This design comes from an exercise in tuning for small area, a short achievable clock period and few clock cycles on the open sky130 flow, not from production work. At most, simulation tests tie the RTL to the original design; equivalence was not proved. Some runs may be left out. An edit can pass the tests and still lose a function that they never use. For runs 3, 4, 7 to 10 and 14, only the layout was checked, not whether the RTL still works. No activity file was given, so power comes from the tool's default toggle rates.

## flow/design.v

```verilog
module cpu(clk,reset,s,load,in,out,N,V,Z,w);
  input clk, reset, s, load;
  input [15:0] in;
  output [15:0] out;
  output N, V, Z, w;
  reg [13:0] ir;
  always @(posedge clk)
    if (load) ir <= {in[14], in[12:0]};
  wire [13:0] e = load ? {in[14], in[12:0]} : ir;
  wire       movg = e[13];           
  wire [1:0] op   = e[12:11];
  wire       movi = movg &  op[1];   
  wire       movr = movg & ~op[1];   
  wire       cmp  = ~movg & (op == 2'b01);
  wire [2:0] rn = e[10:8];
  wire [2:0] rd = e[7:5];
  wire [1:0] sh = e[4:3];
  wire [2:0] rm = e[2:0];
  wire [7:0] im8 = e[7:0];
  wire go = s & ~reset;
  reg [15:0] r0, r1, r2, r3, r4, r5, r6, r7;
  reg [15:0] a, bm;
  always @(*) begin
    case (rn)
      3'd0: a = r0; 3'd1: a = r1; 3'd2: a = r2; 3'd3: a = r3;
      3'd4: a = r4; 3'd5: a = r5; 3'd6: a = r6; default: a = r7;
    endcase
    case (rm)
      3'd0: bm = r0; 3'd1: bm = r1; 3'd2: bm = r2; 3'd3: bm = r3;
      3'd4: bm = r4; 3'd5: bm = r5; 3'd6: bm = r6; default: bm = r7;
    endcase
  end
  reg [15:0] b;
  always @(*)
    case (sh)
      2'b00: b = bm;
      2'b01: b = {bm[14:0], 1'b0};
      2'b10: b = {1'b0, bm[15:1]};
      default: b = {bm[15], bm[15:1]};
    endcase
  wire [15:0] sum  = a + b;
  wire [15:0] diff = a - b;
  reg  [15:0] res;
  always @(*)
    if (movg) res = b;
    else case (op)
      2'b00:   res = sum;
      2'b10:   res = a & b;
      default: res = ~b;
    endcase
  wire [15:0] wdata = movi ? {{8{im8[7]}}, im8} : res;
  wire [2:0]  wnum  = movi ? rn : rd;
  wire        wen   = go & ~cmp;
  always @(posedge clk) begin
    if (wen && wnum == 3'd0) r0 <= wdata;
    if (wen && wnum == 3'd1) r1 <= wdata;
    if (wen && wnum == 3'd2) r2 <= wdata;
    if (wen && wnum == 3'd3) r3 <= wdata;
    if (wen && wnum == 3'd4) r4 <= wdata;
    if (wen && wnum == 3'd5) r5 <= wdata;
    if (wen && wnum == 3'd6) r6 <= wdata;
    if (wen && wnum == 3'd7) r7 <= wdata;
  end
  reg [15:0] c;
  reg [2:0]  nvz;
  always @(posedge clk) begin
    if (go && !cmp && !movi) c <= res;
    if (go && cmp) nvz <= {diff[15], a[15] & b[15] & ~diff[15], a == b};
  end
  assign out = c;
  assign {N, V, Z} = nvz;
  assign w = 1'b1;
endmodule
```

## flow/constraint.sdc

```tcl
create_clock -name core_clock -period 10.0 [get_ports {clk}]
set_input_delay 2.0000 -clock core_clock [delete_from_list [all_inputs] [get_ports {clk}]]
set_output_delay 2.0000 -clock core_clock [all_outputs]
set_load 0.01 [all_outputs]
```

## flow/config.mk

```make
export PLATFORM = sky130hd
export DESIGN_NAME = cpu
export DESIGN_NICKNAME = cpu
export VERILOG_FILES = /design/flow/design.v
export SDC_FILE = /design/flow/constraint.sdc
export NUM_CORES = 4
export LEC_CHECK = 0
export CAP_MARGIN = 20
export CORE_MARGIN = 2
export CORE_UTILIZATION = 40
export SLEW_MARGIN = 20
```

## flow/run.sh

```bash
#!/bin/bash
# synth_recipe.tcl (not shown) runs the flow's synth.tcl, then flattens the netlist and writes it again
# the make line also repeats each setting of config.mk as NAME=value (left out here)
make -C /OpenROAD-flow-scripts/flow DESIGN_CONFIG=/design/flow/config.mk WORK_HOME=/design/flow/orfs CLKGATE_MAP_FILE= SYNTH_SCRIPT=/design/flow/synth_recipe.tcl finish
```

==> run notes, run 1 <==
status=complete, no violations; clock sinks=161; Area Growth Syn to Fin=13.6%; Pwr Total=2250 µW; Clock Latency Late Sink=0.43 ns; Avg Inst Size Synth=10.0 µm²; CP max-delay cell=o21ai_0; Rows=57; n_diodes=0; RSZ-0062 raised after global routing=no; worst path required time=10.10 ns; post-DP HPWL=18900 µm; max cap viols=0; final number of hold-violating endpoints=0; Worst Max-Slew Pin Slew=1.08 ns; Final ANT Viol Nets=0; Slew HR=28.1%; Hold Path Stages=2; CTS tree=yes; largest net degree at the start of global routing=45; crit path kind=in2reg; crit-path leading delay family=compound AO/OA/AOI/OAI gates; startpoint type of the worst setup path=primary input; area leader, netlist=edfxtp_1; PD cells=203 nW/µm²; Post-synth top cells=161 x nand2_1, 147 x edfxtp_1, 77 x nor2_1, 75 x a21oi_1, 51 x nand3_1; Final GP Congestion=0.896; CTS buffer count=17; CTS Root Cell=clkbuf_16; Synth Instances=970; Placed Cells=1298; die height=160 µm; Synth cell types=81; Post-Syn Area=9730 µm²; yosys warns=1; DRT Pass-1 Iters=5; Setup crit end kind=flop; antenna violations before repair=0; CP bufs+invs=3; Hold Path Class=reg2reg; Seq/Total Area, Yosys=48.2%; maximum clock rate=127 MHz; Worst Path Arrival=7.98 ns; die area=25600 µm²; critical path depth=17; CTS clock-pin slew for the worst setup and hold paths=0.07 ns; vias in the first global route=7348; I/O Buffers=36; Core ar.=24100 µm²; Lkg Pwr=0.00396 µW; maximum buffer depth of the clock tree=2; Starting Density=40.4%; IO Pins=40; Synth Register Bits=161; worst-path maximum fanout=36; Avg Vias per Cell=5.93
Testbench counts for the RTL of run 1, summed over its fixed seeds: cycles 16,000.
[run 1: report_power, final]
part           switching, µW  internal (µW)  total (µW)  leakage (µW)
Sequential              12.4            818         830       0.00146
Clock                    293            358         650      0.000281
Combinational            496            271         768       0.00223
Total                    801           1450        2250       0.00396
[run 1: worst min-delay path: stages (launching register included)]
cell     delay, ns
dfxtp_1       0.31
mux2i_1       0.05
inv_1         0.11
[run 1: layout by cell type (no fill, tap or decap), types with 5 or more instances in the layout]
cell / instances
a211o_1: 5
a21oi_1: 75
a221oi_1: 8
a22oi_1: 5
a311oi_1: 5
a31oi_1: 9
and2_1: 5
and3_1: 5
buf_4: 26
clkbuf_16: 17
clkdlybuf4s50_1: 35
dfxtp_1: 14
edfxtp_1: 147
ha_1: 31
inv_1: 29
mux2_2: 7
mux2i_1: 25
mux2i_4: 8
mux4_2: 5
nand2_1: 161
nand3_1: 51
nor2_1: 74
nor2_2: 6
nor3_1: 25
o211ai_1: 16
o21a_1: 10
o21ai_0: 43
o21bai_1: 7
o22a_1: 5
o22ai_1: 11
o32ai_1: 6
xnor2_1: 7
[run 1: per-layer routing]
metal / GRT usage, % / up-vias / routed length [µm]
li1: - / 3673 / -
met1: 31.6 / 3822 / 12300
met2: 36.5 / 346 / 13600
met3: 4.23 / 36 / 2510
met4: 5.98 / 0 / 544
met5: 0 / - / 0
[run 1: registers in the layout, summed over array words and instances, names as in the netlist]
signal and cells:
c 16, ir 14, nvz 3, r0 16
r1 16, r2 16, r3 16, r4 16
r5 16, r6 16, r7 16
[run 1: logic make-up (layout without fill, tap and decap cells)]
family          count (synthesis)  in the layout  share of synthesized area [%]
fa+ha+maj                      32             32                           4.19
xor+xnor                       11             11                          0.990
buf+inv                        94            129                           4.37
flops                         161            161                           48.2
compound gates                274            274                           20.0
simple gates                  345            345                           15.2
mux                            52             52                           7.01
other cells                     1              1                         0.0385
[run 1: layout make-up]
| cell class | count | area (µm²) | share of cell area (%) |
|---|---|---|---|
| Sequential cell | 161 | 4690 | 42.5 |
| Multi-Input combinational cell | 715 | 4690 | 42.4 |
| Timing Repair Buffer | 62 | 551 | 4.98 |
| Clock buffer | 18 | 439 | 3.97 |
| Tap cell | 324 | 405 | 3.67 |
| Clock inverter | 13 | 139 | 1.26 |
| Inverter | 36 | 135 | 1.22 |
[run 1: metrics by stage]
| step | setup slack, ns | hold slack (ns) | area (µm²) | util, % |
|---|---|---|---|---|
| final | 2.12 | 0.514 | 11100 | 45.9 |
| after global routing | 1.80 | 0.542 | 11100 | 45.9 |
| after CTS | 2.20 | 0.523 | 11100 | 45.9 |
| after detailed placement | 1.76 | 0.504 | 10500 | 43.5 |
| after global placement | 1.88 | 0.495 | 10500 | 43.5 |
| after floorplan | 3.73 | 0.455 | 9730 | - |
[run 1: path summary, 6_finish.rpt]
kind	slack [ns]	start	end
worst max-delay path	2.12	in[2]	r6[14]
worst min-delay path	0.51	ir[5]	ir[5]
worst max register to register	3.89	ir[2]	r6[14]
worst min register to register	0.51	ir[5]	ir[5]
==> run_1/m1.png <==
Supply wires on this layer in grey.
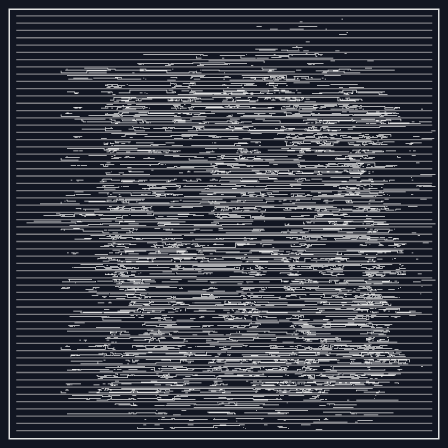
main direction: horizontal
longest straight run: 90.6 µm
nets with wire on the layer: 956
wire length on this layer: 12300 µm
detailed-route via count: 7877
WL final: 29000 µm
GR Util met1: 31.6%

==> run_1/critical_path.png <==
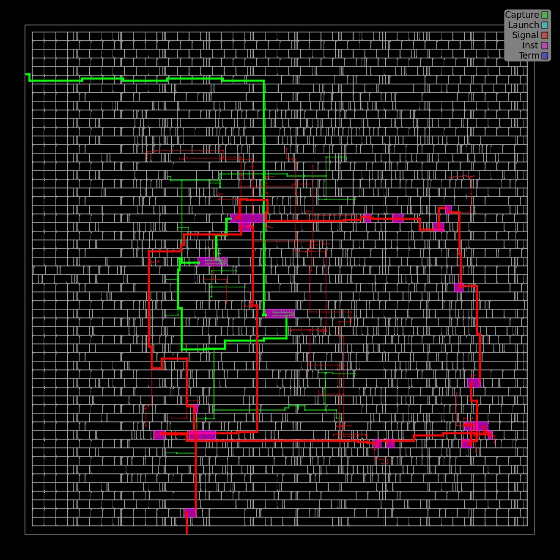
Non-Filler Instances: 1329
crit path time final: 7.88 ns
Util after Layout: 45.9%
setup TNS: 0 ns
setup ws final: 2.12 ns

==> run_1/layers.png <==
Scale bar: 50 µm. Only two layers are drawn.
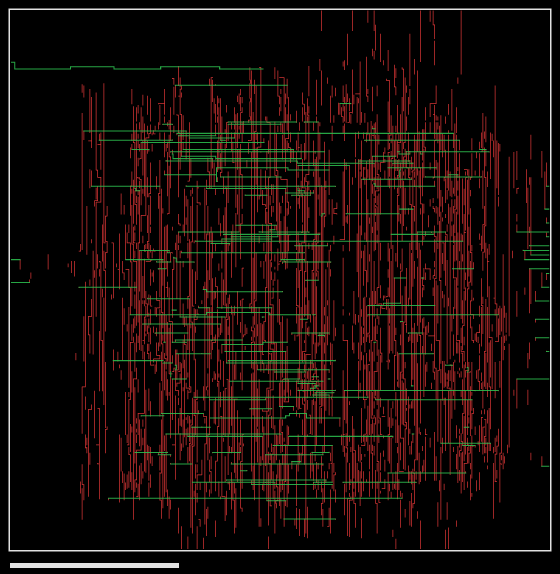
legend:
  green:
    layer: M3
    wire_length: 2510 µm
  red:
    layer: M2
    wire_length: 13600 µm
gr usage total: 22.7%
routed len/inst: 21.8 µm

==> run_1/port_trees.png <==
Scale bar: 50 µm.
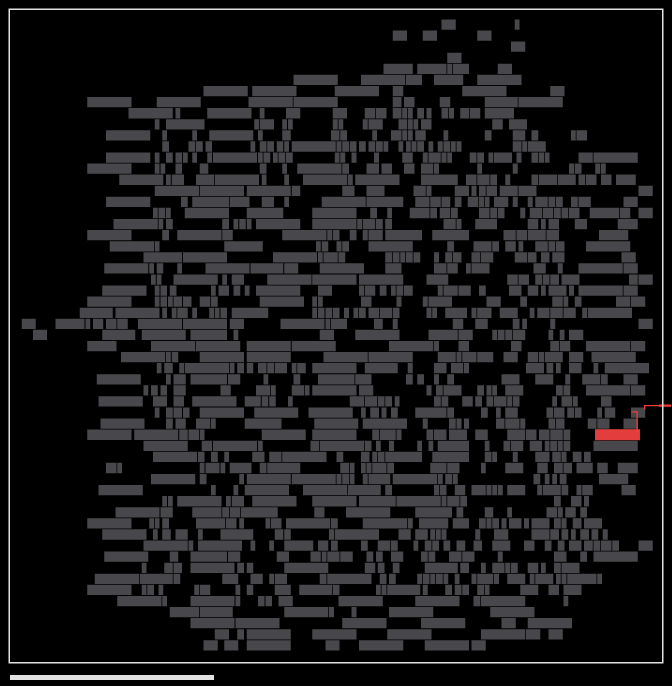

==> run 1 -> run 2 <==
--- a/flow/config.mk
+++ b/flow/config.mk
@@ -9,3 +9,5 @@
 export CORE_MARGIN = 2
 export CORE_UTILIZATION = 40
+export SETUP_SLACK_MARGIN = 5
 export SLEW_MARGIN = 20
+export TNS_END_PERCENT = 100
==> run_2/port_trees.png <==
Scale bar: 50 µm.
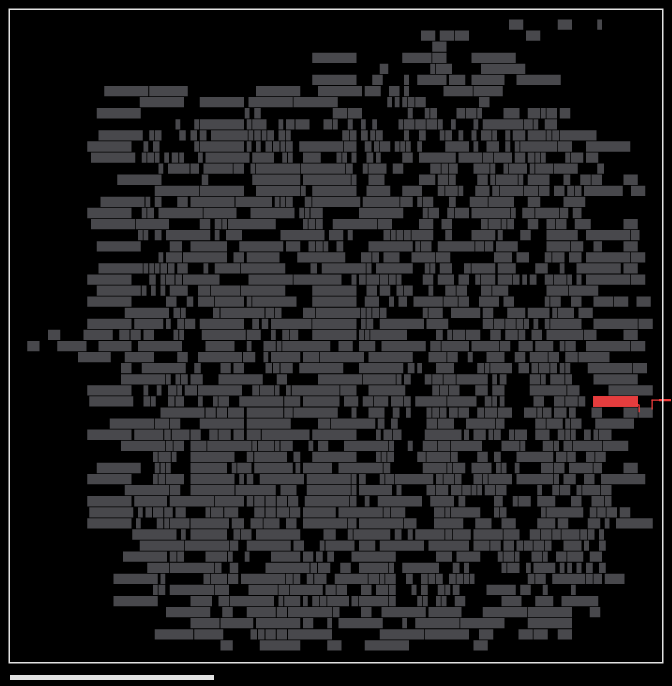
legend:
  red:
    port: `Z`
    direction: output
    edge: east
    end_cells: 1
    buffers: 1
    wire: 6.70 µm
IO Pins: 40
I/O Buffers: 36

==> run_2/m3.png <==
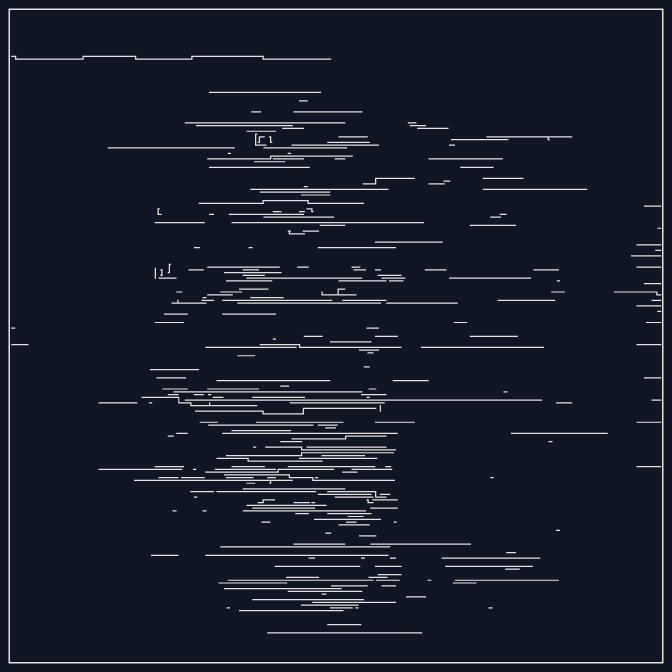
wire length on this layer: 2990 µm
share of all routed wire: 9.0%
nets with wire on the layer: 158
detailed-route via count: 8709
WL final: 33300 µm
met3 Usage GRT: 3.77%

==> run 2 against run 1 <==
  * Synthesized area stayed put
  * Clock skew fell by 0.0056 ns
  * Sequential power about the same
  * Critical endpoint is now r7[10]
  * Clock power grew 0.9%
  * Fmax is 42% higher
  * Die area unchanged
  * Sequential share of layout area shrank 7.0 points
  * Combinational power grew about 50%
==> run notes, run 2 <==
Post-Syn Area=9730 µm²; setup ws final=4.43 ns; Avg Inst Size Synth=10.0 µm²; Synth cell types=81; Starting Density=40.4%; largest net degree at the start of global routing=38; CP bufs+invs=5; maximum clock rate=180 MHz; yosys warns=1; reg-to-reg setup timing slack=5.76 ns; Util after Layout=55.0%; Worst Hold End=ir[6]; area leader, netlist=edfxtp_1; antenna violations before repair=0; Post-synth top cells=161 x nand2_1, 147 x edfxtp_1, 77 x nor2_1, 75 x a21oi_1, 51 x nand3_1; Rows=57; CTS buffer count=17; Seq/Total Area, Yosys=48.2%; Synth Register Bits=161; area of the multi-input gates=5510 µm²; PD cells=199 nW/µm²; RR Endpoint=r7[10]; vias in the first global route=8319; CP max-delay cell=mux4_2; Hold Path Stages=1; startpoint type of the worst setup path=primary input; crit-path leading delay family=compound AO/OA/AOI/OAI gates; Core ar.=24100 µm²; Worst Max-Slew Pin Slew=0.784 ns; routed len/inst=23.2 µm; Synth Instances=970; Slew HR=47.8%; Lkg Pwr=0.00487 µW; WHS=0.514 ns; CTS tree=yes; Clock Latency Late Sink=0.44 ns; Final GP Congestion=0.865; status=complete, no violations
[run 2: cell count changes in the layout (fill, tap and decap cells not counted), moves of 10 or more]
cell | previous run | this run
buf_12 | 0 | 14
a21oi_1 | 75 | 61
nor2_1 | 74 | 64
ha_1 | 31 | 16
buf_6 | 0 | 12
a21oi_2 | 4 | 16
buf_4 | 26 | 97
[run 2: logic make-up (layout without fill, tap and decap cells)]
group                    Yosys count  after routing  synth area share, %
XOR/XNOR                          11             11                0.990
buffers and inverters             94            239                 4.37
AO/OA/AOI/OAI                    274            274                 20.0
other                              1              1               0.0385
flip-flops                       161            161                 48.2
multiplexers                      52             52                 7.01
AND/OR/NAND/NOR                  345            345                 15.2
adder cells (fa/ha/maj)           32             32                 4.19
[run 2: metal layers]
metal	vias up	GRT usage (%)	wire, µm	part of all wire, %
met2	485	42.7	15600	47
met4	0	10.2	1220	3.7
li1	3902	-	-	-
met1	4239	35.1	13500	41
met3	83	3.77	2990	9.0
met5	-	0	0	0
[run 2: timing repair]
action | in CTS | in global routing
endpoints found under the setup margin | 147 | 167
endpoints found under the hold margin | 0 | 0
setup buffers | 84 | 11
resized for setup | 175 | 21
gates cloned | 12 | 0
pin swaps | 66 | 18
[run 2: area by class of cell]
class                   instances  share of cell area (%)
inverters                      36                    1.41
repair inverters                1                  0.0661
multi-input cells             715                    41.6
clock buffers                  17                    3.21
flip-flops and latches        161                    35.4
repair buffers                170                    14.0
well taps                     324                    3.06
clock inverters                15                    1.24
[run 2: power by group]
| group | switching (µW) | total, µW | internal [µW] |
|---|---|---|---|
| Sequential | 13.0 | 830 | 817 |
| Clock | 319 | 656 | 337 |
| Combinational | 647 | 1150 | 503 |
[run 2: per-stage QoR]
| stage | instances | cell area (µm²) | total power, µW |
|---|---|---|---|
| after floorplan | 970 | 10000 | 1440 |
| after global placement | 1300 | 10700 | 1650 |
| after detailed placement | 1300 | 10700 | 1660 |
| after CTS | 1428 | 13100 | 2570 |
| after global routing | 1439 | 13200 | 2740 |
| final | 1439 | 13200 | 2640 |
[run 2: how the worst max path moves through the flow]
| stage | from | to | slack (ns) | cells past startpoint |
|---|---|---|---|---|
| final | load | r7[10] | 4.43 | 20 |
| after detailed placement | load | r2[10] | 2.42 | 19 |
| after floorplan | load | r0[14] | 4.33 | 19 |
| after CTS | load | r7[10] | 4.48 | 20 |
| after global routing | load | r7[10] | 4.27 | 21 |
| after global placement | load | r2[10] | 2.46 | 19 |
==> run_2/m1.png <==
Supply wires on this layer in grey.
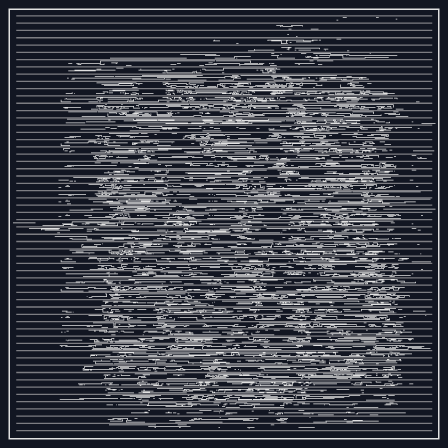

==> run 2 -> run 3 <==
==> flow/design.v (replaced) <==
module shifter(in, shift, out);
  input [15:0] in;
  input [1:0] shift;
  output reg [15:0] out;
  always @(*)
    case (shift)
      2'b00: out = in;
      2'b01: out = {in[14:0], 1'b0};
      2'b10: out = {1'b0, in[15:1]};
      default: out = {in[15], in[15:1]};
    endcase
endmodule
module cpu(clk,reset,s,load,in,out,N,V,Z,w);
  input clk, reset, s, load;
  input [15:0] in;
  output [15:0] out;
  output N, V, Z, w;
  reg [13:0] ir;
  always @(posedge clk)
    if (load) ir <= {in[14], in[12:0]};
  wire [13:0] e = load ? {in[14], in[12:0]} : ir;
  wire       movg = e[13];           
  wire [1:0] op   = e[12:11];        
  wire       movi = movg &  op[1];   
  wire       cmp  = ~movg & ~op[1] & op[0];
  wire [2:0] rn = e[10:8];
  wire [2:0] rd = e[7:5];
  wire [1:0] sh = e[4:3];
  wire [2:0] rm = e[2:0];
  wire [7:0] im8 = e[7:0];
  wire go = s & ~reset;
  reg [15:0] r0, r1, r2, r3, r4, r5, r6, r7;
  wire [127:0] rf = {r7, r6, r5, r4, r3, r2, r1, r0};
  wire [7:0] sa = movg ? 8'd0 : (8'd1 << rn);
  wire [7:0] sb = 8'd1 << rm;
  wire [15:0] a, bm;
  rdport pa(rf, sa, a);
  rdport pb(rf, sb, bm);
  wire [15:0] b;
  shifter u_sh(bm, sh, b);
  wire        sub = ~op[1] & op[0];
  wire [15:0] sum = a + (b ^ {16{sub}}) + {15'd0, sub};
  reg  [15:0] res;
  always @(*)
    case (op)
      2'b10:   res = a & b;
      2'b11:   res = ~b;
      default: res = sum;
    endcase
  wire [15:0] wdata = movi ? {{8{im8[7]}}, im8} : res;
  wire [2:0]  wnum  = movi ? rn : rd;
  wire [7:0]  wsel  = (go & ~cmp) ? (8'd1 << wnum) : 8'd0;
  always @(posedge clk) begin
    if (wsel[0]) r0 <= wdata;
    if (wsel[1]) r1 <= wdata;
    if (wsel[2]) r2 <= wdata;
    if (wsel[3]) r3 <= wdata;
    if (wsel[4]) r4 <= wdata;
    if (wsel[5]) r5 <= wdata;
    if (wsel[6]) r6 <= wdata;
    if (wsel[7]) r7 <= wdata;
  end
  reg [15:0] c;
  reg [2:0]  nvz;
  always @(posedge clk) begin
    if (go && !cmp && !movi) c <= res;
    if (go && cmp) nvz <= {sum[15], a[15] & b[15] & ~sum[15], sum == 16'd0};
  end
  assign out = c;
  assign {N, V, Z} = nvz;
  assign w = 1'b1;
endmodule
module rdport(rf, sel, q);
  input [127:0] rf;
  input [7:0] sel;
  output reg [15:0] q;
  integer k;
  always @(*) begin
    q = 16'd0;
    for (k = 0; k < 8; k = k + 1) q = q | ({16{sel[k]}} & rf[k*16 +: 16]);
  end
endmodule
==> run_3/m1.png <==
Supply wires on this layer in grey.
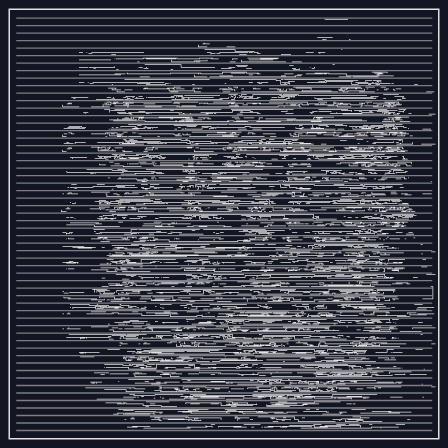
longest straight run: 73.1 µm
main direction: horizontal
wire length on this layer: 12400 µm
share of all routed wire: 40%
nets with wire on the layer: 917
WL final: 31000 µm
detailed-route via count: 7559

==> run 3 against run 2 <==
  * Sequential power is 3.9% higher
  * Critical path type unchanged
  * Final cell count is 14% lower
  * Synthesized area is 5.9% lower
  * Clock skew is 0.0018 ns higher
==> run notes, run 3 <==
Final GP Congestion=0.880; Area Growth Syn to Fin=34.4%; Clock Latency Late Sink=0.44 ns; IO Pins=40; gr usage total=25.9%; Slew HR=38.0%; die area=24100 µm²; RR Startpoint=ir[2]; Synth Register Bits=161; Worst Max-Slew Pin Slew=0.920 ns; clock sinks=161; n_diodes=0; routed len/inst=25.1 µm; maximum buffer depth of the clock tree=2; commonest non-fill, non-tap cells in the layout=147 x edfxtp_1, 85 x buf_4, 81 x mux2i_1; crit path time final=5.81 ns; startpoint type of the worst setup path=primary input; Hold Path Stages=1; area of the multi-input gates=4910 µm²; die height=155 µm; DRT Pass-1 Iters=6; CTS buffer count=17; vias in the first global route=7364; Starting Density=40.6%; status=complete, no violations; largest net degree at the start of global routing=27; yosys warns=3; Final ANT Viol Nets=0; I/O Buffers=36; Worst Hold End=ir[7]; worst-path maximum fanout=5; Lkg Pwr=0.00459 µW; Storage cell area=4690 µm²; Rows=55; Post-Syn Area=9160 µm²; antenna violations before repair=0; worst path required time=10.25 ns; maximum clock rate=172 MHz; Hold Path Class=reg2reg; setup TNS=0 ns; Seq/Total Area, Yosys=51.3%; Worst Path Arrival=6.06 ns; Synth Instances=808; CP max-delay cell=or3b_4; CTS Root Cell=clkbuf_16; Avg Inst Size Synth=11.3 µm²; Placed Cells=1110; Non-Filler Instances=1237; final number of hold-violating endpoints=0; CTS clock-pin slew for the worst setup and hold paths=0.07 ns; PD cells=216 nW/µm²; Synth cell types=73; RSZ-0062 raised after global routing=yes; most common cell after layout, fill and taps aside=edfxtp_1
==> run_3/port_trees.png <==
Scale bar: 50 µm.
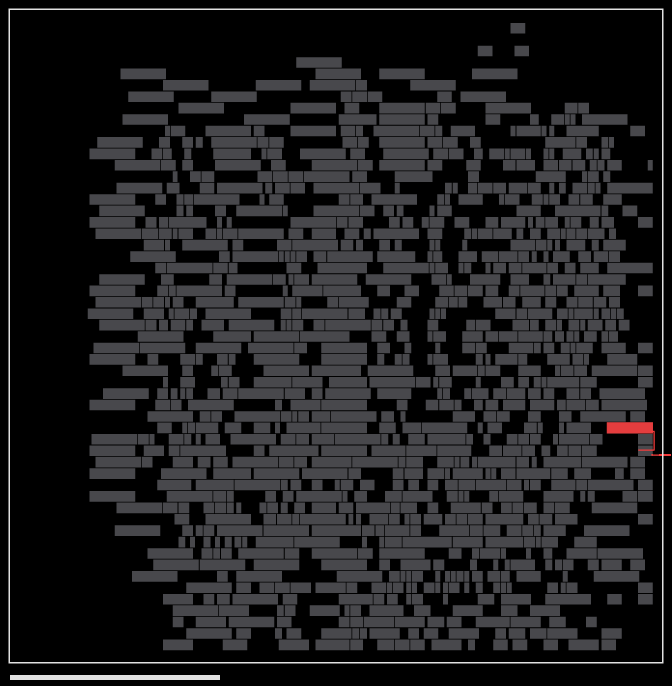
legend:
  red:
    port: `Z`
    direction: output
    edge: east
    end_cells: 1
    buffers: 1
    wire: 11.0 µm

==> run 3: cell count changes in the layout (fill, tap and decap cells not counted), sizes merged, moves of 18 or more <==
cell | previous run | this run
nor2 | 80 | 49
nand2 | 161 | 87
a21oi | 79 | 35
a22oi | 5 | 27
inv | 39 | 21
nand3 | 52 | 32
mux2i | 37 | 97
==> run 3: cells by family (layout without fill, tap and decap cells) <==
logic type	after synthesis	after routing	synth area share, %
buffers and inverters	61	205	2.86
muxes	115	115	13.8
AOI/OAI and AO/OA	204	204	15.8
xor gates and xnor gates	26	26	2.57
and+or+nand+nor	225	225	11.5
DFF	161	161	51.3
other	1	1	0.0410
adders and majority gates	15	15	2.13
==> run 3: cell type report <==
cell class	count	share of cell area, %
timing repair inverter	5	0.437
clock inverter	14	1.24
sequential	161	38.1
inverter	15	0.925
multi-input combinational	586	39.9
timing repair buffer	153	13.0
tap	285	2.90
clock buffer	18	3.49
==> run 3: worst max-delay path, delay by kind of cell <==
| family | cells | cell delay, ns |
|---|---|---|
| simple gates | 5 | 1.18 |
| compound gates | 7 | 1.31 |
| buf+inv | 2 | 0.63 |
| fa+ha+maj | 1 | 0.41 |
| xor+xnor | 1 | 0.20 |
| mux | 1 | 0.32 |
==> run 3: power by group <==
group	total (µW)	leakage [µW]	internal (µW)	switching, µW
Sequential	862	0.00146	848	14.0
Combinational	1140	0.00287	500	637
Clock	659	0.000269	371	288
Total	2660	0.00459	1720	939
==> run 3: stage by stage <==
step	worst slack [ns]	util [%]	instance area [µm²]	total power [µW]	hold WS [ns]
global route	3.99	54.5	12300	2760	0.537
floorplan	4.11	-	9300	1420	0.471
finish	4.19	54.5	12300	2660	0.521
CTS	4.24	53.1	12000	2540	0.523
detailed placement	1.77	44.3	10000	1640	0.507
global placement	1.85	44.3	10000	1640	0.501
==> run 3: layer usage <==
layer / wire [µm] / part of all wire [%] / vias up / GRT usage [%]
met5: 0 / 0 / - / 0
met3: 2360 / 7.6 / 72 / 4.29
met2: 15000 / 48 / 381 / 42.9
met1: 12400 / 40 / 3723 / 33.3
li1: - / - / 3383 / -
met4: 1240 / 4.0 / 0 / 12.6
==> run 3: what timing repair did <==
item | 4_1_cts | 5_1_grt
gates resized for setup | 147 | 50
pin swaps | 46 | 19
endpoints found under the hold margin | 0 | 0
setup buffers | 68 | 14
setup endpoints to repair | 294 | 136
hold buffers | 0 | 0
cloned | 13 | 0
==> run 3: worst max path at each step <==
stage,start,to,slack (ns),cells after the start
6_report,in[10],nvz[0],4.19,17
5_1_grt,load,nvz[0],3.99,20
4_1_cts,load,nvz[0],4.24,18
3_5_place_dp,load,nvz[0],1.77,20
3_3_place_gp,load,nvz[0],1.85,19
2_1_floorplan,load,nvz[0],4.11,20
==> run_3/m3.png <==
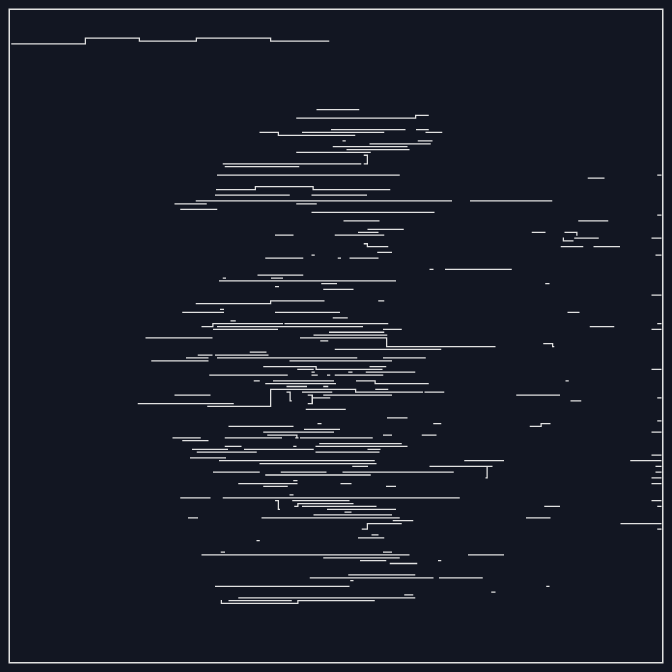

==> run 3 -> run 4 <==
==> flow/design.v (replaced) <==
module cpu(clk,reset,s,load,in,out,N,V,Z,w);
  input clk, reset, s, load;
  input [15:0] in;
  output [15:0] out;
  output N, V, Z, w;
  reg [13:0] ir;
  always @(posedge clk)
    if (load) ir <= {in[14], in[12:0]};
  wire [13:0] e = load ? {in[14], in[12:0]} : ir;
  wire       movg = e[13];           
  wire [1:0] op   = e[12:11];        
  wire       movi = movg &  op[1];   
  wire       cmp  = ~movg & ~op[1] &  op[0];
  wire       andi = ~movg &  op[1] & ~op[0];
  wire       inv  = ~movg &  op[0];            
  wire       usea = ~movg & ~(op[1] & op[0]);  
  wire [2:0] rn = e[10:8];
  wire [1:0] sh = e[4:3];
  wire [2:0] rm = e[2:0];
  wire go = s & ~reset;
  reg pend;
  reg [15:0] r0, r1, r2, r3, r4, r5, r6, r7;
  wire [15:0] sum;
  wire        wmovi = ir[13] & ir[12];
  wire [15:0] wdata = wmovi ? {{8{ir[7]}}, ir[7:0]} : sum;
  wire [2:0]  wnum  = wmovi ? ir[10:8] : ir[7:5];
  wire [7:0]  wsel  = pend ? (8'd1 << wnum) : 8'd0;
  always @(posedge clk) begin
    pend <= go & ~cmp;
    if (wsel[0]) r0 <= wdata;
    if (wsel[1]) r1 <= wdata;
    if (wsel[2]) r2 <= wdata;
    if (wsel[3]) r3 <= wdata;
    if (wsel[4]) r4 <= wdata;
    if (wsel[5]) r5 <= wdata;
    if (wsel[6]) r6 <= wdata;
    if (wsel[7]) r7 <= wdata;
  end
  wire [127:0] rf = {r7, r6, r5, r4, r3, r2, r1, r0};
  wire fwa = pend & (wnum == rn);
  wire fwb = pend & (wnum == rm);
  wire [7:0] sa = (usea & ~fwa) ? (8'd1 << rn) : 8'd0;
  wire [7:0] sb = fwb ? 8'd0 : (8'd1 << rm);
  wire [15:0] a, bm;
  rdport pa(rf, wdata, sa, usea & fwa, a);
  rdport pb(rf, wdata, sb, fwb, bm);
  reg [15:0] b;
  always @(*)
    case (sh)
      2'b00: b = bm;
      2'b01: b = {bm[14:0], 1'b0};
      2'b10: b = {1'b0, bm[15:1]};
      default: b = {bm[15], bm[15:1]};
    endcase
  wire [15:0] bi = inv ? ~b : b;
  reg [15:0] p, g;
  reg cin, vpre;
  reg cw, cf;    
  always @(posedge clk)
    if (go && !movi) begin
      p    <= andi ? (a & bi) : (a ^ bi);
      g    <= andi ? 16'd0 : (a & bi);
      cin  <= cmp;
      vpre <= a[15] & b[15];
      cw   <= ~cmp;
      cf   <= cmp;
    end
  wire [15:0] cy;    
  adder_carries ac(p, g, cin, cy);
  assign sum = p ^ cy;
  wire [2:0] nvz = {sum[15], vpre & ~sum[15], &p};
  reg [15:0] c;
  reg [2:0]  st;
  always @(posedge clk) begin
    if (cw) c <= sum;
    if (cf) st <= nvz;
  end
  assign out = cw ? sum : c;
  assign {N, V, Z} = cf ? nvz : st;
  assign w = 1'b1;
endmodule
module rdport(rf, fw, sel, fsel, q);
  input [127:0] rf;
  input [15:0] fw;
  input [7:0] sel;
  input fsel;
  output reg [15:0] q;
  integer k;
  always @(*) begin
    q = {16{fsel}} & fw;
    for (k = 0; k < 8; k = k + 1) q = q | ({16{sel[k]}} & rf[k*16 +: 16]);
  end
endmodule
module adder_carries(p, g, cin, cy);
  input [15:0] p, g;
  input cin;
  output [15:0] cy;
  wire [15:0] g0 = {g[15:1], g[0] | (p[0] & cin)};
  wire [15:0] g1, p1, g2, p2, g3, p3, g4;
  wire [15:0] p0 = p;
  genvar i;
  generate
    for (i = 0; i < 16; i = i + 1) begin : ks
      if (i >= 1) begin : l1
        assign g1[i] = g0[i] | (p0[i] & g0[i-1]);
        assign p1[i] = p0[i] & p0[i-1];
      end else begin : l1b
        assign g1[i] = g0[i];
        assign p1[i] = p0[i];
      end
      if (i >= 2) begin : l2
        assign g2[i] = g1[i] | (p1[i] & g1[i-2]);
        assign p2[i] = p1[i] & p1[i-2];
      end else begin : l2b
        assign g2[i] = g1[i];
        assign p2[i] = p1[i];
      end
      if (i >= 4) begin : l3
        assign g3[i] = g2[i] | (p2[i] & g2[i-4]);
        assign p3[i] = p2[i] & p2[i-4];
      end else begin : l3b
        assign g3[i] = g2[i];
        assign p3[i] = p2[i];
      end
      if (i >= 8) begin : l4
        assign g4[i] = g3[i] | (p3[i] & g3[i-8]);
      end else begin : l4b
        assign g4[i] = g3[i];
      end
    end
  endgenerate
  assign cy = {g4[14:0], cin};
endmodule
==> run_4/m3.png <==
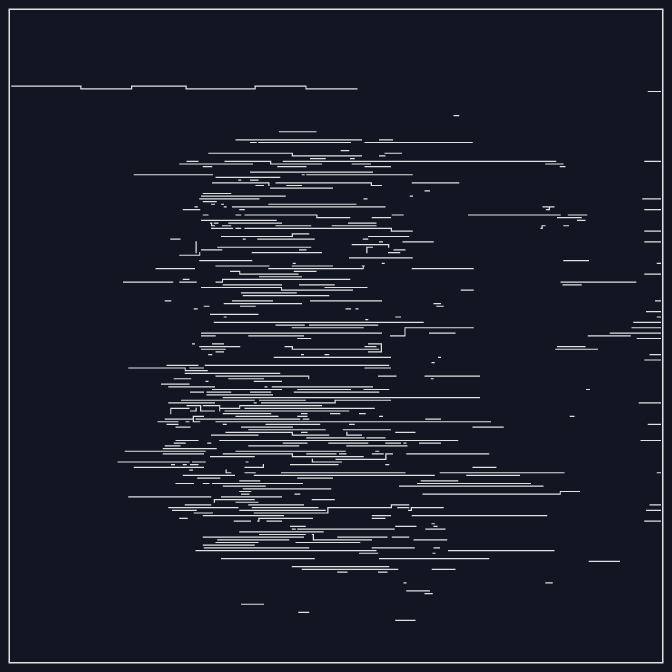
longest straight run: 69.5 µm
main direction: horizontal
WL final: 36100 µm
met3 Usage GRT: 5.34%

==> run 4 against run 3 <==
  * Sequential power is 19% higher
  * Via count rose by 20%
  * Largest cell class is now registers
  * Largest power group is now sequential cells
  * Highest routed layer unchanged
  * Combinational power shrank 38%
  * Clock skew is 0.0014 ns lower
  * First-iteration DRC count rose by 69%
  * Non-clock buffer count up 9
==> run notes, run 4 <==
Post-Syn Area=10400 µm²; Area Growth Syn to Fin=28.3%; Worst Max-Slew Pin Slew=1.11 ns; Post-synth top cells=165 x edfxtp_1, 106 x nand2_1, 57 x nand3_1, 53 x a21oi_1, 47 x nor2_1; CTS buffer count=17; IO Pins=40; Clock Latency Late Sink=0.45 ns; worst path required time=10.20 ns; Slew HR=25.5%; reg-to-reg setup timing slack=5.65 ns; worst-path maximum fanout=8; Post-CTS Hold Buffers=0; most common cell after layout, fill and taps aside=edfxtp_1; Starting Density=41.0%; Synth cell types=74; Core ar.=25300 µm²; Synth Instances=941; max cap viols=0; Util after Layout=52.6%; RR Startpoint=cf; maximum buffer depth of the clock tree=2; Hold Path Stages=2; DRT Pass-1 Iters=6; status=complete, no violations; Setup crit end kind=flop
==> run_4/layers.png <==
Scale bar: 50 µm. Only two layers are drawn.
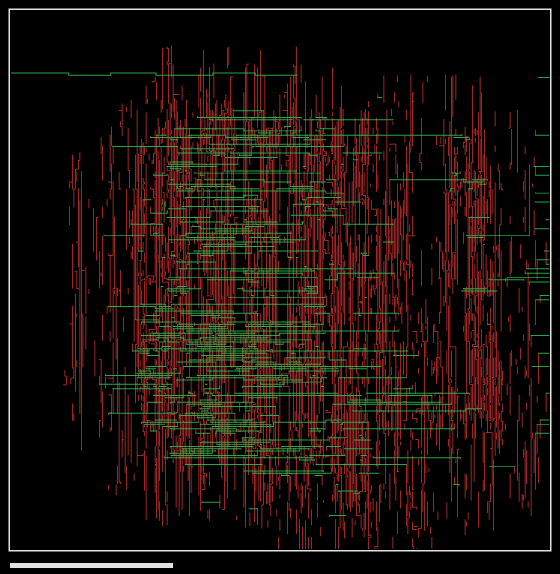
legend:
  red:
    layer: M2
    wire_length: 16100 µm
  green:
    layer: M3
    wire_length: 4090 µm
detailed-route via count: 9053
routed len/inst: 25.4 µm
gr usage total: 26.5%

run 4: worst max-delay path by stage:
stage	startpoint	endpoint	slack, ns	cells after the start
global placement	load	p[2]	2.88	14
floorplan	load	p[13]	4.60	12
detailed placement	load	p[10]	2.89	15
CTS	load	p[13]	4.61	15
global route	load	p[13]	4.54	16
finish	load	p[13]	4.62	16
run 4: cell type report:
type	instances	area (µm²)
Fill cell	2155	12000
Tap cell	330	413
Inverter	21	108
Timing Repair Buffer	162	1470
Clock buffer	17	425
Clock inverter	15	185
Multi-Input combinational cell	678	5150
Sequential cell	196	5580
run 4: logic make-up after synthesis:
kind of cell               share of synthesized area (%)
AOI/OAI and AO/OA                                   16.8
and+or+nand+nor                                     15.0
muxes                                               7.03
xor gates and xnor gates                            2.70
adders and majority gates                           2.17
other                                             0.0361
DFF                                                 53.7
buffers and inverters                               2.59
run 4: per-layer routing:
layer | share of wire [%] | vias to the layer above | global-route usage, %
li1 | - | 3929 | -
met1 | 38 | 4310 | 34.6
met2 | 45 | 668 | 41.3
met3 | 11 | 146 | 5.34
met4 | 5.6 | 0 | 14.4
met5 | 0 | - | 0
run 4: through the flow:
step,area (µm²),setup WS (ns),std cells
floorplan,10400,4.60,941
global placement,11300,2.88,1293
detailed placement,11300,2.89,1293
CTS,12700,4.61,1380
global route,13300,4.54,1419
finish,13300,4.62,1419
run 4: repair_timing:
action	in CTS	in global routing
gates resized for setup	115	68
endpoints found under the setup margin	45	37
buffers inserted	53	37
gates cloned	2	1
pin swaps	52	49
run 4: critical path, cell delays in order:
cell and delay, ns:
buf_6 0.07, buf_12 0.10, buf_4 0.13, mux2i_4 0.26, clkinv_4 0.12, and3_4 0.20, a211oi_4 0.25, buf_6 0.16
a21oi_1 0.07, or4_4 0.55, or4b_4 0.51, or2_1 0.26, a31oi_2 0.23, xnor2_1 0.09, ha_1 0.32, mux2_4 0.26
run 4: report_power, final:
part	internal [µW]	switching [µW]	leakage, µW
Clock	341	359	0.000291
Sequential	986	43.0	0.00177
Combinational	302	404	0.00281
Total	1630	806	0.00487
==> run_4/m1.png <==
Supply wires on this layer in grey.
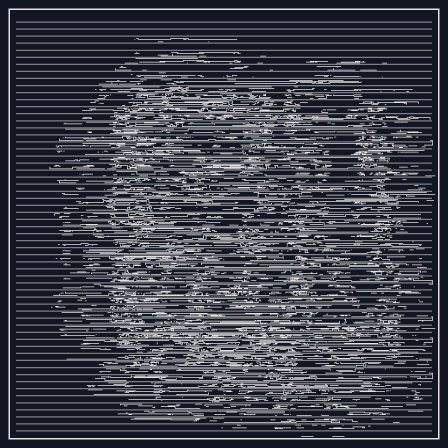

==> run 4 -> run 5 <==
--- a/flow/design.v
+++ b/flow/design.v
@@ -1,2 +1,22 @@
+module pgcalc(a, bm, sh, andi, inv, cin, p, g, g0, b15);
+  input [15:0] a, bm;
+  input [1:0] sh;
+  input andi, inv, cin;
+  output [15:0] p, g;
+  output g0, b15;
+  reg [15:0] b;
+  always @(*)
+    case (sh)
+      2'b00: b = bm;
+      2'b01: b = {bm[14:0], 1'b0};
+      2'b10: b = {1'b0, bm[15:1]};
+      default: b = {bm[15], bm[15:1]};
+    endcase
+  wire [15:0] bi = b ^ {16{inv}};
+  assign p = andi ? (a & bi) : (a ^ bi);
+  assign g = andi ? 16'd0 : (a & bi);
+  assign g0 = g[0] | (p[0] & cin);
+  assign b15 = b[15];
+endmodule
 module cpu(clk,reset,s,load,in,out,N,V,Z,w);
   input clk, reset, s, load;
@@ -38,20 +58,16 @@
   end
   wire [127:0] rf = {r7, r6, r5, r4, r3, r2, r1, r0};
-  wire fwa = pend & (wnum == rn);
-  wire fwb = pend & (wnum == rm);
-  wire [7:0] sa = (usea & ~fwa) ? (8'd1 << rn) : 8'd0;
-  wire [7:0] sb = fwb ? 8'd0 : (8'd1 << rm);
+  wire [7:0] dn = 8'd1 << rn;
+  wire [7:0] dm = 8'd1 << rm;
+  wire [7:0] sa = {8{usea}} & dn & ~wsel;
+  wire [7:0] sb = dm & ~wsel;
+  wire fa = usea & |(dn & wsel);
+  wire fb = |(dm & wsel);
   wire [15:0] a, bm;
-  rdport pa(rf, wdata, sa, usea & fwa, a);
-  rdport pb(rf, wdata, sb, fwb, bm);
-  reg [15:0] b;
-  always @(*)
-    case (sh)
-      2'b00: b = bm;
-      2'b01: b = {bm[14:0], 1'b0};
-      2'b10: b = {1'b0, bm[15:1]};
-      default: b = {bm[15], bm[15:1]};
-    endcase
-  wire [15:0] bi = inv ? ~b : b;
+  rdport pa(rf, wdata, sa, fa, a);
+  rdport pb(rf, wdata, sb, fb, bm);
+  wire [15:0] pn, gn;
+  wire g0n, b15;
+  pgcalc pg(a, bm, sh, andi, inv, cmp, pn, gn, g0n, b15);
   reg [15:0] p, g;
   reg cin, vpre;
@@ -59,13 +75,14 @@
   always @(posedge clk)
     if (go && !movi) begin
-      p    <= andi ? (a & bi) : (a ^ bi);
-      g    <= andi ? 16'd0 : (a & bi);
+      p    <= pn;
+      g    <= {gn[15:1], g0n};
       cin  <= cmp;
-      vpre <= a[15] & b[15];
+      vpre <= a[15] & b15;
       cw   <= ~cmp;
       cf   <= cmp;
     end
   wire [15:0] cy;    
-  adder_carries ac(p, g, cin, cy);
+  adder_carries ac(p, g, cy[15:1]);
+  assign cy[0] = cin;
   assign sum = p ^ cy;
   wire [2:0] nvz = {sum[15], vpre & ~sum[15], &p};
@@ -92,20 +109,17 @@
   end
 endmodule
-module adder_carries(p, g, cin, cy);
+module adder_carries(p, g, cy);
   input [15:0] p, g;
-  input cin;
-  output [15:0] cy;
-  wire [15:0] g0 = {g[15:1], g[0] | (p[0] & cin)};
+  output [15:1] cy;
   wire [15:0] g1, p1, g2, p2, g3, p3, g4;
-  wire [15:0] p0 = p;
   genvar i;
   generate
     for (i = 0; i < 16; i = i + 1) begin : ks
       if (i >= 1) begin : l1
-        assign g1[i] = g0[i] | (p0[i] & g0[i-1]);
-        assign p1[i] = p0[i] & p0[i-1];
+        assign g1[i] = g[i] | (p[i] & g[i-1]);
+        assign p1[i] = p[i] & p[i-1];
       end else begin : l1b
-        assign g1[i] = g0[i];
-        assign p1[i] = p0[i];
+        assign g1[i] = g[i];
+        assign p1[i] = p[i];
       end
       if (i >= 2) begin : l2
@@ -130,4 +144,4 @@
     end
   endgenerate
-  assign cy = {g4[14:0], cin};
+  assign cy = g4[14:0];
 endmodule
==> flow/flow/run.sh (new file) <==
#!/bin/bash
set -euo pipefail
bash standard.sh SETUP_SLACK_MARGIN=6.5 finish > orfs_make.log 2>&1
==> flow/standard.sh (new file) <==
#!/bin/bash
# synth_recipe.tcl (not shown) runs the flow's synth.tcl, then flattens the netlist and writes it again
# the make line also repeats each setting of config.mk as NAME=value (left out here)
make -C /OpenROAD-flow-scripts/flow DESIGN_CONFIG=/design/flow/config.mk WORK_HOME=/design/flow/orfs CLKGATE_MAP_FILE= SYNTH_SCRIPT=/design/flow/synth_recipe.tcl "${@:-finish}"
--- a/flow/config.mk
+++ b/flow/config.mk
@@ -9,5 +9,5 @@
 export CORE_MARGIN = 2
 export CORE_UTILIZATION = 40
-export SETUP_SLACK_MARGIN = 5
 export SLEW_MARGIN = 20
+export SYNTH_HIERARCHICAL = 1
 export TNS_END_PERCENT = 100
removed: flow/run.sh
==> run_5/m1.png <==
Supply wires on this layer in grey.
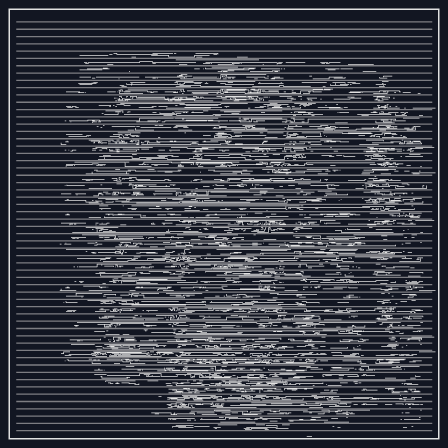
longest straight run: 62.6 µm
nets with wire on the layer: 840
wire length on this layer: 11200 µm
share of all routed wire: 39%
WL final: 28800 µm
detailed-route via count: 7260
GR Util met1: 26.7%

==> run 5 against run 4 <==
  * Sequential share of layout area increased by 3.3 points
  * Die area is 6.7% lower
  * Synthesized cell count is 20% lower
  * Final cell count fell by 16%
  * First-iteration DRC count is 41% lower
  * Count of clock-buffer cells in the layout rose by 2
  * Combinational power shrank 18%
  * Core utilization down 0.27 points
  * Fmax increased by 9.5%
  * Largest cell class unchanged
  * Largest power group unchanged
==> run notes, run 5 <==
final number of hold-violating endpoints=0; worst path required time=8.00 ns; antenna violations before repair=0; CTS buffer count=17; crit path time final=4.91 ns; Post-Syn Area=9670 µm²; vias in the first global route=7261; WL met3=2370 µm; Non-Filler Instances=1188; CTS clock-pin slew for the worst setup and hold paths=0.07 ns; setup TNS=0 ns; RR Endpoint=p[14]; I/O Buffers=36; die height=159 µm; crit path to=N; routed len/inst=24.2 µm; Starting Density=41.0%; dpl cell area=10400 µm²; reg-to-reg setup timing slack=5.60 ns; Lkg Pwr=0.00444 µW; Worst Max-Slew Pin Slew=1.02 ns; Pwr Total=2280 µW; commonest non-fill, non-tap cells in the layout=165 x edfxtp_1, 69 x buf_4, 46 x nor2_1; max cap viols=0; Hold Path Stages=2; RSZ-0062 raised after global routing=yes; Final GP Congestion=0.817; status=complete, no violations; post-route cell area=12400 µm²; met2 WL=14600 µm; Avg Vias per Cell=6.11; Post-CTS Hold Buffers=0; Metal-1 WL=11200 µm; Slew HR=31.9%; largest net degree at the start of global routing=34; Hold Path Class=reg2reg; Placed Cells=1079; IO Pins=40; clock sinks=196; WHS=0.451 ns; Avg Inst Size Synth=12.9 µm²; crit path kind=reg2out; most common cell after layout, fill and taps aside=edfxtp_1
Testbench counts for the RTL of run 5, summed over its fixed seeds: cycles 16,000.
==> run_5/m3.png <==
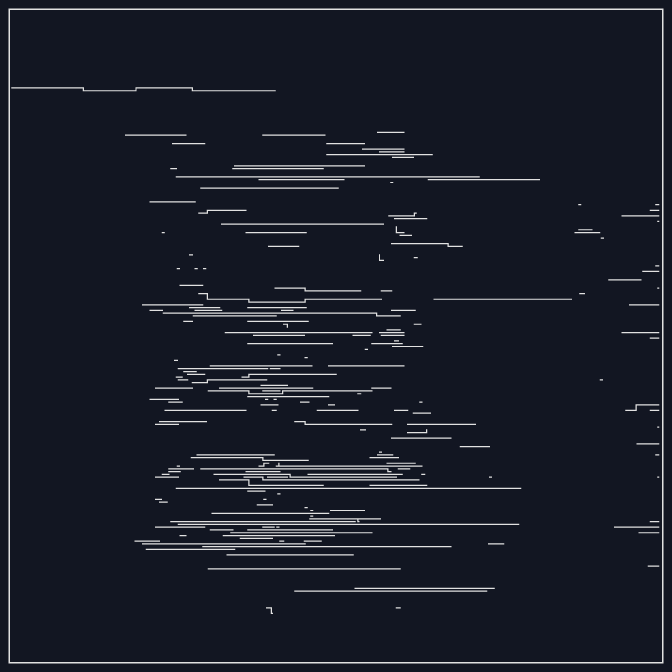
wire length on this layer: 2370 µm
nets with wire on the layer: 119
main direction: horizontal
met3 Usage GRT: 5.73%

==> run 5: cell types whose count changed in the layout (fill, tap and decap cells not counted), moves of 12 or more <==
cell | previous run | this run
a222oi_1 | 7 | 32
nand2_1 | 105 | 27
a22o_1 | 6 | 21
a21oi_2 | 5 | 17
a21oi_1 | 44 | 23
a221oi_2 | 4 | 22
nand3_1 | 54 | 25
o21ai_0 | 17 | 3
and2_1 | 22 | 0
buf_4 | 96 | 69
mux2i_1 | 28 | 15
buf_2 | 2 | 15
==> run 5: through the flow <==
step / util [%] / worst slack [ns]
after floorplan: - / 5.21
after global placement: 44.2 / 3.12
after detailed placement: 44.2 / 3.06
after CTS: 50.9 / 5.07
after global routing: 52.3 / 4.97
final: 52.3 / 5.09
==> run 5: cell type report <==
| cell class | instances | area [µm²] |
|---|---|---|
| Clock buffer | 19 | 433 |
| Clock inverter | 13 | 146 |
| Fill cell | 1978 | 11300 |
| Inverter | 9 | 36.3 |
| Multi-Input combinational cell | 500 | 4570 |
| Sequential cell | 196 | 5580 |
| Tap cell | 319 | 399 |
| Timing Repair Buffer | 132 | 1190 |
==> run 5: timing repair <==
action,in CTS,in global routing
pin swaps,63,51
gates resized for setup,178,50
buffers inserted,57,16
cloned,4,0
endpoints found under the setup margin,91,51
==> run 5: critical path, cell delays in order, from the launching register on <==
cell,delay (ns)
edfxtp_1,0.48
o21ai_1,0.26
o21ai_2,0.12
a221o_2,0.41
a221o_1,0.41
a21o_1,0.23
xnor2_4,0.17
buf_6,0.15
a21oi_4,0.14
buf_6,0.12
==> run 5: worst min path at each step <==
stage | slack, ns | to | startpoint
floorplan | 0.46 | st[1] | st[1]
global placement | 0.44 | st[1] | st[1]
detailed placement | 0.44 | st[1] | st[1]
CTS | 0.46 | st[1] | st[1]
global route | 0.48 | st[1] | st[1]
finish | 0.45 | st[1] | st[1]
==> run 5: where the power goes <==
part	switching, µW	internal [µW]	total, µW
combinational	323	256	579
sequential	37.2	982	1020
clock	313	374	687
total	673	1610	2280
==> run 5: metal layers <==
metal  GRT usage, %  up-vias
li1               -     3239
met1           26.7     3620
met2           38.5      338
met3           5.73       63
met4           7.77        0
met5              0        -
==> run_5/layers.png <==
Scale bar: 50 µm. Only two layers are drawn.
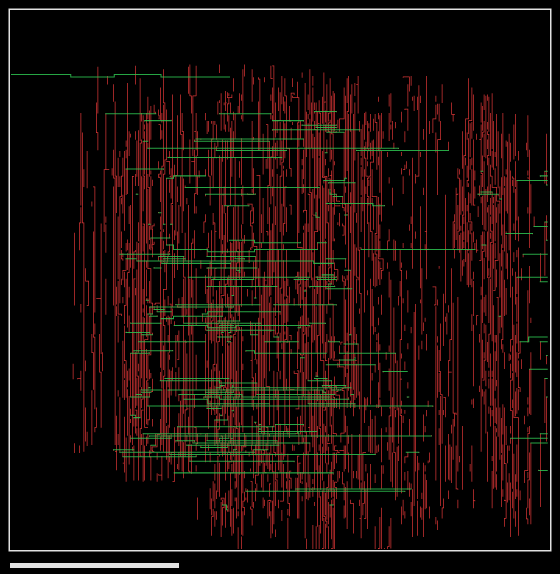

==> run 5 -> run 6 <==
==> flow/run.sh (new file) <==
#!/bin/bash
# synth_recipe.tcl (not shown) runs the flow's synth.tcl, then flattens the netlist and writes it again
# the make line also repeats each setting of config.mk as NAME=value (left out here)
make -C /OpenROAD-flow-scripts/flow DESIGN_CONFIG=/design/flow/config.mk WORK_HOME=/design/flow/orfs CLKGATE_MAP_FILE= SYNTH_SCRIPT=/design/flow/synth_recipe.tcl finish
--- a/flow/config.mk
+++ b/flow/config.mk
@@ -9,4 +9,5 @@
 export CORE_MARGIN = 2
 export CORE_UTILIZATION = 40
+export SETUP_SLACK_MARGIN = 5
 export SLEW_MARGIN = 20
 export SYNTH_HIERARCHICAL = 1
removed: flow/flow/run.sh
removed: flow/standard.sh
==> run_6/layers.png <==
Scale bar: 50 µm. Only two layers are drawn.
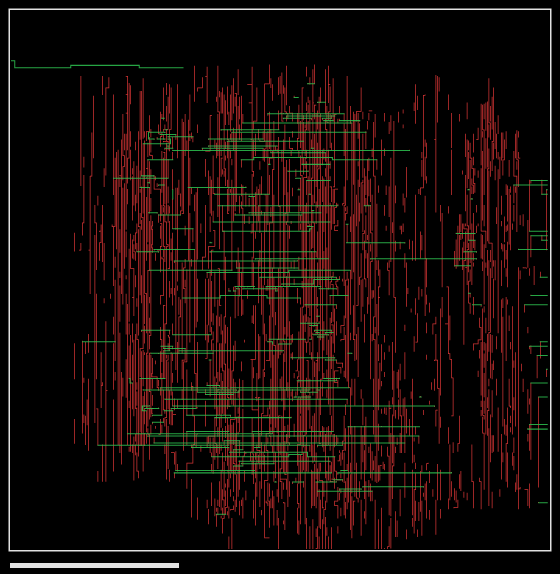
legend:
  red:
    layer: M2
    wire_length: 13100 µm
  green:
    layer: M3
    wire_length: 2270 µm
routed len/inst: 23.6 µm
WL final: 27000 µm
gr usage total: 20.8%
detailed-route via count: 6918

==> run_6/critical_path.png <==
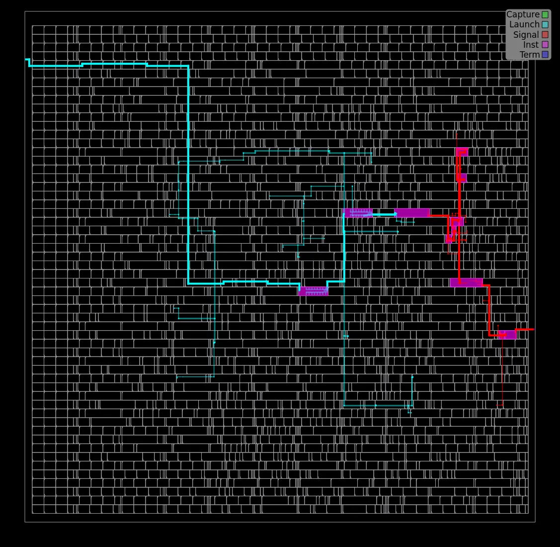
Util after Layout: 48.4%
setup ws final: 5.08 ns
crit path time final: 4.92 ns

==> run 6 against run 5 <==
  * Still clean
  * Hold slack worse by 0.0029 ns
  * Count of clock-buffer cells in the layout is 1 lower
  * Synthesized area stayed put
  * Critical path type unchanged
==> run notes, run 6 <==
status=complete, no violations; DRT Pass-1 Iters=7; Final GP Congestion=0.831; Starting Density=41.0%; Lkg Pwr=0.00404 µW; PD cells=187 nW/µm²; die height=159 µm; Non-Filler Instances=1143; Rows=56; CTS Root Cell=clkbuf_16; Avg Inst Size Synth=12.9 µm²; maximum buffer depth of the clock tree=2; reg-to-reg setup timing slack=5.61 ns; setup TNS=0 ns; RR Startpoint=p[8]; Worst Path Arrival=2.92 ns; Hold Path Stages=2; most common cell after layout, fill and taps aside=edfxtp_1; crit path kind=reg2out; worst-path maximum fanout=7; final number of hold-violating endpoints=0; antenna violations before repair=0; Final ANT Viol Nets=0; fillers=2063; Post-CTS Hold Buffers=0; Worst Max-Slew Pin Slew=0.987 ns; Synth Instances=750; dpl cell area=10400 µm²; IO Pins=40; Post-Syn Area=9670 µm²; RR Endpoint=p[15]; RSZ-0062 raised after global routing=yes; max cap viols=0; CTS clock-pin slew for the worst setup and hold paths=0.07 ns; Slew HR=34.0%; Avg Vias per Cell=6.05; commonest non-fill, non-tap cells in the layout=165 x edfxtp_1, 46 x nor2_1, 45 x buf_4
## run 6: worst max-delay path by stage
stage                    to  startpoint  cells after the start  slack [ns]
CTS                 out[13]        p[1]                      9        4.92
finish              out[15]        p[8]                      8        5.08
detailed placement     p[2]        load                     15        3.61
global route        out[12]        p[1]                      9        4.96
global placement       p[1]        load                     15        3.67
floorplan              p[6]        load                     16        5.18
## run 6: stage by stage
step	hold WS, ns	utilization (%)	worst slack (ns)
2_1_floorplan	0.485	-	5.18
3_3_place_gp	0.460	43.9	3.67
3_5_place_dp	0.464	43.9	3.61
4_1_cts	0.476	47.4	4.92
5_1_grt	0.494	48.4	4.96
6_report	0.448	48.4	5.08
## run 6: power breakdown
group | switching, µW | total (µW) | internal [µW]
logic | 281 | 478 | 197
clock network | 316 | 643 | 327
registers | 37.1 | 1020 | 982
total | 635 | 2140 | 1510
## run 6: critical path, stage by stage (launching register included)
cell,delay (ns)
edfxtp_1,0.50
a21oi_1,0.23
nand2_1,0.09
a221o_2,0.42
a221o_1,0.38
a21o_1,0.24
xnor2_4,0.19
a21oi_1,0.18
clkdlybuf4s15_1,0.26
## run 6: area by class of cell
cell class | instances | area share, %
clock buffer | 18 | 3.76
tap | 319 | 3.50
clock inverter | 14 | 1.05
sequential | 196 | 48.8
timing repair buffer | 89 | 7.45
inverter | 9 | 0.318
multi-input combinational | 498 | 35.1
## run 6: timing repair
action | 4_1_cts | 5_1_grt
buffers inserted | 12 | 17
pin swaps | 11 | 17
setup endpoints to repair | 37 | 26
gates cloned | 2 | 0
gates resized for setup | 35 | 22
## run 6: per-layer routing
| metal | track usage, % | up-vias | part of all wire (%) |
|---|---|---|---|
| met5 | 0 | - | 0 |
| met4 | 8.76 | 0 | 3.0 |
| met3 | 4.74 | 55 | 8.4 |
| met2 | 34.5 | 338 | 49 |
| met1 | 26.1 | 3378 | 40 |
| li1 | - | 3147 | - |
==> run_6/port_trees.png <==
Scale bar: 50 µm.
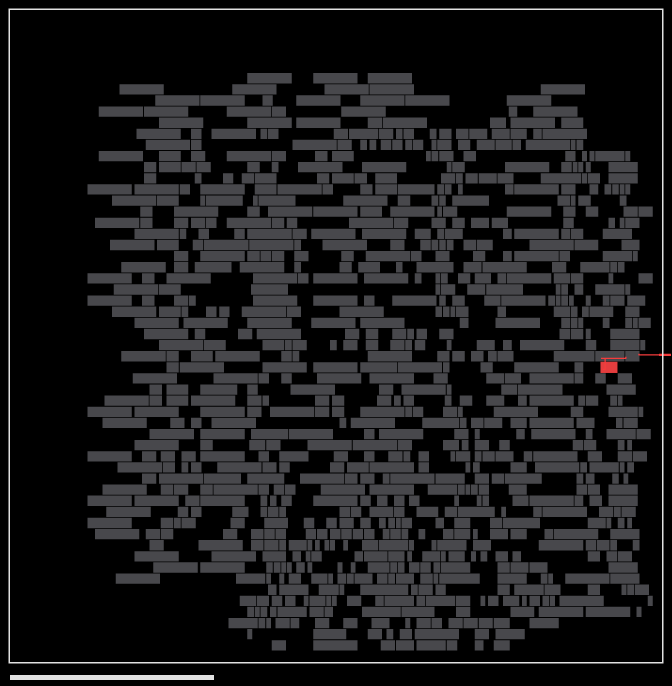

==> run 6 -> run 7 <==
--- a/flow/design.v
+++ b/flow/design.v
@@ -25,7 +25,7 @@
   output N, V, Z, w;
   reg [13:0] ir;
+  wire [13:0] e = load ? {in[14], in[12:0]} : ir;
   always @(posedge clk)
-    if (load) ir <= {in[14], in[12:0]};
-  wire [13:0] e = load ? {in[14], in[12:0]} : ir;
+    ir <= e;
   wire       movg = e[13];           
   wire [1:0] op   = e[12:11];        
@@ -71,18 +71,16 @@
   pgcalc pg(a, bm, sh, andi, inv, cmp, pn, gn, g0n, b15);
   reg [15:0] p, g;
-  reg cin, vpre;
-  reg cw, cf;    
-  always @(posedge clk)
-    if (go && !movi) begin
-      p    <= pn;
-      g    <= {gn[15:1], g0n};
-      cin  <= cmp;
-      vpre <= a[15] & b15;
-      cw   <= ~cmp;
-      cf   <= cmp;
-    end
+  reg vpre;
+  reg cw, cf;
+  always @(posedge clk) begin
+    p    <= pn;
+    g    <= {gn[15:1], g0n};
+    vpre <= a[15] & b15;
+    cw   <= go & ~cmp & ~movi;
+    cf   <= go & cmp;
+  end
   wire [15:0] cy;    
   adder_carries ac(p, g, cy[15:1]);
-  assign cy[0] = cin;
+  assign cy[0] = cf;    
   assign sum = p ^ cy;
   wire [2:0] nvz = {sum[15], vpre & ~sum[15], &p};
==> run_7/port_trees.png <==
Scale bar: 50 µm.
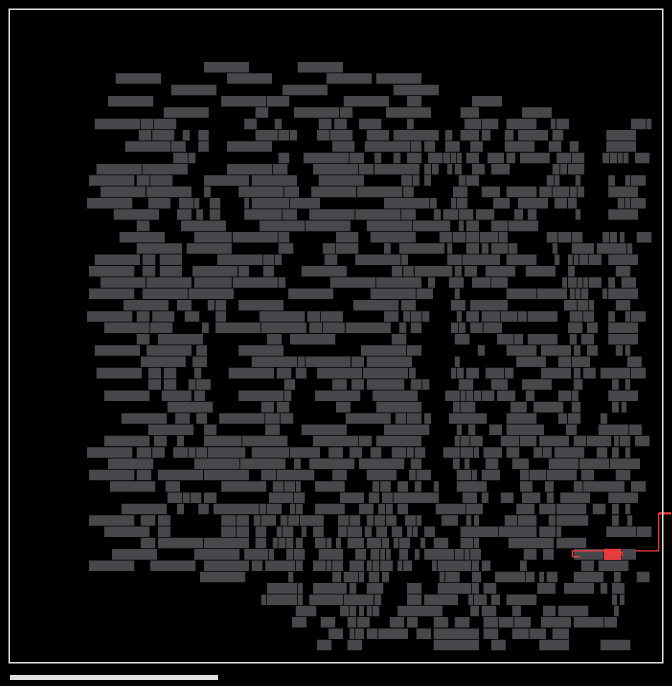
legend:
  red:
    port: `Z`
    direction: output
    edge: east
    end_cells: 1
    buffers: 1
    wire: 30.8 µm

==> run_7/critical_path.png <==
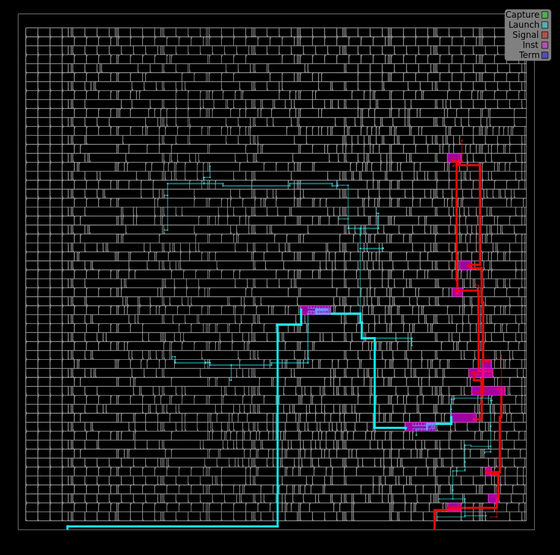
crit path time final: 4.91 ns
Util after Layout: 47.6%
setup ws final: 5.09 ns

==> run 7 against run 6 <==
  * Routed wire length down 3.1%
  * Combinational power rose by 51%
  * Non-clock buffer count down 18
  * Die area down 3.7%
  * Via count decreased by 1.8%
  * Largest cell class unchanged
  * Fmax rose by 0.37%
  * Flip-flop and latch count stayed put
  * First-iteration DRC count up 51%
==> run notes, run 7 <==
largest net degree at the start of global routing=34; CTS clock-pin slew for the worst setup and hold paths=0.07 ns; startpoint type of the worst setup path=flop; commonest non-fill, non-tap cells in the layout=131 x edfxtp_1, 64 x dfxtp_1, 41 x a21oi_1; Worst Max-Slew Pin Slew=0.984 ns; I/O Buffers=36; Clock Latency Late Sink=0.43 ns; maximum clock rate=204 MHz; fillers=2036; DRT Pass-1 Iters=6; CP max-delay cell=a221o_1; RSZ-0062 raised after global routing=yes; yosys warns=9; CTS buffer count=17; status=complete, no violations; Avg Inst Size Synth=12.4 µm²; setup TNS=0 ns; Synth Instances=749; Core ar.=22700 µm²; Final GP Congestion=0.873; delay of the slowest cell on the worst path=0.43 ns; Area Growth Syn to Fin=16.1%; die area=24500 µm²; vias in the first global route=6763; Lkg Pwr=0.00387 µW; Slew HR=34.1%; CTS Root Cell=clkbuf_16
run 7: changes by cell type in the layout (fill, tap and decap cells not counted), moves of 3 or more:
cell	change
dfxtp_1	+33
nand3_2	-7
buf_4	-15
dlymetal6s2s_1	-4
edfxtp_1	-34
nor2_1	-6
mux2i_4	+3
nand3_1	+5
nand2_1	+7
clkdlybuf4s50_1	+5
run 7: repair_timing:
action | in CTS | in global routing
buffers inserted | 10 | 3
setup endpoints to repair | 36 | 23
resized for setup | 21 | 16
hold buffers | 0 | 0
pin swaps | 4 | 7
endpoints found under the hold margin | 0 | 0
run 7: worst register-to-register path, delay by kind of cell, from the launching register on:
kind	cells	cell delay, ns
compound gates	9	2.50
xor+xnor	2	0.38
fa+ha+maj	1	0.31
buf+inv	1	0.16
flops	1	0.35
mux	1	0.26
simple gates	1	0.16
run 7: final cells by class:
type	count	share of cell area [%]
Sequential cell	196	48.4
Multi-Input combinational cell	498	36.0
Timing Repair Buffer	71	6.42
Clock buffer	19	4.00
Tap cell	285	3.30
Clock inverter	13	1.54
Inverter	9	0.312
run 7: metal layers:
metal	GRT usage (%)	share of wire, %	vias to the layer above
li1	-	-	3068
met4	6.55	1.5	0
met3	4.32	8.8	32
met5	0	0	-
met1	28.1	41	3360
met2	36.1	49	333
run 7: worst paths after layout:
check              from    end  slack, ns  cells after the start
hold / removal    st[1]  st[1]       0.46                      2
setup reg to reg   p[1]  p[15]       5.77                     15
setup / recovery   p[1]      V       5.09                      9
hold reg to reg   st[1]  st[1]       0.46                      2
run 7: power by group through the flow:
stage	registers [µW]	clock network, µW	logic (µW)
global route	1160	743	787
floorplan	1140	0	433
detailed placement	1160	0	673
global placement	1160	0	652
finish	1150	694	720
CTS	1150	710	701
run 7: through the flow:
step | power [µW] | hold slack (ns)
after global placement | 1810 | 0.462
after detailed placement | 1840 | 0.463
final | 2570 | 0.461
after global routing | 2690 | 0.497
after floorplan | 1570 | 0.481
after CTS | 2560 | 0.480
==> run_7/m3.png <==
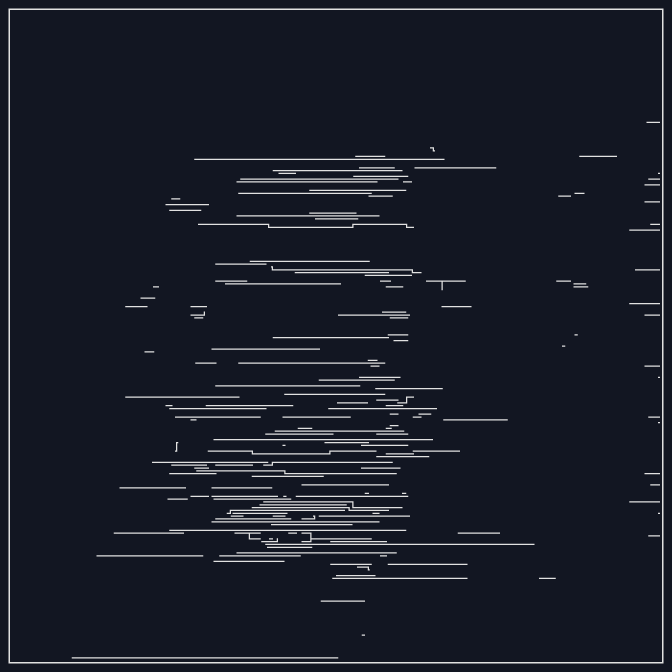

==> run 7 -> run 8 <==
--- a/flow/config.mk
+++ b/flow/config.mk
@@ -9,4 +9,5 @@
 export CORE_MARGIN = 2
 export CORE_UTILIZATION = 40
+export PLACE_DENSITY = 0.8
 export SETUP_SLACK_MARGIN = 5
 export SLEW_MARGIN = 20
==> run_8/m3.png <==
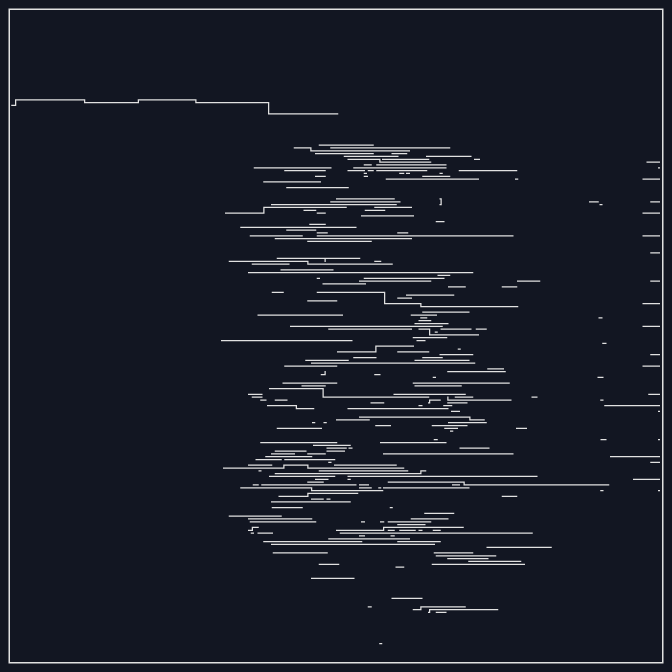
main direction: horizontal
longest straight run: 53.8 µm
share of all routed wire: 10%
met3 Usage GRT: 5.23%
WL final: 24800 µm
detailed-route via count: 7036

==> run 8 against run 7 <==
  * Still clean
  * Final cell count increased by 2.1%
  * Routed wire length decreased by 5.0%
  * Synthesized cell count unchanged
  * Worst setup slack got worse by 0.0089 ns
  * Power increased by 0.74%
  * Critical path depth unchanged
  * First-iteration DRC count decreased by 10%
  * Flip-flop and latch count unchanged
  * Sequential power about the same
  * Combinational power increased by 2%
  * Critical path type unchanged
==> run notes, run 8 <==
CTS tree=yes; DRT Pass-1 Iters=10; routed len/inst=22.3 µm; PD cells=232 nW/µm²; n_diodes=0; Switching Fraction=31.8%; commonest non-fill, non-tap cells in the layout=131 x edfxtp_1, 63 x dfxtp_1, 51 x buf_4; most common cell after layout, fill and taps aside=edfxtp_1; worst path required time=8.00 ns; CTS Root Cell=clkbuf_16; largest net degree at the start of global routing=34; clock sinks=196; CTS clock-pin slew for the worst setup and hold paths=0.06 ns; Worst Path Arrival=2.92 ns; Hold Path Class=reg2reg; antenna violations before repair=0; CTS buffer count=17; Worst Max-Slew Pin Slew=1.08 ns; Slew HR=28.3%; Area Growth Syn to Fin=19.5%; NetSw=822 µW; max cap viols=0; status=complete, no violations; IO Pins=40; die area=24500 µm²; Non-Filler Instances=1114; Final ANT Viol Nets=0; maximum clock rate=203 MHz; Starting Density=41.0%; Clock Latency Late Sink=0.43 ns; Rows=55; Core ar.=22700 µm²
==> run_8/port_trees.png <==
Scale bar: 50 µm.
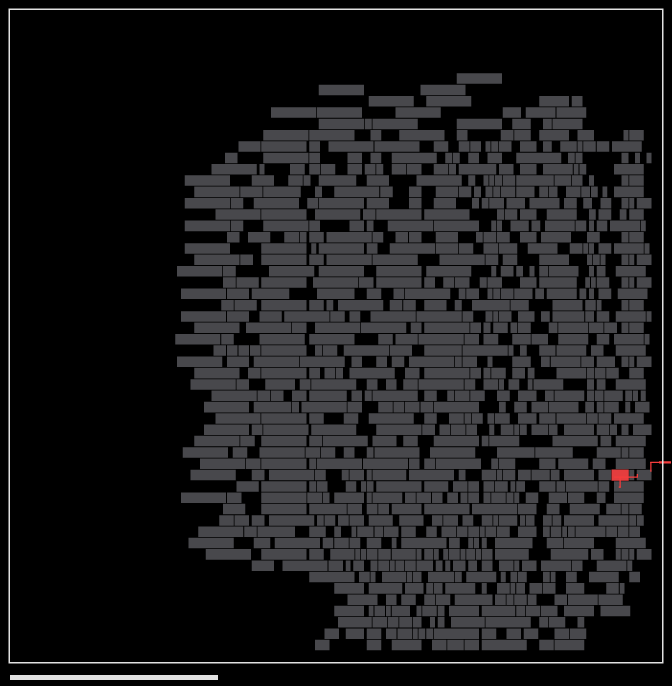
legend:
  red:
    port: `Z`
    direction: output
    edge: east
    end_cells: 1
    buffers: 1
    wire: 12.9 µm

[run 8: area by class of cell]
cell class / instances / area (µm²) / share of cell area [%]
clock buffers: 18 / 429 / 3.86
clock inverters: 14 / 176 / 1.59
inverters: 9 / 33.8 / 0.304
multi-input cells: 498 / 4020 / 36.1
flip-flops and latches: 196 / 5240 / 47.1
well taps: 285 / 357 / 3.20
repair buffers: 94 / 873 / 7.85
[run 8: stage by stage]
step / cell area, µm² / worst slack [ns] / util, % / power, µW / hold slack [ns]
2_1_floorplan: 9310 / 5.06 / - / 1570 / 0.481
3_3_place_gp: 9980 / 3.93 / 44.0 / 1790 / 0.461
3_5_place_dp: 9980 / 3.81 / 44.0 / 1820 / 0.463
4_1_cts: 11000 / 4.95 / 48.2 / 2540 / 0.478
5_1_grt: 11100 / 4.99 / 49.0 / 2700 / 0.475
6_report: 11100 / 5.08 / 49.0 / 2590 / 0.450
[run 8: worst max-delay path: stages (launching register included)]
cell and delay, ns:
dfxtp_2 0.35, a211oi_2 0.27, o21ai_2 0.12, a221o_2 0.39, a221o_1 0.41, a21o_1 0.21, xnor2_2 0.16, buf_4 0.14
a21oi_1 0.15, dlygate4sd2_1 0.29
[run 8: repair_timing]
action | CTS | global route
buffers inserted | 28 | 8
pin swaps | 10 | 15
resized for setup | 24 | 29
cloned | 0 | 1
setup endpoints to repair | 36 | 27
hold endpoints to repair | 0 | 0
[run 8: path summary, 6_finish.rpt]
kind	start	end	slack (ns)	cells after the start
max reg2reg	p[1]	p[15]	5.72	16
max	p[1]	N	5.08	9
min	st[1]	st[1]	0.45	2
min reg2reg	st[1]	st[1]	0.45	2
[run 8: routing by layer]
layer,GRT usage (%),vias to the layer above,part of all wire (%)
met1,24.4,3397,38
met3,5.23,88,10
met5,0,-,0
met4,10.0,0,3.8
li1,-,3113,-
met2,33.4,438,48
[run 8: power by group through the flow]
stage	Sequential, µW	Clock [µW]	Combinational (µW)
2_1_floorplan	1140	0	433
3_3_place_gp	1150	0	638
3_5_place_dp	1160	0	656
4_1_cts	1150	702	694
5_1_grt	1160	738	794
6_report	1150	698	736
==> run_8/m1.png <==
Supply wires on this layer in grey.
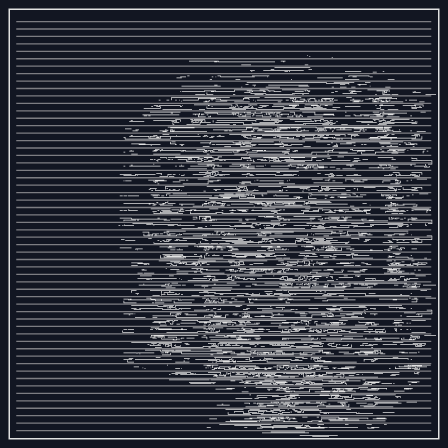

==> run 8 -> run 9 <==
--- a/flow/config.mk
+++ b/flow/config.mk
@@ -9,5 +9,6 @@
 export CORE_MARGIN = 2
 export CORE_UTILIZATION = 40
-export PLACE_DENSITY = 0.8
+export CTS_BUF_LIST = sky130_fd_sc_hd__clkbuf_4 sky130_fd_sc_hd__clkbuf_8
+export CTS_CLUSTER_SIZE = 30
 export SETUP_SLACK_MARGIN = 5
 export SLEW_MARGIN = 20
==> run_9/m1.png <==
Supply wires on this layer in grey.
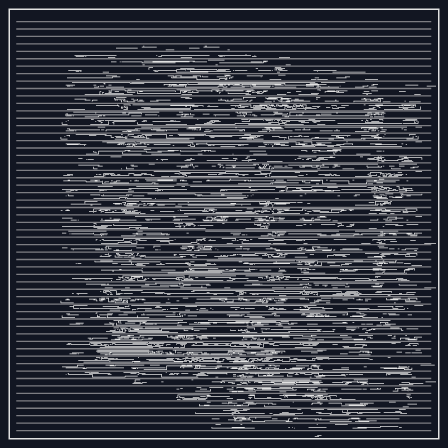
wire length on this layer: 10500 µm
share of all routed wire: 41%
nets with wire on the layer: 773
main direction: horizontal
longest straight run: 76.8 µm
WL final: 26000 µm
detailed-route via count: 6724
GR Util met1: 27.9%

==> run_9/m3.png <==
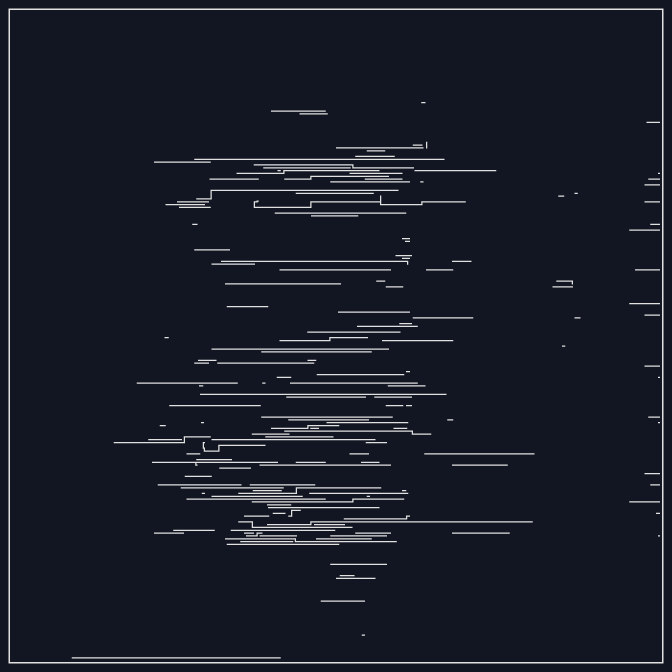
longest straight run: 59.8 µm
main direction: horizontal
share of all routed wire: 8.4%
met3 Usage GRT: 4.18%

==> run 9 against run 8 <==
  * Routed wire length grew 4.8%
  * Flip-flop and latch count unchanged
  * Clock power down 23%
  * Final cell count decreased by 2.0%
  * Hold slack gained 0.011 ns
  * Combinational power shrank 2%
  * Design area shrank 4.4%
  * Sequential power barely moved
  * Highest routed layer unchanged
==> run notes, run 9 <==
I/O Buffers=36; routed len/inst=23.8 µm; CTS Root Cell=clkbuf_8; Slew HR=33.2%; worst-path maximum fanout=6; PD cells=227 nW/µm²; startpoint type of the worst setup path=flop; Synth Instances=749; antenna violations before repair=0; die height=157 µm; Area Growth Syn to Fin=14.3%; post-DP HPWL=16400 µm; yosys warns=9; status=complete, no violations; GRT met2 Usage=36.2%; Post-Syn Area=9310 µm²; maximum clock rate=204 MHz; Final GP Congestion=0.873; Final ANT Viol Nets=0; crit-path leading delay family=compound AO/OA/AOI/OAI gates; n_diodes=0; Clock Latency Late Sink=0.48 ns; IO Pins=40; CP max-delay cell=a221o_1; largest net degree at the start of global routing=34; delay of the slowest cell on the worst path=0.42 ns; Top Usage Layer GRT=met2; final number of hold-violating endpoints=0; commonest non-fill, non-tap cells in the layout=131 x edfxtp_1, 63 x dfxtp_1, 40 x nor2_1, 40 x a21oi_1; most common cell after layout, fill and taps aside=edfxtp_1; vias in the first global route=6742; Lkg Pwr=0.00380 µW; crit path time final=4.91 ns; clock sinks=196; Avg Inst Size Synth=12.4 µm²; CTS tree=yes; die area=24500 µm²; Starting Density=41.0%; Avg Vias per Cell=6.16; Post-CTS Hold Buffers=0; crit path cell chain=a211oi_2, o21ai_2, a221o_2, a221o_1, a21o_1, xnor2_4, a21oi_2, clkdlybuf4s15_1; crit path kind=reg2out; maximum buffer depth of the clock tree=2; RSZ-0062 raised after global routing=yes; Worst Path Arrival=2.91 ns
==> run 9: final timing paths <==
| check | startpoint | end | slack (ns) | cells past startpoint |
|---|---|---|---|---|
| worst max-delay path | p[5] | out[15] | 5.09 | 8 |
| worst min-delay path | st[1] | st[1] | 0.46 | 2 |
| worst max register to register | p[5] | p[15] | 5.75 | 15 |
| worst min register to register | st[1] | st[1] | 0.46 | 2 |
==> run 9: per-stage QoR <==
stage	hold WS, ns	util, %	power [µW]	instance area, µm²	worst slack [ns]
6_report	0.461	46.9	2410	10600	5.09
2_1_floorplan	0.481	-	1570	9310	5.06
3_3_place_gp	0.462	43.7	1810	9930	3.44
4_1_cts	0.485	46.4	2400	10500	4.99
5_1_grt	0.500	46.9	2540	10600	4.99
3_5_place_dp	0.463	43.7	1840	9930	3.36
==> run 9: power breakdown <==
group | internal, µW | total [µW] | switching (µW)
combinational | 287 | 723 | 436
clock | 237 | 537 | 300
sequential | 1060 | 1150 | 91.5
total | 1590 | 2410 | 827
==> run 9: worst min-delay path, cell delays in order (launching register included) <==
cell and delay [ns]:
dfxtp_1 0.31, inv_1 0.06, o21ai_2 0.05
==> run 9: repair_timing <==
action | in CTS | in global routing
buffers inserted | 10 | 4
setup endpoints to repair | 36 | 19
pin swaps | 4 | 7
resized for setup | 25 | 19
==> run 9: per-layer routing <==
| layer | vias to the layer above | wire, µm |
|---|---|---|
| met5 | - | 0 |
| met3 | 55 | 2190 |
| li1 | 3068 | - |
| met2 | 298 | 12700 |
| met4 | 0 | 579 |
| met1 | 3303 | 10500 |
==> run 9: layout make-up <==
class	count	area [µm²]
clock inverter	13	166
timing repair buffer	72	692
sequential	196	5240
multi-input combinational	498	3900
tap	285	357
fill	2058	12100
clock buffer	19	249
inverter	9	33.8
==> run_9/port_trees.png <==
Scale bar: 50 µm.
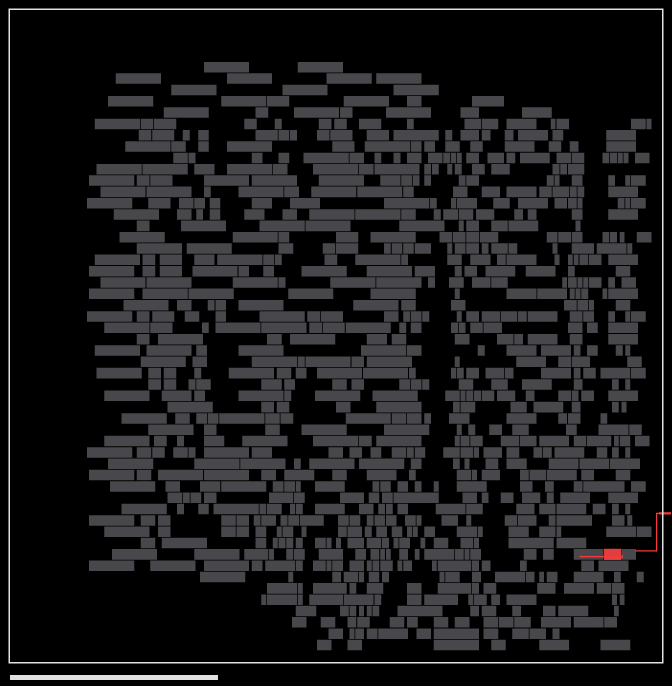

==> run 9 -> run 10 <==
==> flow/flow/run.sh (new file) <==
#!/bin/bash
# Layout: the standard ORFS flow (standard.sh: unchanged synthesis,
# floorplan, power grid, placement, CTS and routing), with two settings
# beyond config.mk's list:
#  - the port buffers that global placement inserts are buf_2 cells
#    (buffer_ports otherwise picks a slow delay buffer);
#  - repair_timing aims at MARGIN ns of setup slack.
# The clock, the constraints and the checks are unchanged.
set -euo pipefail
MARGIN=${MARGIN:-5}
bash standard.sh "BUFFER_PORTS_ARGS=-buffer_cell sky130_fd_sc_hd__buf_2" \
  "SETUP_SLACK_MARGIN=$MARGIN" finish > orfs_make.log 2>&1
==> flow/standard.sh (new file) <==
#!/bin/bash
# synth_recipe.tcl (not shown) runs the flow's synth.tcl, then flattens the netlist and writes it again
# the make line also repeats each setting of config.mk as NAME=value (left out here)
make -C /OpenROAD-flow-scripts/flow DESIGN_CONFIG=/design/flow/config.mk WORK_HOME=/design/flow/orfs CLKGATE_MAP_FILE= SYNTH_SCRIPT=/design/flow/synth_recipe.tcl "${@:-finish}"
--- a/flow/config.mk
+++ b/flow/config.mk
@@ -11,5 +11,4 @@
 export CTS_BUF_LIST = sky130_fd_sc_hd__clkbuf_4 sky130_fd_sc_hd__clkbuf_8
 export CTS_CLUSTER_SIZE = 30
-export SETUP_SLACK_MARGIN = 5
 export SLEW_MARGIN = 20
 export SYNTH_HIERARCHICAL = 1
removed: flow/run.sh
==> run_10/port_trees.png <==
Scale bar: 50 µm.
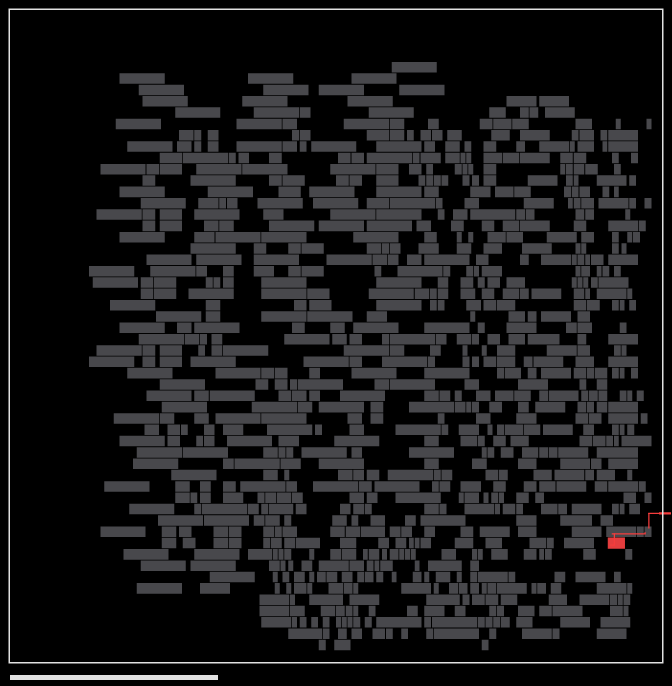
legend:
  red:
    port: `Z`
    direction: output
    edge: east
    end_cells: 1
    buffers: 1
    wire: 18.0 µm

==> run 10 against run 9 <==
  * Critical endpoint unchanged
  * Critical path type unchanged
  * Hold slack lost 0.0029 ns
  * Synthesized area is the same
  * Core utilization is 1.5 points lower
  * First-iteration DRC count is 19% higher
  * Synthesized cell count unchanged
==> run notes, run 10 <==
setup TNS=0 ns; reg-to-reg setup timing slack=5.79 ns; Clock Latency Late Sink=0.48 ns; DRT Pass-1 Iters=8; vias in the first global route=6653; CTS clock-pin slew for the worst setup and hold paths=0.10 ns; CTS tree=yes; RR Startpoint=p[1]; commonest non-fill, non-tap cells in the layout=131 x edfxtp_1, 63 x dfxtp_1, 42 x a21oi_1; HP Start=st[1]; Switching Fraction=34.6%; startpoint type of the worst setup path=flop; detailed-route via count=6746; n_diodes=0; Post-Syn Area=9310 µm²; yosys warns=9; routed len/inst=23.4 µm; Rows=55; Hold Path Class=reg2reg; NetSw=813 µW; IO Pins=40; Area Growth Syn to Fin=10.6%; die area=24500 µm²; largest net degree at the start of global routing=34; status=complete, no violations; maximum clock rate=205 MHz; most common cell after layout, fill and taps aside=edfxtp_1; R2R cell count=15; Hold Path Stages=2; WL final=25400 µm; RR Endpoint=p[15]; maximum buffer depth of the clock tree=2; Worst Path Arrival=2.89 ns; Avg Vias per Cell=6.23; Post-CTS Hold Buffers=0; Final ANT Viol Nets=0; Setup crit end kind=output pin
==> run_10/critical_path.png <==
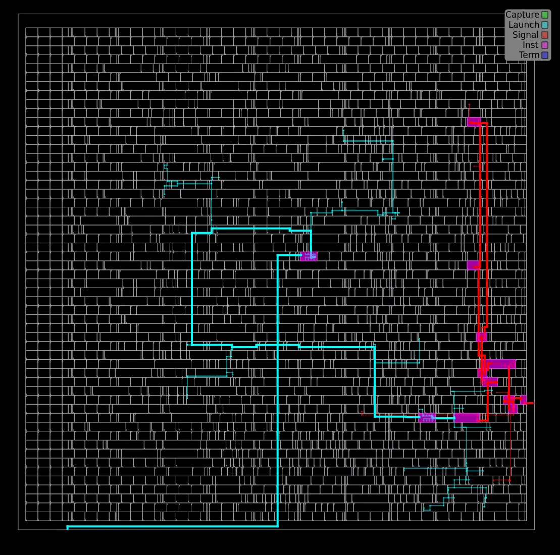
setup ws final: 5.11 ns
crit path time final: 4.89 ns
Non-Filler Instances: 1082

[run 10: cell types whose count changed in the layout (fill, tap and decap cells not counted), moves of 2 or more]
cell             before  now
nor3_1               13    9
buf_12                6    1
buf_4                30   25
clkdlybuf4s50_1      31    0
a21oi_1              40   42
nor3_2                3    8
buf_2                 1   35
a21oi_2               3    1
[run 10: what timing repair did]
item	4_1_cts	5_1_grt
gates resized for setup	8	11
setup endpoints to repair	22	14
cloned	0	0
pin swaps	3	5
endpoints found under the hold margin	0	0
setup buffers	2	2
[run 10: layer usage]
metal | track usage [%] | vias up | part of all wire [%]
met5 | 0 | - | 0
met4 | 8.52 | 0 | 2.5
met3 | 4.15 | 61 | 8.6
met2 | 34.8 | 357 | 48
met1 | 27.2 | 3287 | 41
li1 | - | 3041 | -
[run 10: worst max path at each step]
stage                     cells past startpoint  endpoint  startpoint  slack, ns
after floorplan                              13      p[4]        load       5.06
after global placement                       12      p[2]        load       4.28
after detailed placement                     12      p[1]        load       4.22
after CTS                                     9         V        g[0]       5.01
after global routing                          9   out[15]        p[1]       5.01
final                                         9   out[15]        p[1]       5.11
[run 10: power by group through the flow]
stage                     combinational, µW  clock, µW  sequential (µW)
after floorplan                         433          0             1140
after global placement                  611          0             1160
after detailed placement                631          0             1160
after CTS                               649        542             1150
after global routing                    733        575             1160
final                                   667        531             1150
[run 10: cell type report]
type                       instances  area, µm²
clock inverter                    14        169
sequential                       196       5240
tap                              285        357
multi-input combinational        498       3870
clock buffer                      18        241
fill                            2044      12400
inverter                           9       33.8
timing repair buffer              62        390
[run 10: per-stage QoR]
| step | utilization [%] | power, µW | hold WS (ns) | cells | cell area (µm²) |
|---|---|---|---|---|---|
| after floorplan | - | 1570 | 0.481 | 749 | 9310 |
| after global placement | 43.0 | 1770 | 0.457 | 1046 | 9770 |
| after detailed placement | 43.0 | 1790 | 0.462 | 1046 | 9770 |
| after CTS | 45.1 | 2340 | 0.481 | 1080 | 10200 |
| after global routing | 45.3 | 2470 | 0.491 | 1082 | 10300 |
| final | 45.3 | 2350 | 0.458 | 1082 | 10300 |
[run 10: worst max-delay path, cell delays in order (launching register included)]
cell      delay [ns]
dfxtp_2         0.36
a211oi_2        0.29
o21ai_2         0.13
a221o_2         0.42
a221o_1         0.38
a21o_1          0.23
xnor2_4         0.17
buf_4           0.16
a21oi_2         0.13
buf_2           0.15
==> run_10/m3.png <==
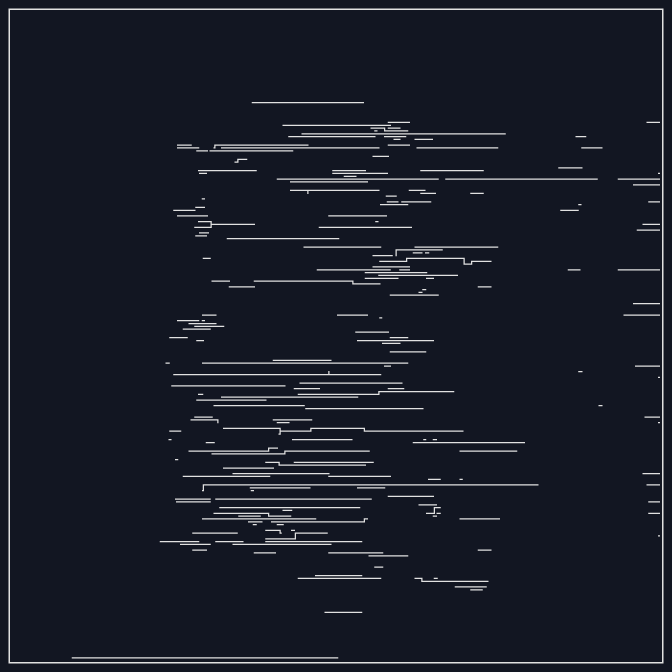

==> run 10 -> run 11 <==
--- a/flow/design.v
+++ b/flow/design.v
@@ -5,17 +5,22 @@
   output [15:0] p, g;
   output g0, b15;
-  reg [15:0] b;
-  always @(*)
-    case (sh)
-      2'b00: b = bm;
-      2'b01: b = {bm[14:0], 1'b0};
-      2'b10: b = {1'b0, bm[15:1]};
-      default: b = {bm[15], bm[15:1]};
-    endcase
+  wire s0 = ~sh[1] & ~sh[0];    
+  wire sl = ~sh[1] &  sh[0];    
+  wire sr =  sh[1];             
+  wire sa =  sh[1] &  sh[0];    
+  wire [15:0] nb;
+  aoi222 sft(bm, {bm[14:0], 1'b0}, {1'b0, bm[15:1]}, s0, sl, sr, nb[15:0]);
+  wire [15:0] b = ~nb | {sa & bm[15], 15'd0};
+  pgbits pgb(a, b, andi, inv, p, g);
+  assign g0 = g[0] | (p[0] & cin);
+  assign b15 = b[15];
+endmodule
+module pgbits(a, b, andi, inv, p, g);
+  input [15:0] a, b;
+  input andi, inv;
+  output [15:0] p, g;
   wire [15:0] bi = b ^ {16{inv}};
   assign p = andi ? (a & bi) : (a ^ bi);
   assign g = andi ? 16'd0 : (a & bi);
-  assign g0 = g[0] | (p[0] & cin);
-  assign b15 = b[15];
 endmodule
 module cpu(clk,reset,s,load,in,out,N,V,Z,w);
@@ -100,10 +105,16 @@
   input [7:0] sel;
   input fsel;
-  output reg [15:0] q;
-  integer k;
-  always @(*) begin
-    q = {16{fsel}} & fw;
-    for (k = 0; k < 8; k = k + 1) q = q | ({16{sel[k]}} & rf[k*16 +: 16]);
-  end
+  output [15:0] q;
+  wire [15:0] n0, n1, n2;
+  aoi222 g0(rf[15:0],    rf[31:16],   rf[47:32],   sel[0], sel[1], sel[2], n0);
+  aoi222 g1(rf[63:48],   rf[79:64],   rf[95:80],   sel[3], sel[4], sel[5], n1);
+  aoi222 g2(rf[111:96],  rf[127:112], fw,          sel[6], sel[7], fsel,   n2);
+  assign q = ~(n0 & n1 & n2);
+endmodule
+module aoi222(d0, d1, d2, s0, s1, s2, q);
+  input [15:0] d0, d1, d2;
+  input s0, s1, s2;
+  output [15:0] q;
+  assign q = ~(({16{s0}} & d0) | ({16{s1}} & d1) | ({16{s2}} & d2));
 endmodule
 module adder_carries(p, g, cy);
==> run_11/m3.png <==
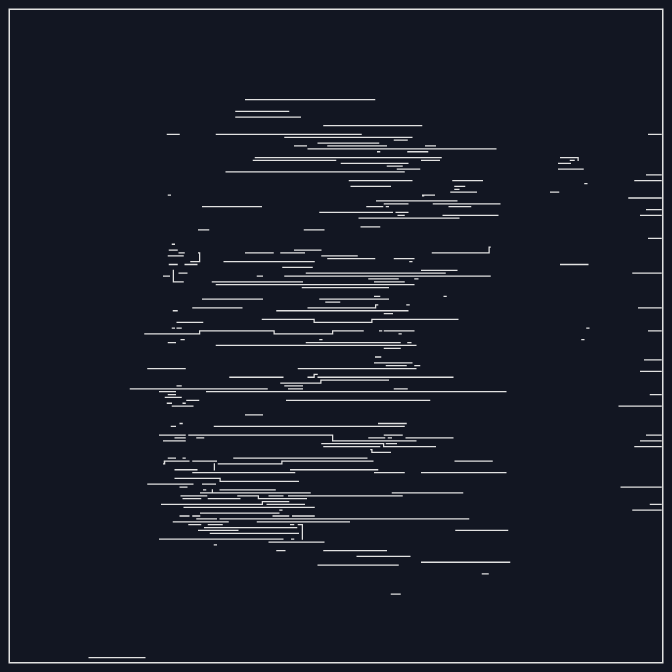
main direction: horizontal
longest straight run: 70.4 µm
wire length on this layer: 2470 µm
detailed-route via count: 6632
WL final: 24900 µm

==> run 11 against run 10 <==
  * Synthesized cell count fell by 7.3%
  * Die area fell by 4.0%
  * Clock skew fell by 0.0076 ns
  * Still clean on timing, DRC and antenna
  * First-iteration DRC count rose by 17%
  * Sequential power barely moved
  * Design area fell by 3.8%
==> run notes, run 11 <==
DRT Pass-1 Iters=7; status=complete, no violations; Final ANT Viol Nets=0; IO Pins=40; Core ar.=21900 µm²; Rows=54; Post-Syn Area=8920 µm²; Avg Inst Size Synth=12.9 µm²; Starting Density=40.8%; vias in the first global route=6565; Area Growth Syn to Fin=11.1%; most common cell after layout, fill and taps aside=edfxtp_1; Worst Max-Slew Pin Slew=1.08 ns; yosys warns=7; Placed Cells=1000; Synth Instances=694; PD cells=233 nW/µm²; Non-Filler Instances=1035; Final GP Congestion=0.856; maximum clock rate=204 MHz; crit path time final=4.91 ns; worst-path maximum fanout=4; maximum buffer depth of the clock tree=2; Setup crit end kind=output pin; final number of hold-violating endpoints=0; crit path kind=reg2out; Pwr Total=2310 µW; commonest non-fill, non-tap cells in the layout=131 x edfxtp_1, 112 x a222oi_1, 64 x dfxtp_1; Worst Path Arrival=2.91 ns; largest net degree at the start of global routing=33
Testbench counts for the RTL of run 11, summed over its fixed seeds: cycles 16,000.
==> run_11/layers.png <==
Scale bar: 50 µm. Only two layers are drawn.
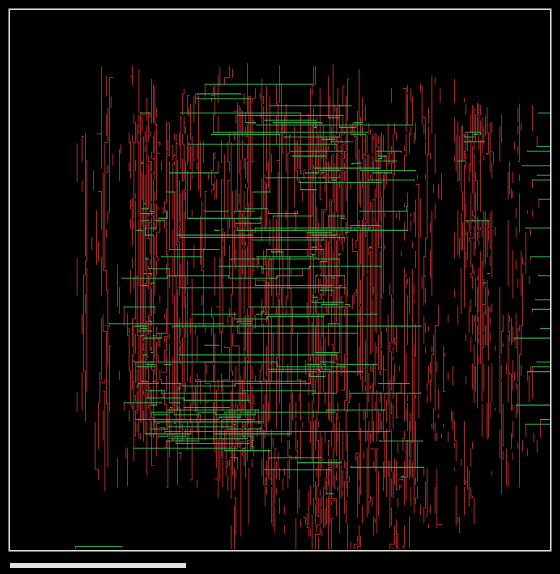
legend:
  red:
    layer: M2
    wire_length: 11800 µm
  green:
    layer: M3
    wire_length: 2470 µm
routed len/inst: 24.1 µm
gr usage total: 20.9%

-- run 11: changes by cell type in the layout (fill, tap and decap cells not counted), sizes merged, moves of 2 or more --
cell / previous run / this run
nand2: 37 / 23
o21ai: 24 / 9
a222oi: 32 / 112
buf: 61 / 64
a221oi: 32 / 0
a22oi: 33 / 0
xnor2: 19 / 17
a22o: 33 / 0
mux2i: 21 / 7
inv: 15 / 31
conb: 1 / 3
clkbuf: 19 / 17
-- run 11: repair_timing --
action	in CTS	in global routing
hold buffers	0	0
buffers inserted	1	3
setup endpoints to repair	17	3
resized for setup	6	10
pin swaps	2	3
gates cloned	0	0
-- run 11: worst paths after layout --
check / end / slack, ns / depth (start not counted) / start
max: N / 5.09 / 9 / p[1]
min: c[7] / 0.48 / 2 / c[7]
max reg2reg: g[0] / 5.52 / 13 / ir[12]
min reg2reg: c[7] / 0.48 / 2 / c[7]
-- run 11: layer usage --
metal | track usage, % | share of wire [%] | up-vias
met5 | 0 | 0 | -
met1 | 26.4 | 39 | 3189
met4 | 9.92 | 3.7 | 0
met2 | 34.4 | 47 | 412
li1 | - | - | 2959
met3 | 4.56 | 9.9 | 72
-- run 11: final cells by class --
class,count,area [µm²]
well taps,280,350
inverters,24,90.1
multi-input cells,440,3440
repair buffers,64,397
fillers,1988,12000
clock buffers,17,234
clock inverters,14,166
flip-flops and latches,196,5240
-- run 11: worst max-delay path, cell delays in order (launching register included) --
cell	delay (ns)
dfxtp_2	0.36
a211oi_4	0.29
o21ai_2	0.14
a221o_2	0.41
a221o_1	0.38
a21o_1	0.23
xnor2_2	0.16
buf_4	0.14
a21oi_1	0.18
buf_2	0.16
-- run 11: power by group --
part           internal, µW  total, µW  leakage [µW]  switching [µW]
Combinational           229        643       0.00171             414
Sequential             1060       1150       0.00173            84.3
Clock                   229        520      0.000194             291
Total                  1520       2310       0.00363             789
-- run 11: metrics by stage --
step                utilization (%)  hold slack (ns)  worst slack, ns
global route                   45.3            0.501             5.00
global placement               43.0            0.456             4.36
floorplan                         -            0.481             5.09
detailed placement             43.0            0.461             4.30
CTS                            45.0            0.481             5.02
finish                         45.3            0.480             5.09
==> run_11/port_trees.png <==
Scale bar: 50 µm.
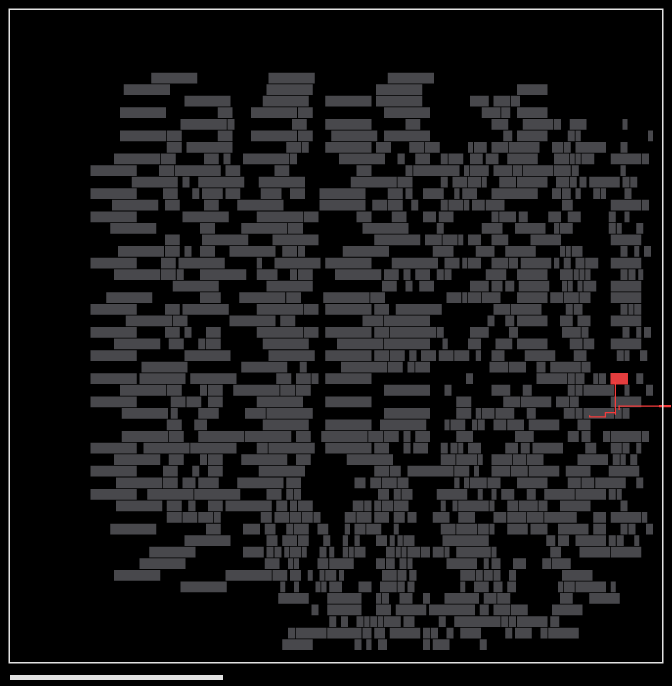

==> run 11 -> run 12 <==
--- a/flow/flow/run.sh
+++ b/flow/flow/run.sh
@@ -8,5 +8,5 @@
 # The clock, the constraints and the checks are unchanged.
 set -euo pipefail
-MARGIN=${MARGIN:-5}
+MARGIN=${MARGIN:-5.3}
 bash standard.sh "BUFFER_PORTS_ARGS=-buffer_cell sky130_fd_sc_hd__buf_2" \
   "SETUP_SLACK_MARGIN=$MARGIN" finish > orfs_make.log 2>&1
==> run_12/port_trees.png <==
Scale bar: 50 µm.
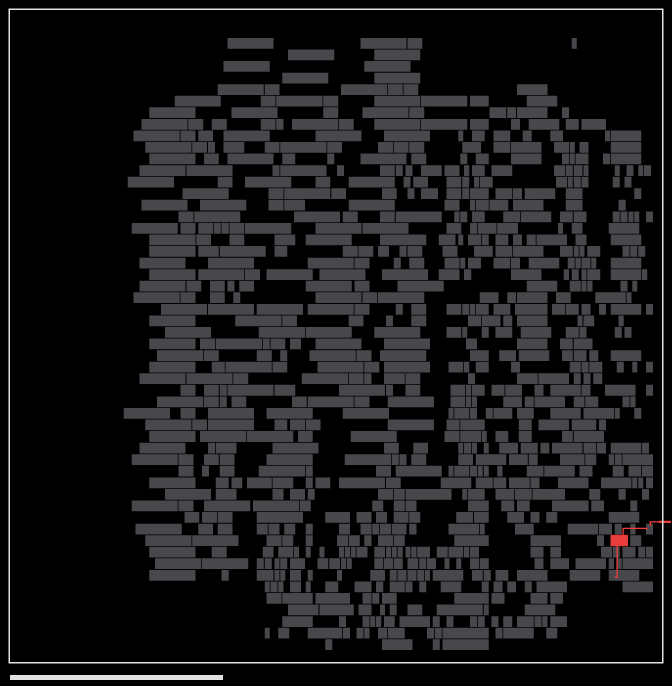
legend:
  red:
    port: `Z`
    direction: output
    edge: east
    end_cells: 1
    buffers: 1
    wire: 23.6 µm

==> run 12 against run 11 <==
  * Clock skew up 0.00056 ns
  * Power up 1.3%
  * Via count up 0.80%
  * Flip-flop and latch count unchanged
  * Core utilization up 0.72 points
  * Still clean
  * Die area unchanged
  * Largest power group unchanged
==> run notes, run 12 <==
maximum clock rate=210 MHz; Starting Density=40.8%; setup TNS=0 ns; Storage cell area=5240 µm²; most common cell after layout, fill and taps aside=edfxtp_1; Avg Inst Size Synth=12.9 µm²; Final GP Congestion=0.857; max cap viols=0; RSZ-0062 raised after global routing=yes; status=complete, no violations; Post-Syn Area=8920 µm²; gr usage total=20.8%; Non-Filler Instances=1048; CTS buffer count=17; Area Growth Syn to Fin=12.8%; setup ws final=5.24 ns; commonest non-fill, non-tap cells in the layout=131 x edfxtp_1, 112 x a222oi_1, 62 x dfxtp_1; final number of hold-violating endpoints=0; Worst Path Arrival=2.76 ns; Clock Latency Late Sink=0.47 ns; Core ar.=21900 µm²; CTS tree=yes; die area=23500 µm²; Setup crit end kind=output pin; die height=153 µm; worst-path maximum fanout=4; CTS clock-pin slew for the worst setup and hold paths=0.10 ns; post-DP HPWL=15700 µm; CTS Root Cell=clkbuf_8; maximum buffer depth of the clock tree=2; DRT Pass-1 Iters=14; startpoint type of the worst setup path=flop; I/O Buffers=36; yosys warns=7; routed len/inst=23.7 µm
==> run_12/m3.png <==
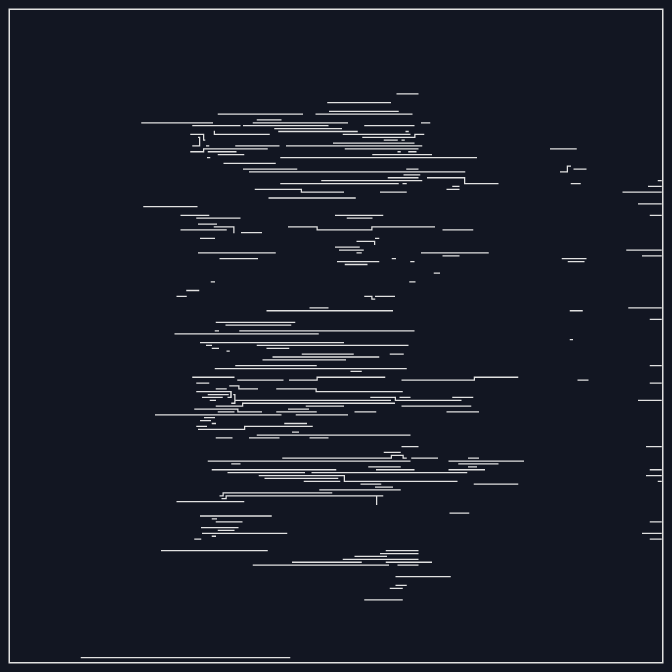
longest straight run: 50.6 µm
share of all routed wire: 9.8%
wire length on this layer: 2430 µm
WL final: 24800 µm
met3 Usage GRT: 3.94%
detailed-route via count: 6685

[run 12: area by class of cell]
class / count / area share, %
repair buffers: 76 / 4.96
clock inverters: 15 / 1.74
multi-input cells: 440 / 34.5
well taps: 280 / 3.48
inverters: 24 / 0.895
clock buffers: 17 / 2.32
flip-flops and latches: 196 / 52.1
[run 12: timing repair]
action | CTS | global route
pin swaps | 9 | 14
hold buffers | 0 | 0
setup endpoints to repair | 21 | 19
buffers inserted | 7 | 9
resized for setup | 18 | 9
endpoints found under the hold margin | 0 | 0
[run 12: critical path, cell delays in order (launching register included)]
cell	delay, ns
dfxtp_4	0.37
a211oi_4	0.27
o21ai_2	0.11
a221o_2	0.37
a221o_1	0.37
a21o_1	0.20
xnor2_2	0.24
buf_4	0.15
a21oi_2	0.04
buf_2	0.17
[run 12: per-layer routing]
layer | share of wire (%) | track usage [%] | vias to the layer above
li1 | - | - | 2995
met1 | 40 | 26.9 | 3225
met2 | 48 | 34.4 | 418
met3 | 9.8 | 3.94 | 47
met4 | 2.0 | 8.91 | 0
met5 | 0 | 0 | -
[run 12: stage by stage]
stage                     hold WS (ns)  instance area [µm²]  total power [µW]
after CTS                        0.464                 9960              2320
after floorplan                  0.481                 8960              1550
final                            0.462                10100              2340
after global placement           0.458                 9430              1740
after detailed placement         0.463                 9430              1770
after global routing             0.478                10100              2450
[run 12: power breakdown]
group          internal [µW]  switching, µW
combinational            252            418
clock                    213            308
sequential              1060           87.9
[run 12: final timing paths]
kind / start / end / depth (start not counted)
hold / removal: st[1] / st[1] / 2
setup / recovery: g[0] / out[15] / 9
hold reg to reg: st[1] / st[1] / 2
setup reg to reg: ir[12] / p[15] / 13
==> run_12/critical_path.png <==
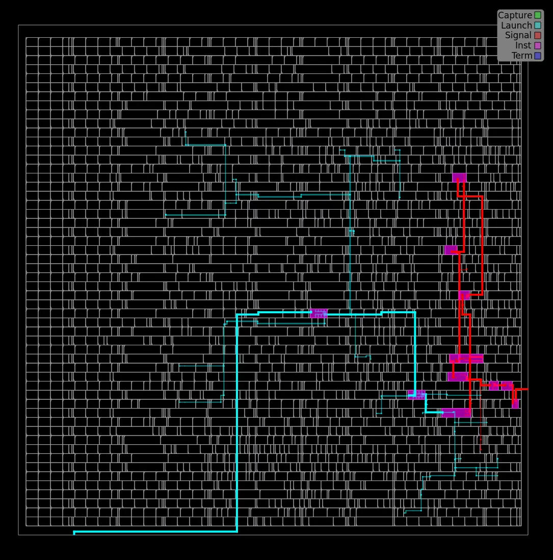

==> run 12 -> run 13 <==
==> flow/run.sh (new file) <==
#!/bin/bash
# synth_recipe.tcl (not shown) runs the flow's synth.tcl, then flattens the netlist and writes it again
# the make line also repeats each setting of config.mk as NAME=value (left out here)
make -C /OpenROAD-flow-scripts/flow DESIGN_CONFIG=/design/flow/config.mk WORK_HOME=/design/flow/orfs CLKGATE_MAP_FILE= SYNTH_SCRIPT=/design/flow/synth_recipe.tcl finish
--- a/flow/config.mk
+++ b/flow/config.mk
@@ -11,4 +11,5 @@
 export CTS_BUF_LIST = sky130_fd_sc_hd__clkbuf_4 sky130_fd_sc_hd__clkbuf_8
 export CTS_CLUSTER_SIZE = 30
+export SETUP_SLACK_MARGIN = 5
 export SLEW_MARGIN = 20
 export SYNTH_HIERARCHICAL = 1
removed: flow/flow/run.sh
removed: flow/standard.sh
==> run_13/critical_path.png <==
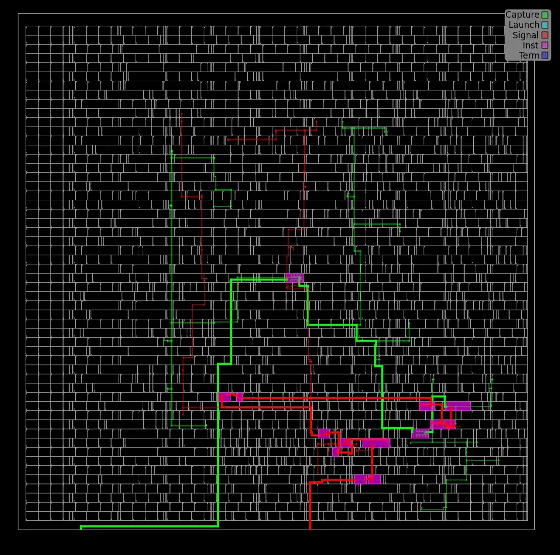
Util after Layout: 45.8%
Non-Filler Instances: 1034
setup ws final: 5.03 ns
crit path time final: 4.97 ns

==> run 13 against run 12 <==
  * Still clean
  * Power fell by 0.68%
  * Critical path depth grew 2
  * Clock skew is 0.0017 ns higher
  * Register-to-register slack got worse by 0.10 ns
  * First-iteration DRC count shrank 0.23%
  * Die area stayed put
  * Global-route usage decreased by 0.38 points
  * Combinational power grew 0.6%
  * Worst setup slack worse by 0.21 ns
  * Routed wire length is 2.6% lower
  * Hold slack better by 0.012 ns
  * Critical path type is now in2reg
  * Largest cell class unchanged
  * Highest routed layer unchanged
==> run notes, run 13 <==
crit path cell chain=clkdlybuf4s50_1, mux2i_1, mux4_2, nand4b_1, o21ai_1, o31a_1, a222oi_1, nand3_1, ha_1, mux2_2, a21o_1; vias in the first global route=6509; Core ar.=21900 µm²; IO Pins=40; final number of hold-violating endpoints=0; maximum buffer depth of the clock tree=2; detailed-route via count=6617; WL final=24200 µm; Clock Latency Late Sink=0.49 ns; antenna violations before repair=0; clock sinks=196; Rows=54; CTS tree=yes; RSZ-0062 raised after global routing=yes; delay of the slowest cell on the worst path=0.59 ns; yosys warns=7; PD cells=232 nW/µm²; die height=153 µm; Avg Inst Size Synth=12.9 µm²; I/O Buffers=36; CP max-delay cell=o31a_1; status=complete, no violations; routed len/inst=23.4 µm; CTS buffer count=17; Final ANT Viol Nets=0; worst path required time=10.39 ns; CP bufs+invs=1; Placed Cells=999; fillers=1946; WHS=0.474 ns; Post-CTS Hold Buffers=0; worst-path maximum fanout=16; maximum clock rate=201 MHz; Hold Path Class=reg2reg; die area=23500 µm²; Final GP Congestion=0.873; Pwr Total=2320 µW; Slew HR=24.8%; max cap viols=0; Area Growth Syn to Fin=12.4%; most common cell after layout, fill and taps aside=edfxtp_1
==> run_13/port_trees.png <==
Scale bar: 50 µm.
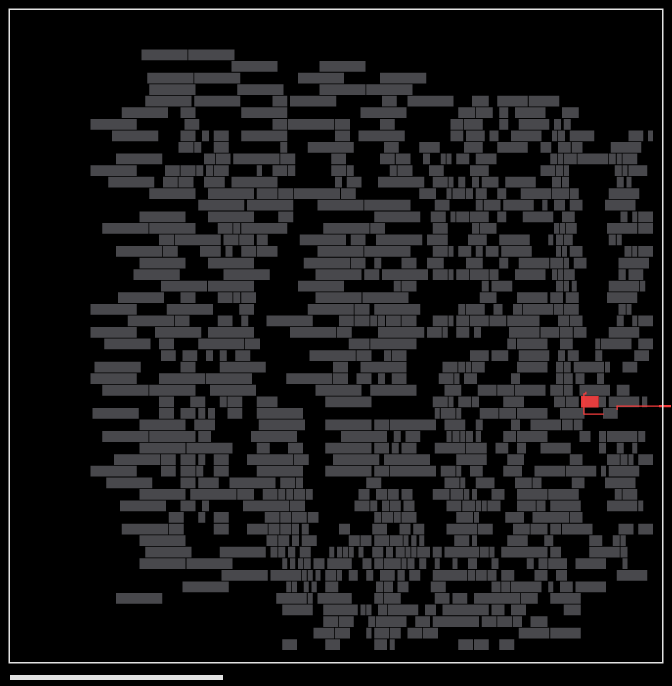
legend:
  red:
    port: `Z`
    direction: output
    edge: east
    end_cells: 1
    buffers: 1
    wire: 21.4 µm

## run 13: report_power, final
| group | internal (µW) | switching [µW] | total [µW] |
|---|---|---|---|
| sequential | 1060 | 85.8 | 1150 |
| combinational | 262 | 412 | 674 |
| clock | 207 | 295 | 502 |
| total | 1530 | 792 | 2320 |
## run 13: what timing repair did
item / CTS / global route
gates cloned: 0 / 0
pin swaps: 2 / 7
setup endpoints to repair: 36 / 21
resized for setup: 16 / 19
setup buffers: 2 / 1
## run 13: tightest hold or removal path: stages, from the launching register on
cell,delay [ns]
dfxtp_1,0.31
inv_1,0.04
o21ai_0,0.07
## run 13: final cells by class
class | instances | area (µm²) | share of cell area, %
inverter | 24 | 90.1 | 0.898
clock buffer | 18 | 241 | 2.41
tap | 280 | 350 | 3.49
clock inverter | 14 | 143 | 1.42
multi-input combinational | 440 | 3420 | 34.1
timing repair buffer | 62 | 544 | 5.42
sequential | 196 | 5240 | 52.2
## run 13: routing by layer
metal	global-route usage [%]	vias to the layer above	routed length [µm]	share of wire [%]
met1	26.2	3191	9660	40
met5	0	-	0	0
met4	7.43	0	630	2.6
li1	-	2960	-	-
met3	5.02	65	2450	10
met2	33.8	401	11400	47
## run 13: path summary, 6_finish.rpt
path                             start  endpoint  slack, ns  cells after the start
worst max-delay path             in[8]      g[0]       5.03                     11
worst min-delay path             st[1]     st[1]       0.47                      2
worst max register to register  ir[12]      p[7]       5.47                     12
worst min register to register   st[1]     st[1]       0.47                      2
## run 13: per-stage QoR
stage / worst slack [ns] / cell area (µm²)
floorplan: 5.09 / 8930
global placement: 3.68 / 9560
detailed placement: 3.64 / 9560
CTS: 5.01 / 9980
global route: 4.96 / 10000
finish: 5.03 / 10000
==> run_13/m1.png <==
Supply wires on this layer in grey.
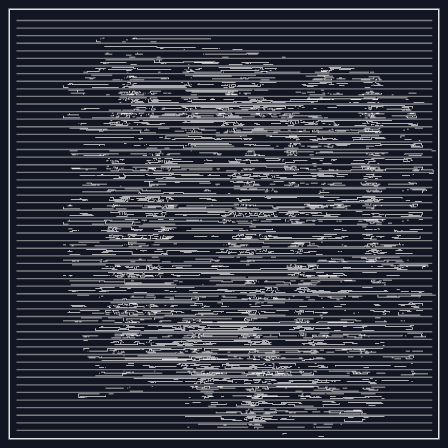

==> run 13 -> run 14 <==
--- a/flow/design.v
+++ b/flow/design.v
@@ -10,17 +10,18 @@
   wire sa =  sh[1] &  sh[0];    
   wire [15:0] nb;
-  aoi222 sft(bm, {bm[14:0], 1'b0}, {1'b0, bm[15:1]}, s0, sl, sr, nb[15:0]);
-  wire [15:0] b = ~nb | {sa & bm[15], 15'd0};
-  pgbits pgb(a, b, andi, inv, p, g);
-  assign g0 = g[0] | (p[0] & cin);
-  assign b15 = b[15];
+  aoi222 sft(bm, {bm[14:0], 1'b0}, {sa & bm[15], bm[15:1]}, s0, sl, sr, nb);
+  pgbits pgb(a, nb, andi, inv, cin, p, g);
+  assign g0 = g[0];
+  assign b15 = ~nb[15];
 endmodule
-module pgbits(a, b, andi, inv, p, g);
-  input [15:0] a, b;
-  input andi, inv;
+module pgbits(a, nb, andi, inv, cin, p, g);
+  input [15:0] a, nb;
+  input andi, inv, cin;
   output [15:0] p, g;
-  wire [15:0] bi = b ^ {16{inv}};
-  assign p = andi ? (a & bi) : (a ^ bi);
-  assign g = andi ? 16'd0 : (a & bi);
+  wire [15:0] bi = ~(nb ^ {16{inv}});
+  wire [15:0] x  = a ^ bi;
+  wire [15:0] y  = a & bi;
+  assign p = andi ? y : x;
+  assign g = andi ? 16'd0 : {y[15:1], y[0] | (x[0] & cin)};
 endmodule
 module cpu(clk,reset,s,load,in,out,N,V,Z,w);
==> flow/flow/run.sh (new file) <==
#!/bin/bash
# Layout: the standard ORFS flow (standard.sh: unchanged synthesis,
# floorplan, power grid, placement, CTS and routing), with two settings
# beyond config.mk's list:
#  - the port buffers that global placement inserts are buf_2 cells
#    (buffer_ports otherwise picks a slow delay buffer);
#  - repair_timing aims at MARGIN ns of setup slack.
# The clock, the constraints and the checks are unchanged.
set -euo pipefail
MARGIN=${MARGIN:-5}
bash standard.sh "BUFFER_PORTS_ARGS=-buffer_cell sky130_fd_sc_hd__buf_2" \
  "SETUP_SLACK_MARGIN=$MARGIN" finish > orfs_make.log 2>&1
==> flow/standard.sh (new file) <==
#!/bin/bash
# synth_recipe.tcl (not shown) runs the flow's synth.tcl, then flattens the netlist and writes it again
# the make line also repeats each setting of config.mk as NAME=value (left out here)
make -C /OpenROAD-flow-scripts/flow DESIGN_CONFIG=/design/flow/config.mk WORK_HOME=/design/flow/orfs CLKGATE_MAP_FILE= SYNTH_SCRIPT=/design/flow/synth_recipe.tcl "${@:-finish}"
--- a/flow/config.mk
+++ b/flow/config.mk
@@ -11,5 +11,4 @@
 export CTS_BUF_LIST = sky130_fd_sc_hd__clkbuf_4 sky130_fd_sc_hd__clkbuf_8
 export CTS_CLUSTER_SIZE = 30
-export SETUP_SLACK_MARGIN = 5
 export SLEW_MARGIN = 20
 export SYNTH_HIERARCHICAL = 1
removed: flow/run.sh
==> run_14/m1.png <==
Supply wires on this layer in grey.
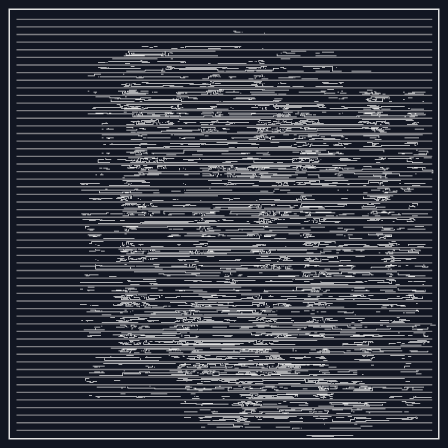
share of all routed wire: 40%
wire length on this layer: 9990 µm
nets with wire on the layer: 719
main direction: horizontal
detailed-route via count: 6617
GR Util met1: 27.3%
WL final: 25200 µm

==> run 14 against run 13 <==
  * Worst setup slack gained 0.081 ns
  * Still clean on timing, DRC and antenna
  * Combinational power shrank 5.0%
  * Via count is the same
  * Core utilization shrank 0.84 points
  * Count of clock-buffer cells in the layout shrank 1
  * Largest power group unchanged
  * Sequential share of layout area grew 1.1 points
  * Hold slack gained 0.0043 ns
  * Register-to-register slack gained 0.21 ns
==> run notes, run 14 <==
status=complete, no violations; Avg Vias per Cell=6.50; critical path depth=10; Slew HR=25.0%; routed len/inst=24.8 µm; Hold Path Stages=2; crit path kind=in2reg; Avg Inst Size Synth=13.0 µm²; final number of hold-violating endpoints=0; n_diodes=0; startpoint type of the worst setup path=primary input; Setup crit end kind=flop; Rows=54; CTS tree=yes; Worst Max-Slew Pin Slew=1.13 ns; Storage cell area=5240 µm²; I/O Buffers=36; largest net degree at the start of global routing=33; Synth Instances=680; Final GP Congestion=0.837; Worst Path Arrival=5.26 ns; maximum buffer depth of the clock tree=2; Placed Cells=984; gr usage total=21.1%; Hold Path Class=reg2reg; Core ar.=21800 µm²; WHS=0.479 ns; DRT Pass-1 Iters=11; die height=153 µm; max cap viols=0; vias in the first global route=6403; Final ANT Viol Nets=0; most common cell after layout, fill and taps aside=edfxtp_1; Lkg Pwr=0.00346 µW; RSZ-0062 raised after global routing=no; Pwr Total=2300 µW
==> run_14/critical_path.png <==
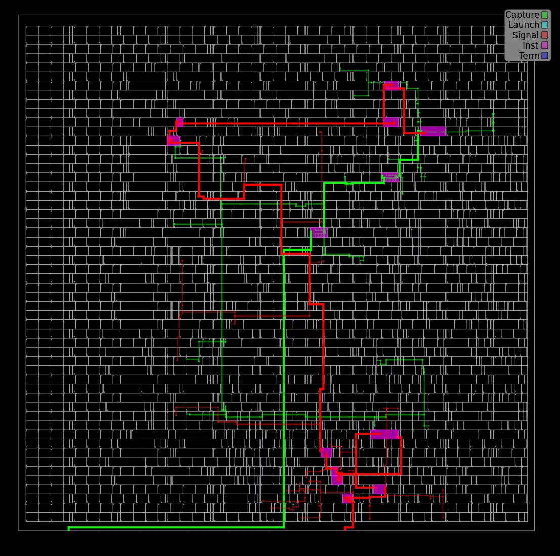
crit path time final: 4.89 ns
setup ws final: 5.11 ns
Non-Filler Instances: 1018

run 14: where the power goes:
group | leakage (µW) | total, µW | internal, µW | switching [µW]
logic | 0.00153 | 640 | 232 | 408
registers | 0.00173 | 1150 | 1060 | 86.0
clock network | 0.000203 | 513 | 192 | 322
total | 0.00346 | 2300 | 1480 | 816
run 14: worst paths after layout:
path               start    to  slack, ns
setup reg to reg  ir[12]  p[8]       5.68
hold reg to reg     c[7]  c[7]       0.48
hold / removal      c[7]  c[7]       0.48
setup / recovery    load  p[7]       5.11
run 14: metrics by stage:
stage	utilization [%]	instance area [µm²]
6_report	45.0	9820
3_3_place_gp	42.8	9340
5_1_grt	45.0	9820
2_1_floorplan	-	8870
3_5_place_dp	42.8	9340
4_1_cts	44.8	9780
run 14: repair_timing:
action,4_1_cts,5_1_grt
endpoints found under the setup margin,6,21
buffers inserted,0,2
gates resized for setup,4,7
pin swaps,1,3
run 14: layout make-up:
class                           instances  area share [%]
Inverter                               10           0.382
Timing Repair Buffer                   62            3.85
Clock buffer                           17            2.38
Tap cell                              280            3.57
Multi-Input combinational cell        438            34.7
Sequential cell                       196            53.3
Clock inverter                         15            1.81
run 14: tightest hold or removal path, stage by stage (launching register included):
cell	delay, ns
dfxtp_1	0.31
nor2_1	0.08
a21oi_1	0.05
run 14: per-layer routing:
layer | routed length, µm | global-route usage (%) | up-vias
met5 | 0 | 0 | -
met4 | 695 | 9.13 | 0
met3 | 2820 | 5.19 | 58
met2 | 11700 | 33.7 | 399
met1 | 9990 | 27.3 | 3227
li1 | - | - | 2933

-- afterwards: timing with drivers on the ports --
Ports are ideal in the flow. The routed layouts listed here were re-timed in OpenROAD.
Step 1 assumes that a clkbuf_16 drives the clock port and a buf_2 every other input.
Step 2 times the ports against the registers' clock, not the clock port: input delays grow and output delays shrink by t, the midpoint of the rising clock arrivals with the driver on.
a / b / c = ideal / step 1 / step 2; a / b = the first two.
run	t (ns)	setup WS [ns]	latest minus earliest clock arrival (ns)	worst register clock-pin slew, ns	worst data-port slew with drivers (ns)
run 1	0.471	2.118 / 2.143 / 1.672	0.018 / 0.018	0.07 / 0.07	0.04
run 2	0.481	4.430 / 4.395 / 3.914	0.012 / 0.012	0.08 / 0.08	0.08
run 3	0.476	4.185 / 4.157 / 3.681	0.014 / 0.015	0.07 / 0.07	0.09
run 4	0.491	4.619 / 4.631 / 4.139	0.012 / 0.013	0.08 / 0.08	0.04
run 5	0.471	5.088 / 5.042 / 4.790	0.008 / 0.008	0.07 / 0.07	0.11
run 6	0.476	5.075 / 5.026 / 4.700	0.015 / 0.015	0.08 / 0.08	0.04
run 7	0.463	5.093 / 5.051 / 4.702	0.015 / 0.014	0.08 / 0.08	0.04
run 8	0.477	5.084 / 5.036 / 4.684	0.011 / 0.010	0.07 / 0.07	0.05
run 9	0.510	5.087 / 5.046 / 4.699	0.018 / 0.018	0.11 / 0.11	0.04
run 10	0.514	5.110 / 5.068 / 4.680	0.018 / 0.019	0.11 / 0.11	0.05
run 11	0.505	5.092 / 5.050 / 4.673	0.011 / 0.012	0.10 / 0.10	0.04
run 12	0.507	5.244 / 5.203 / 4.831	0.016 / 0.016	0.11 / 0.11	0.07
run 13	0.518	5.032 / 5.033 / 4.515	0.014 / 0.014	0.10 / 0.10	0.04
run 14	0.516	5.113 / 5.072 / 4.608	0.014 / 0.014	0.12 / 0.12	0.04
After both steps every run listed still meets setup and hold. For run 13, which loses most, drivers alone change the setup slack by +0.001 ns; drivers and shift together by -0.517 ns.
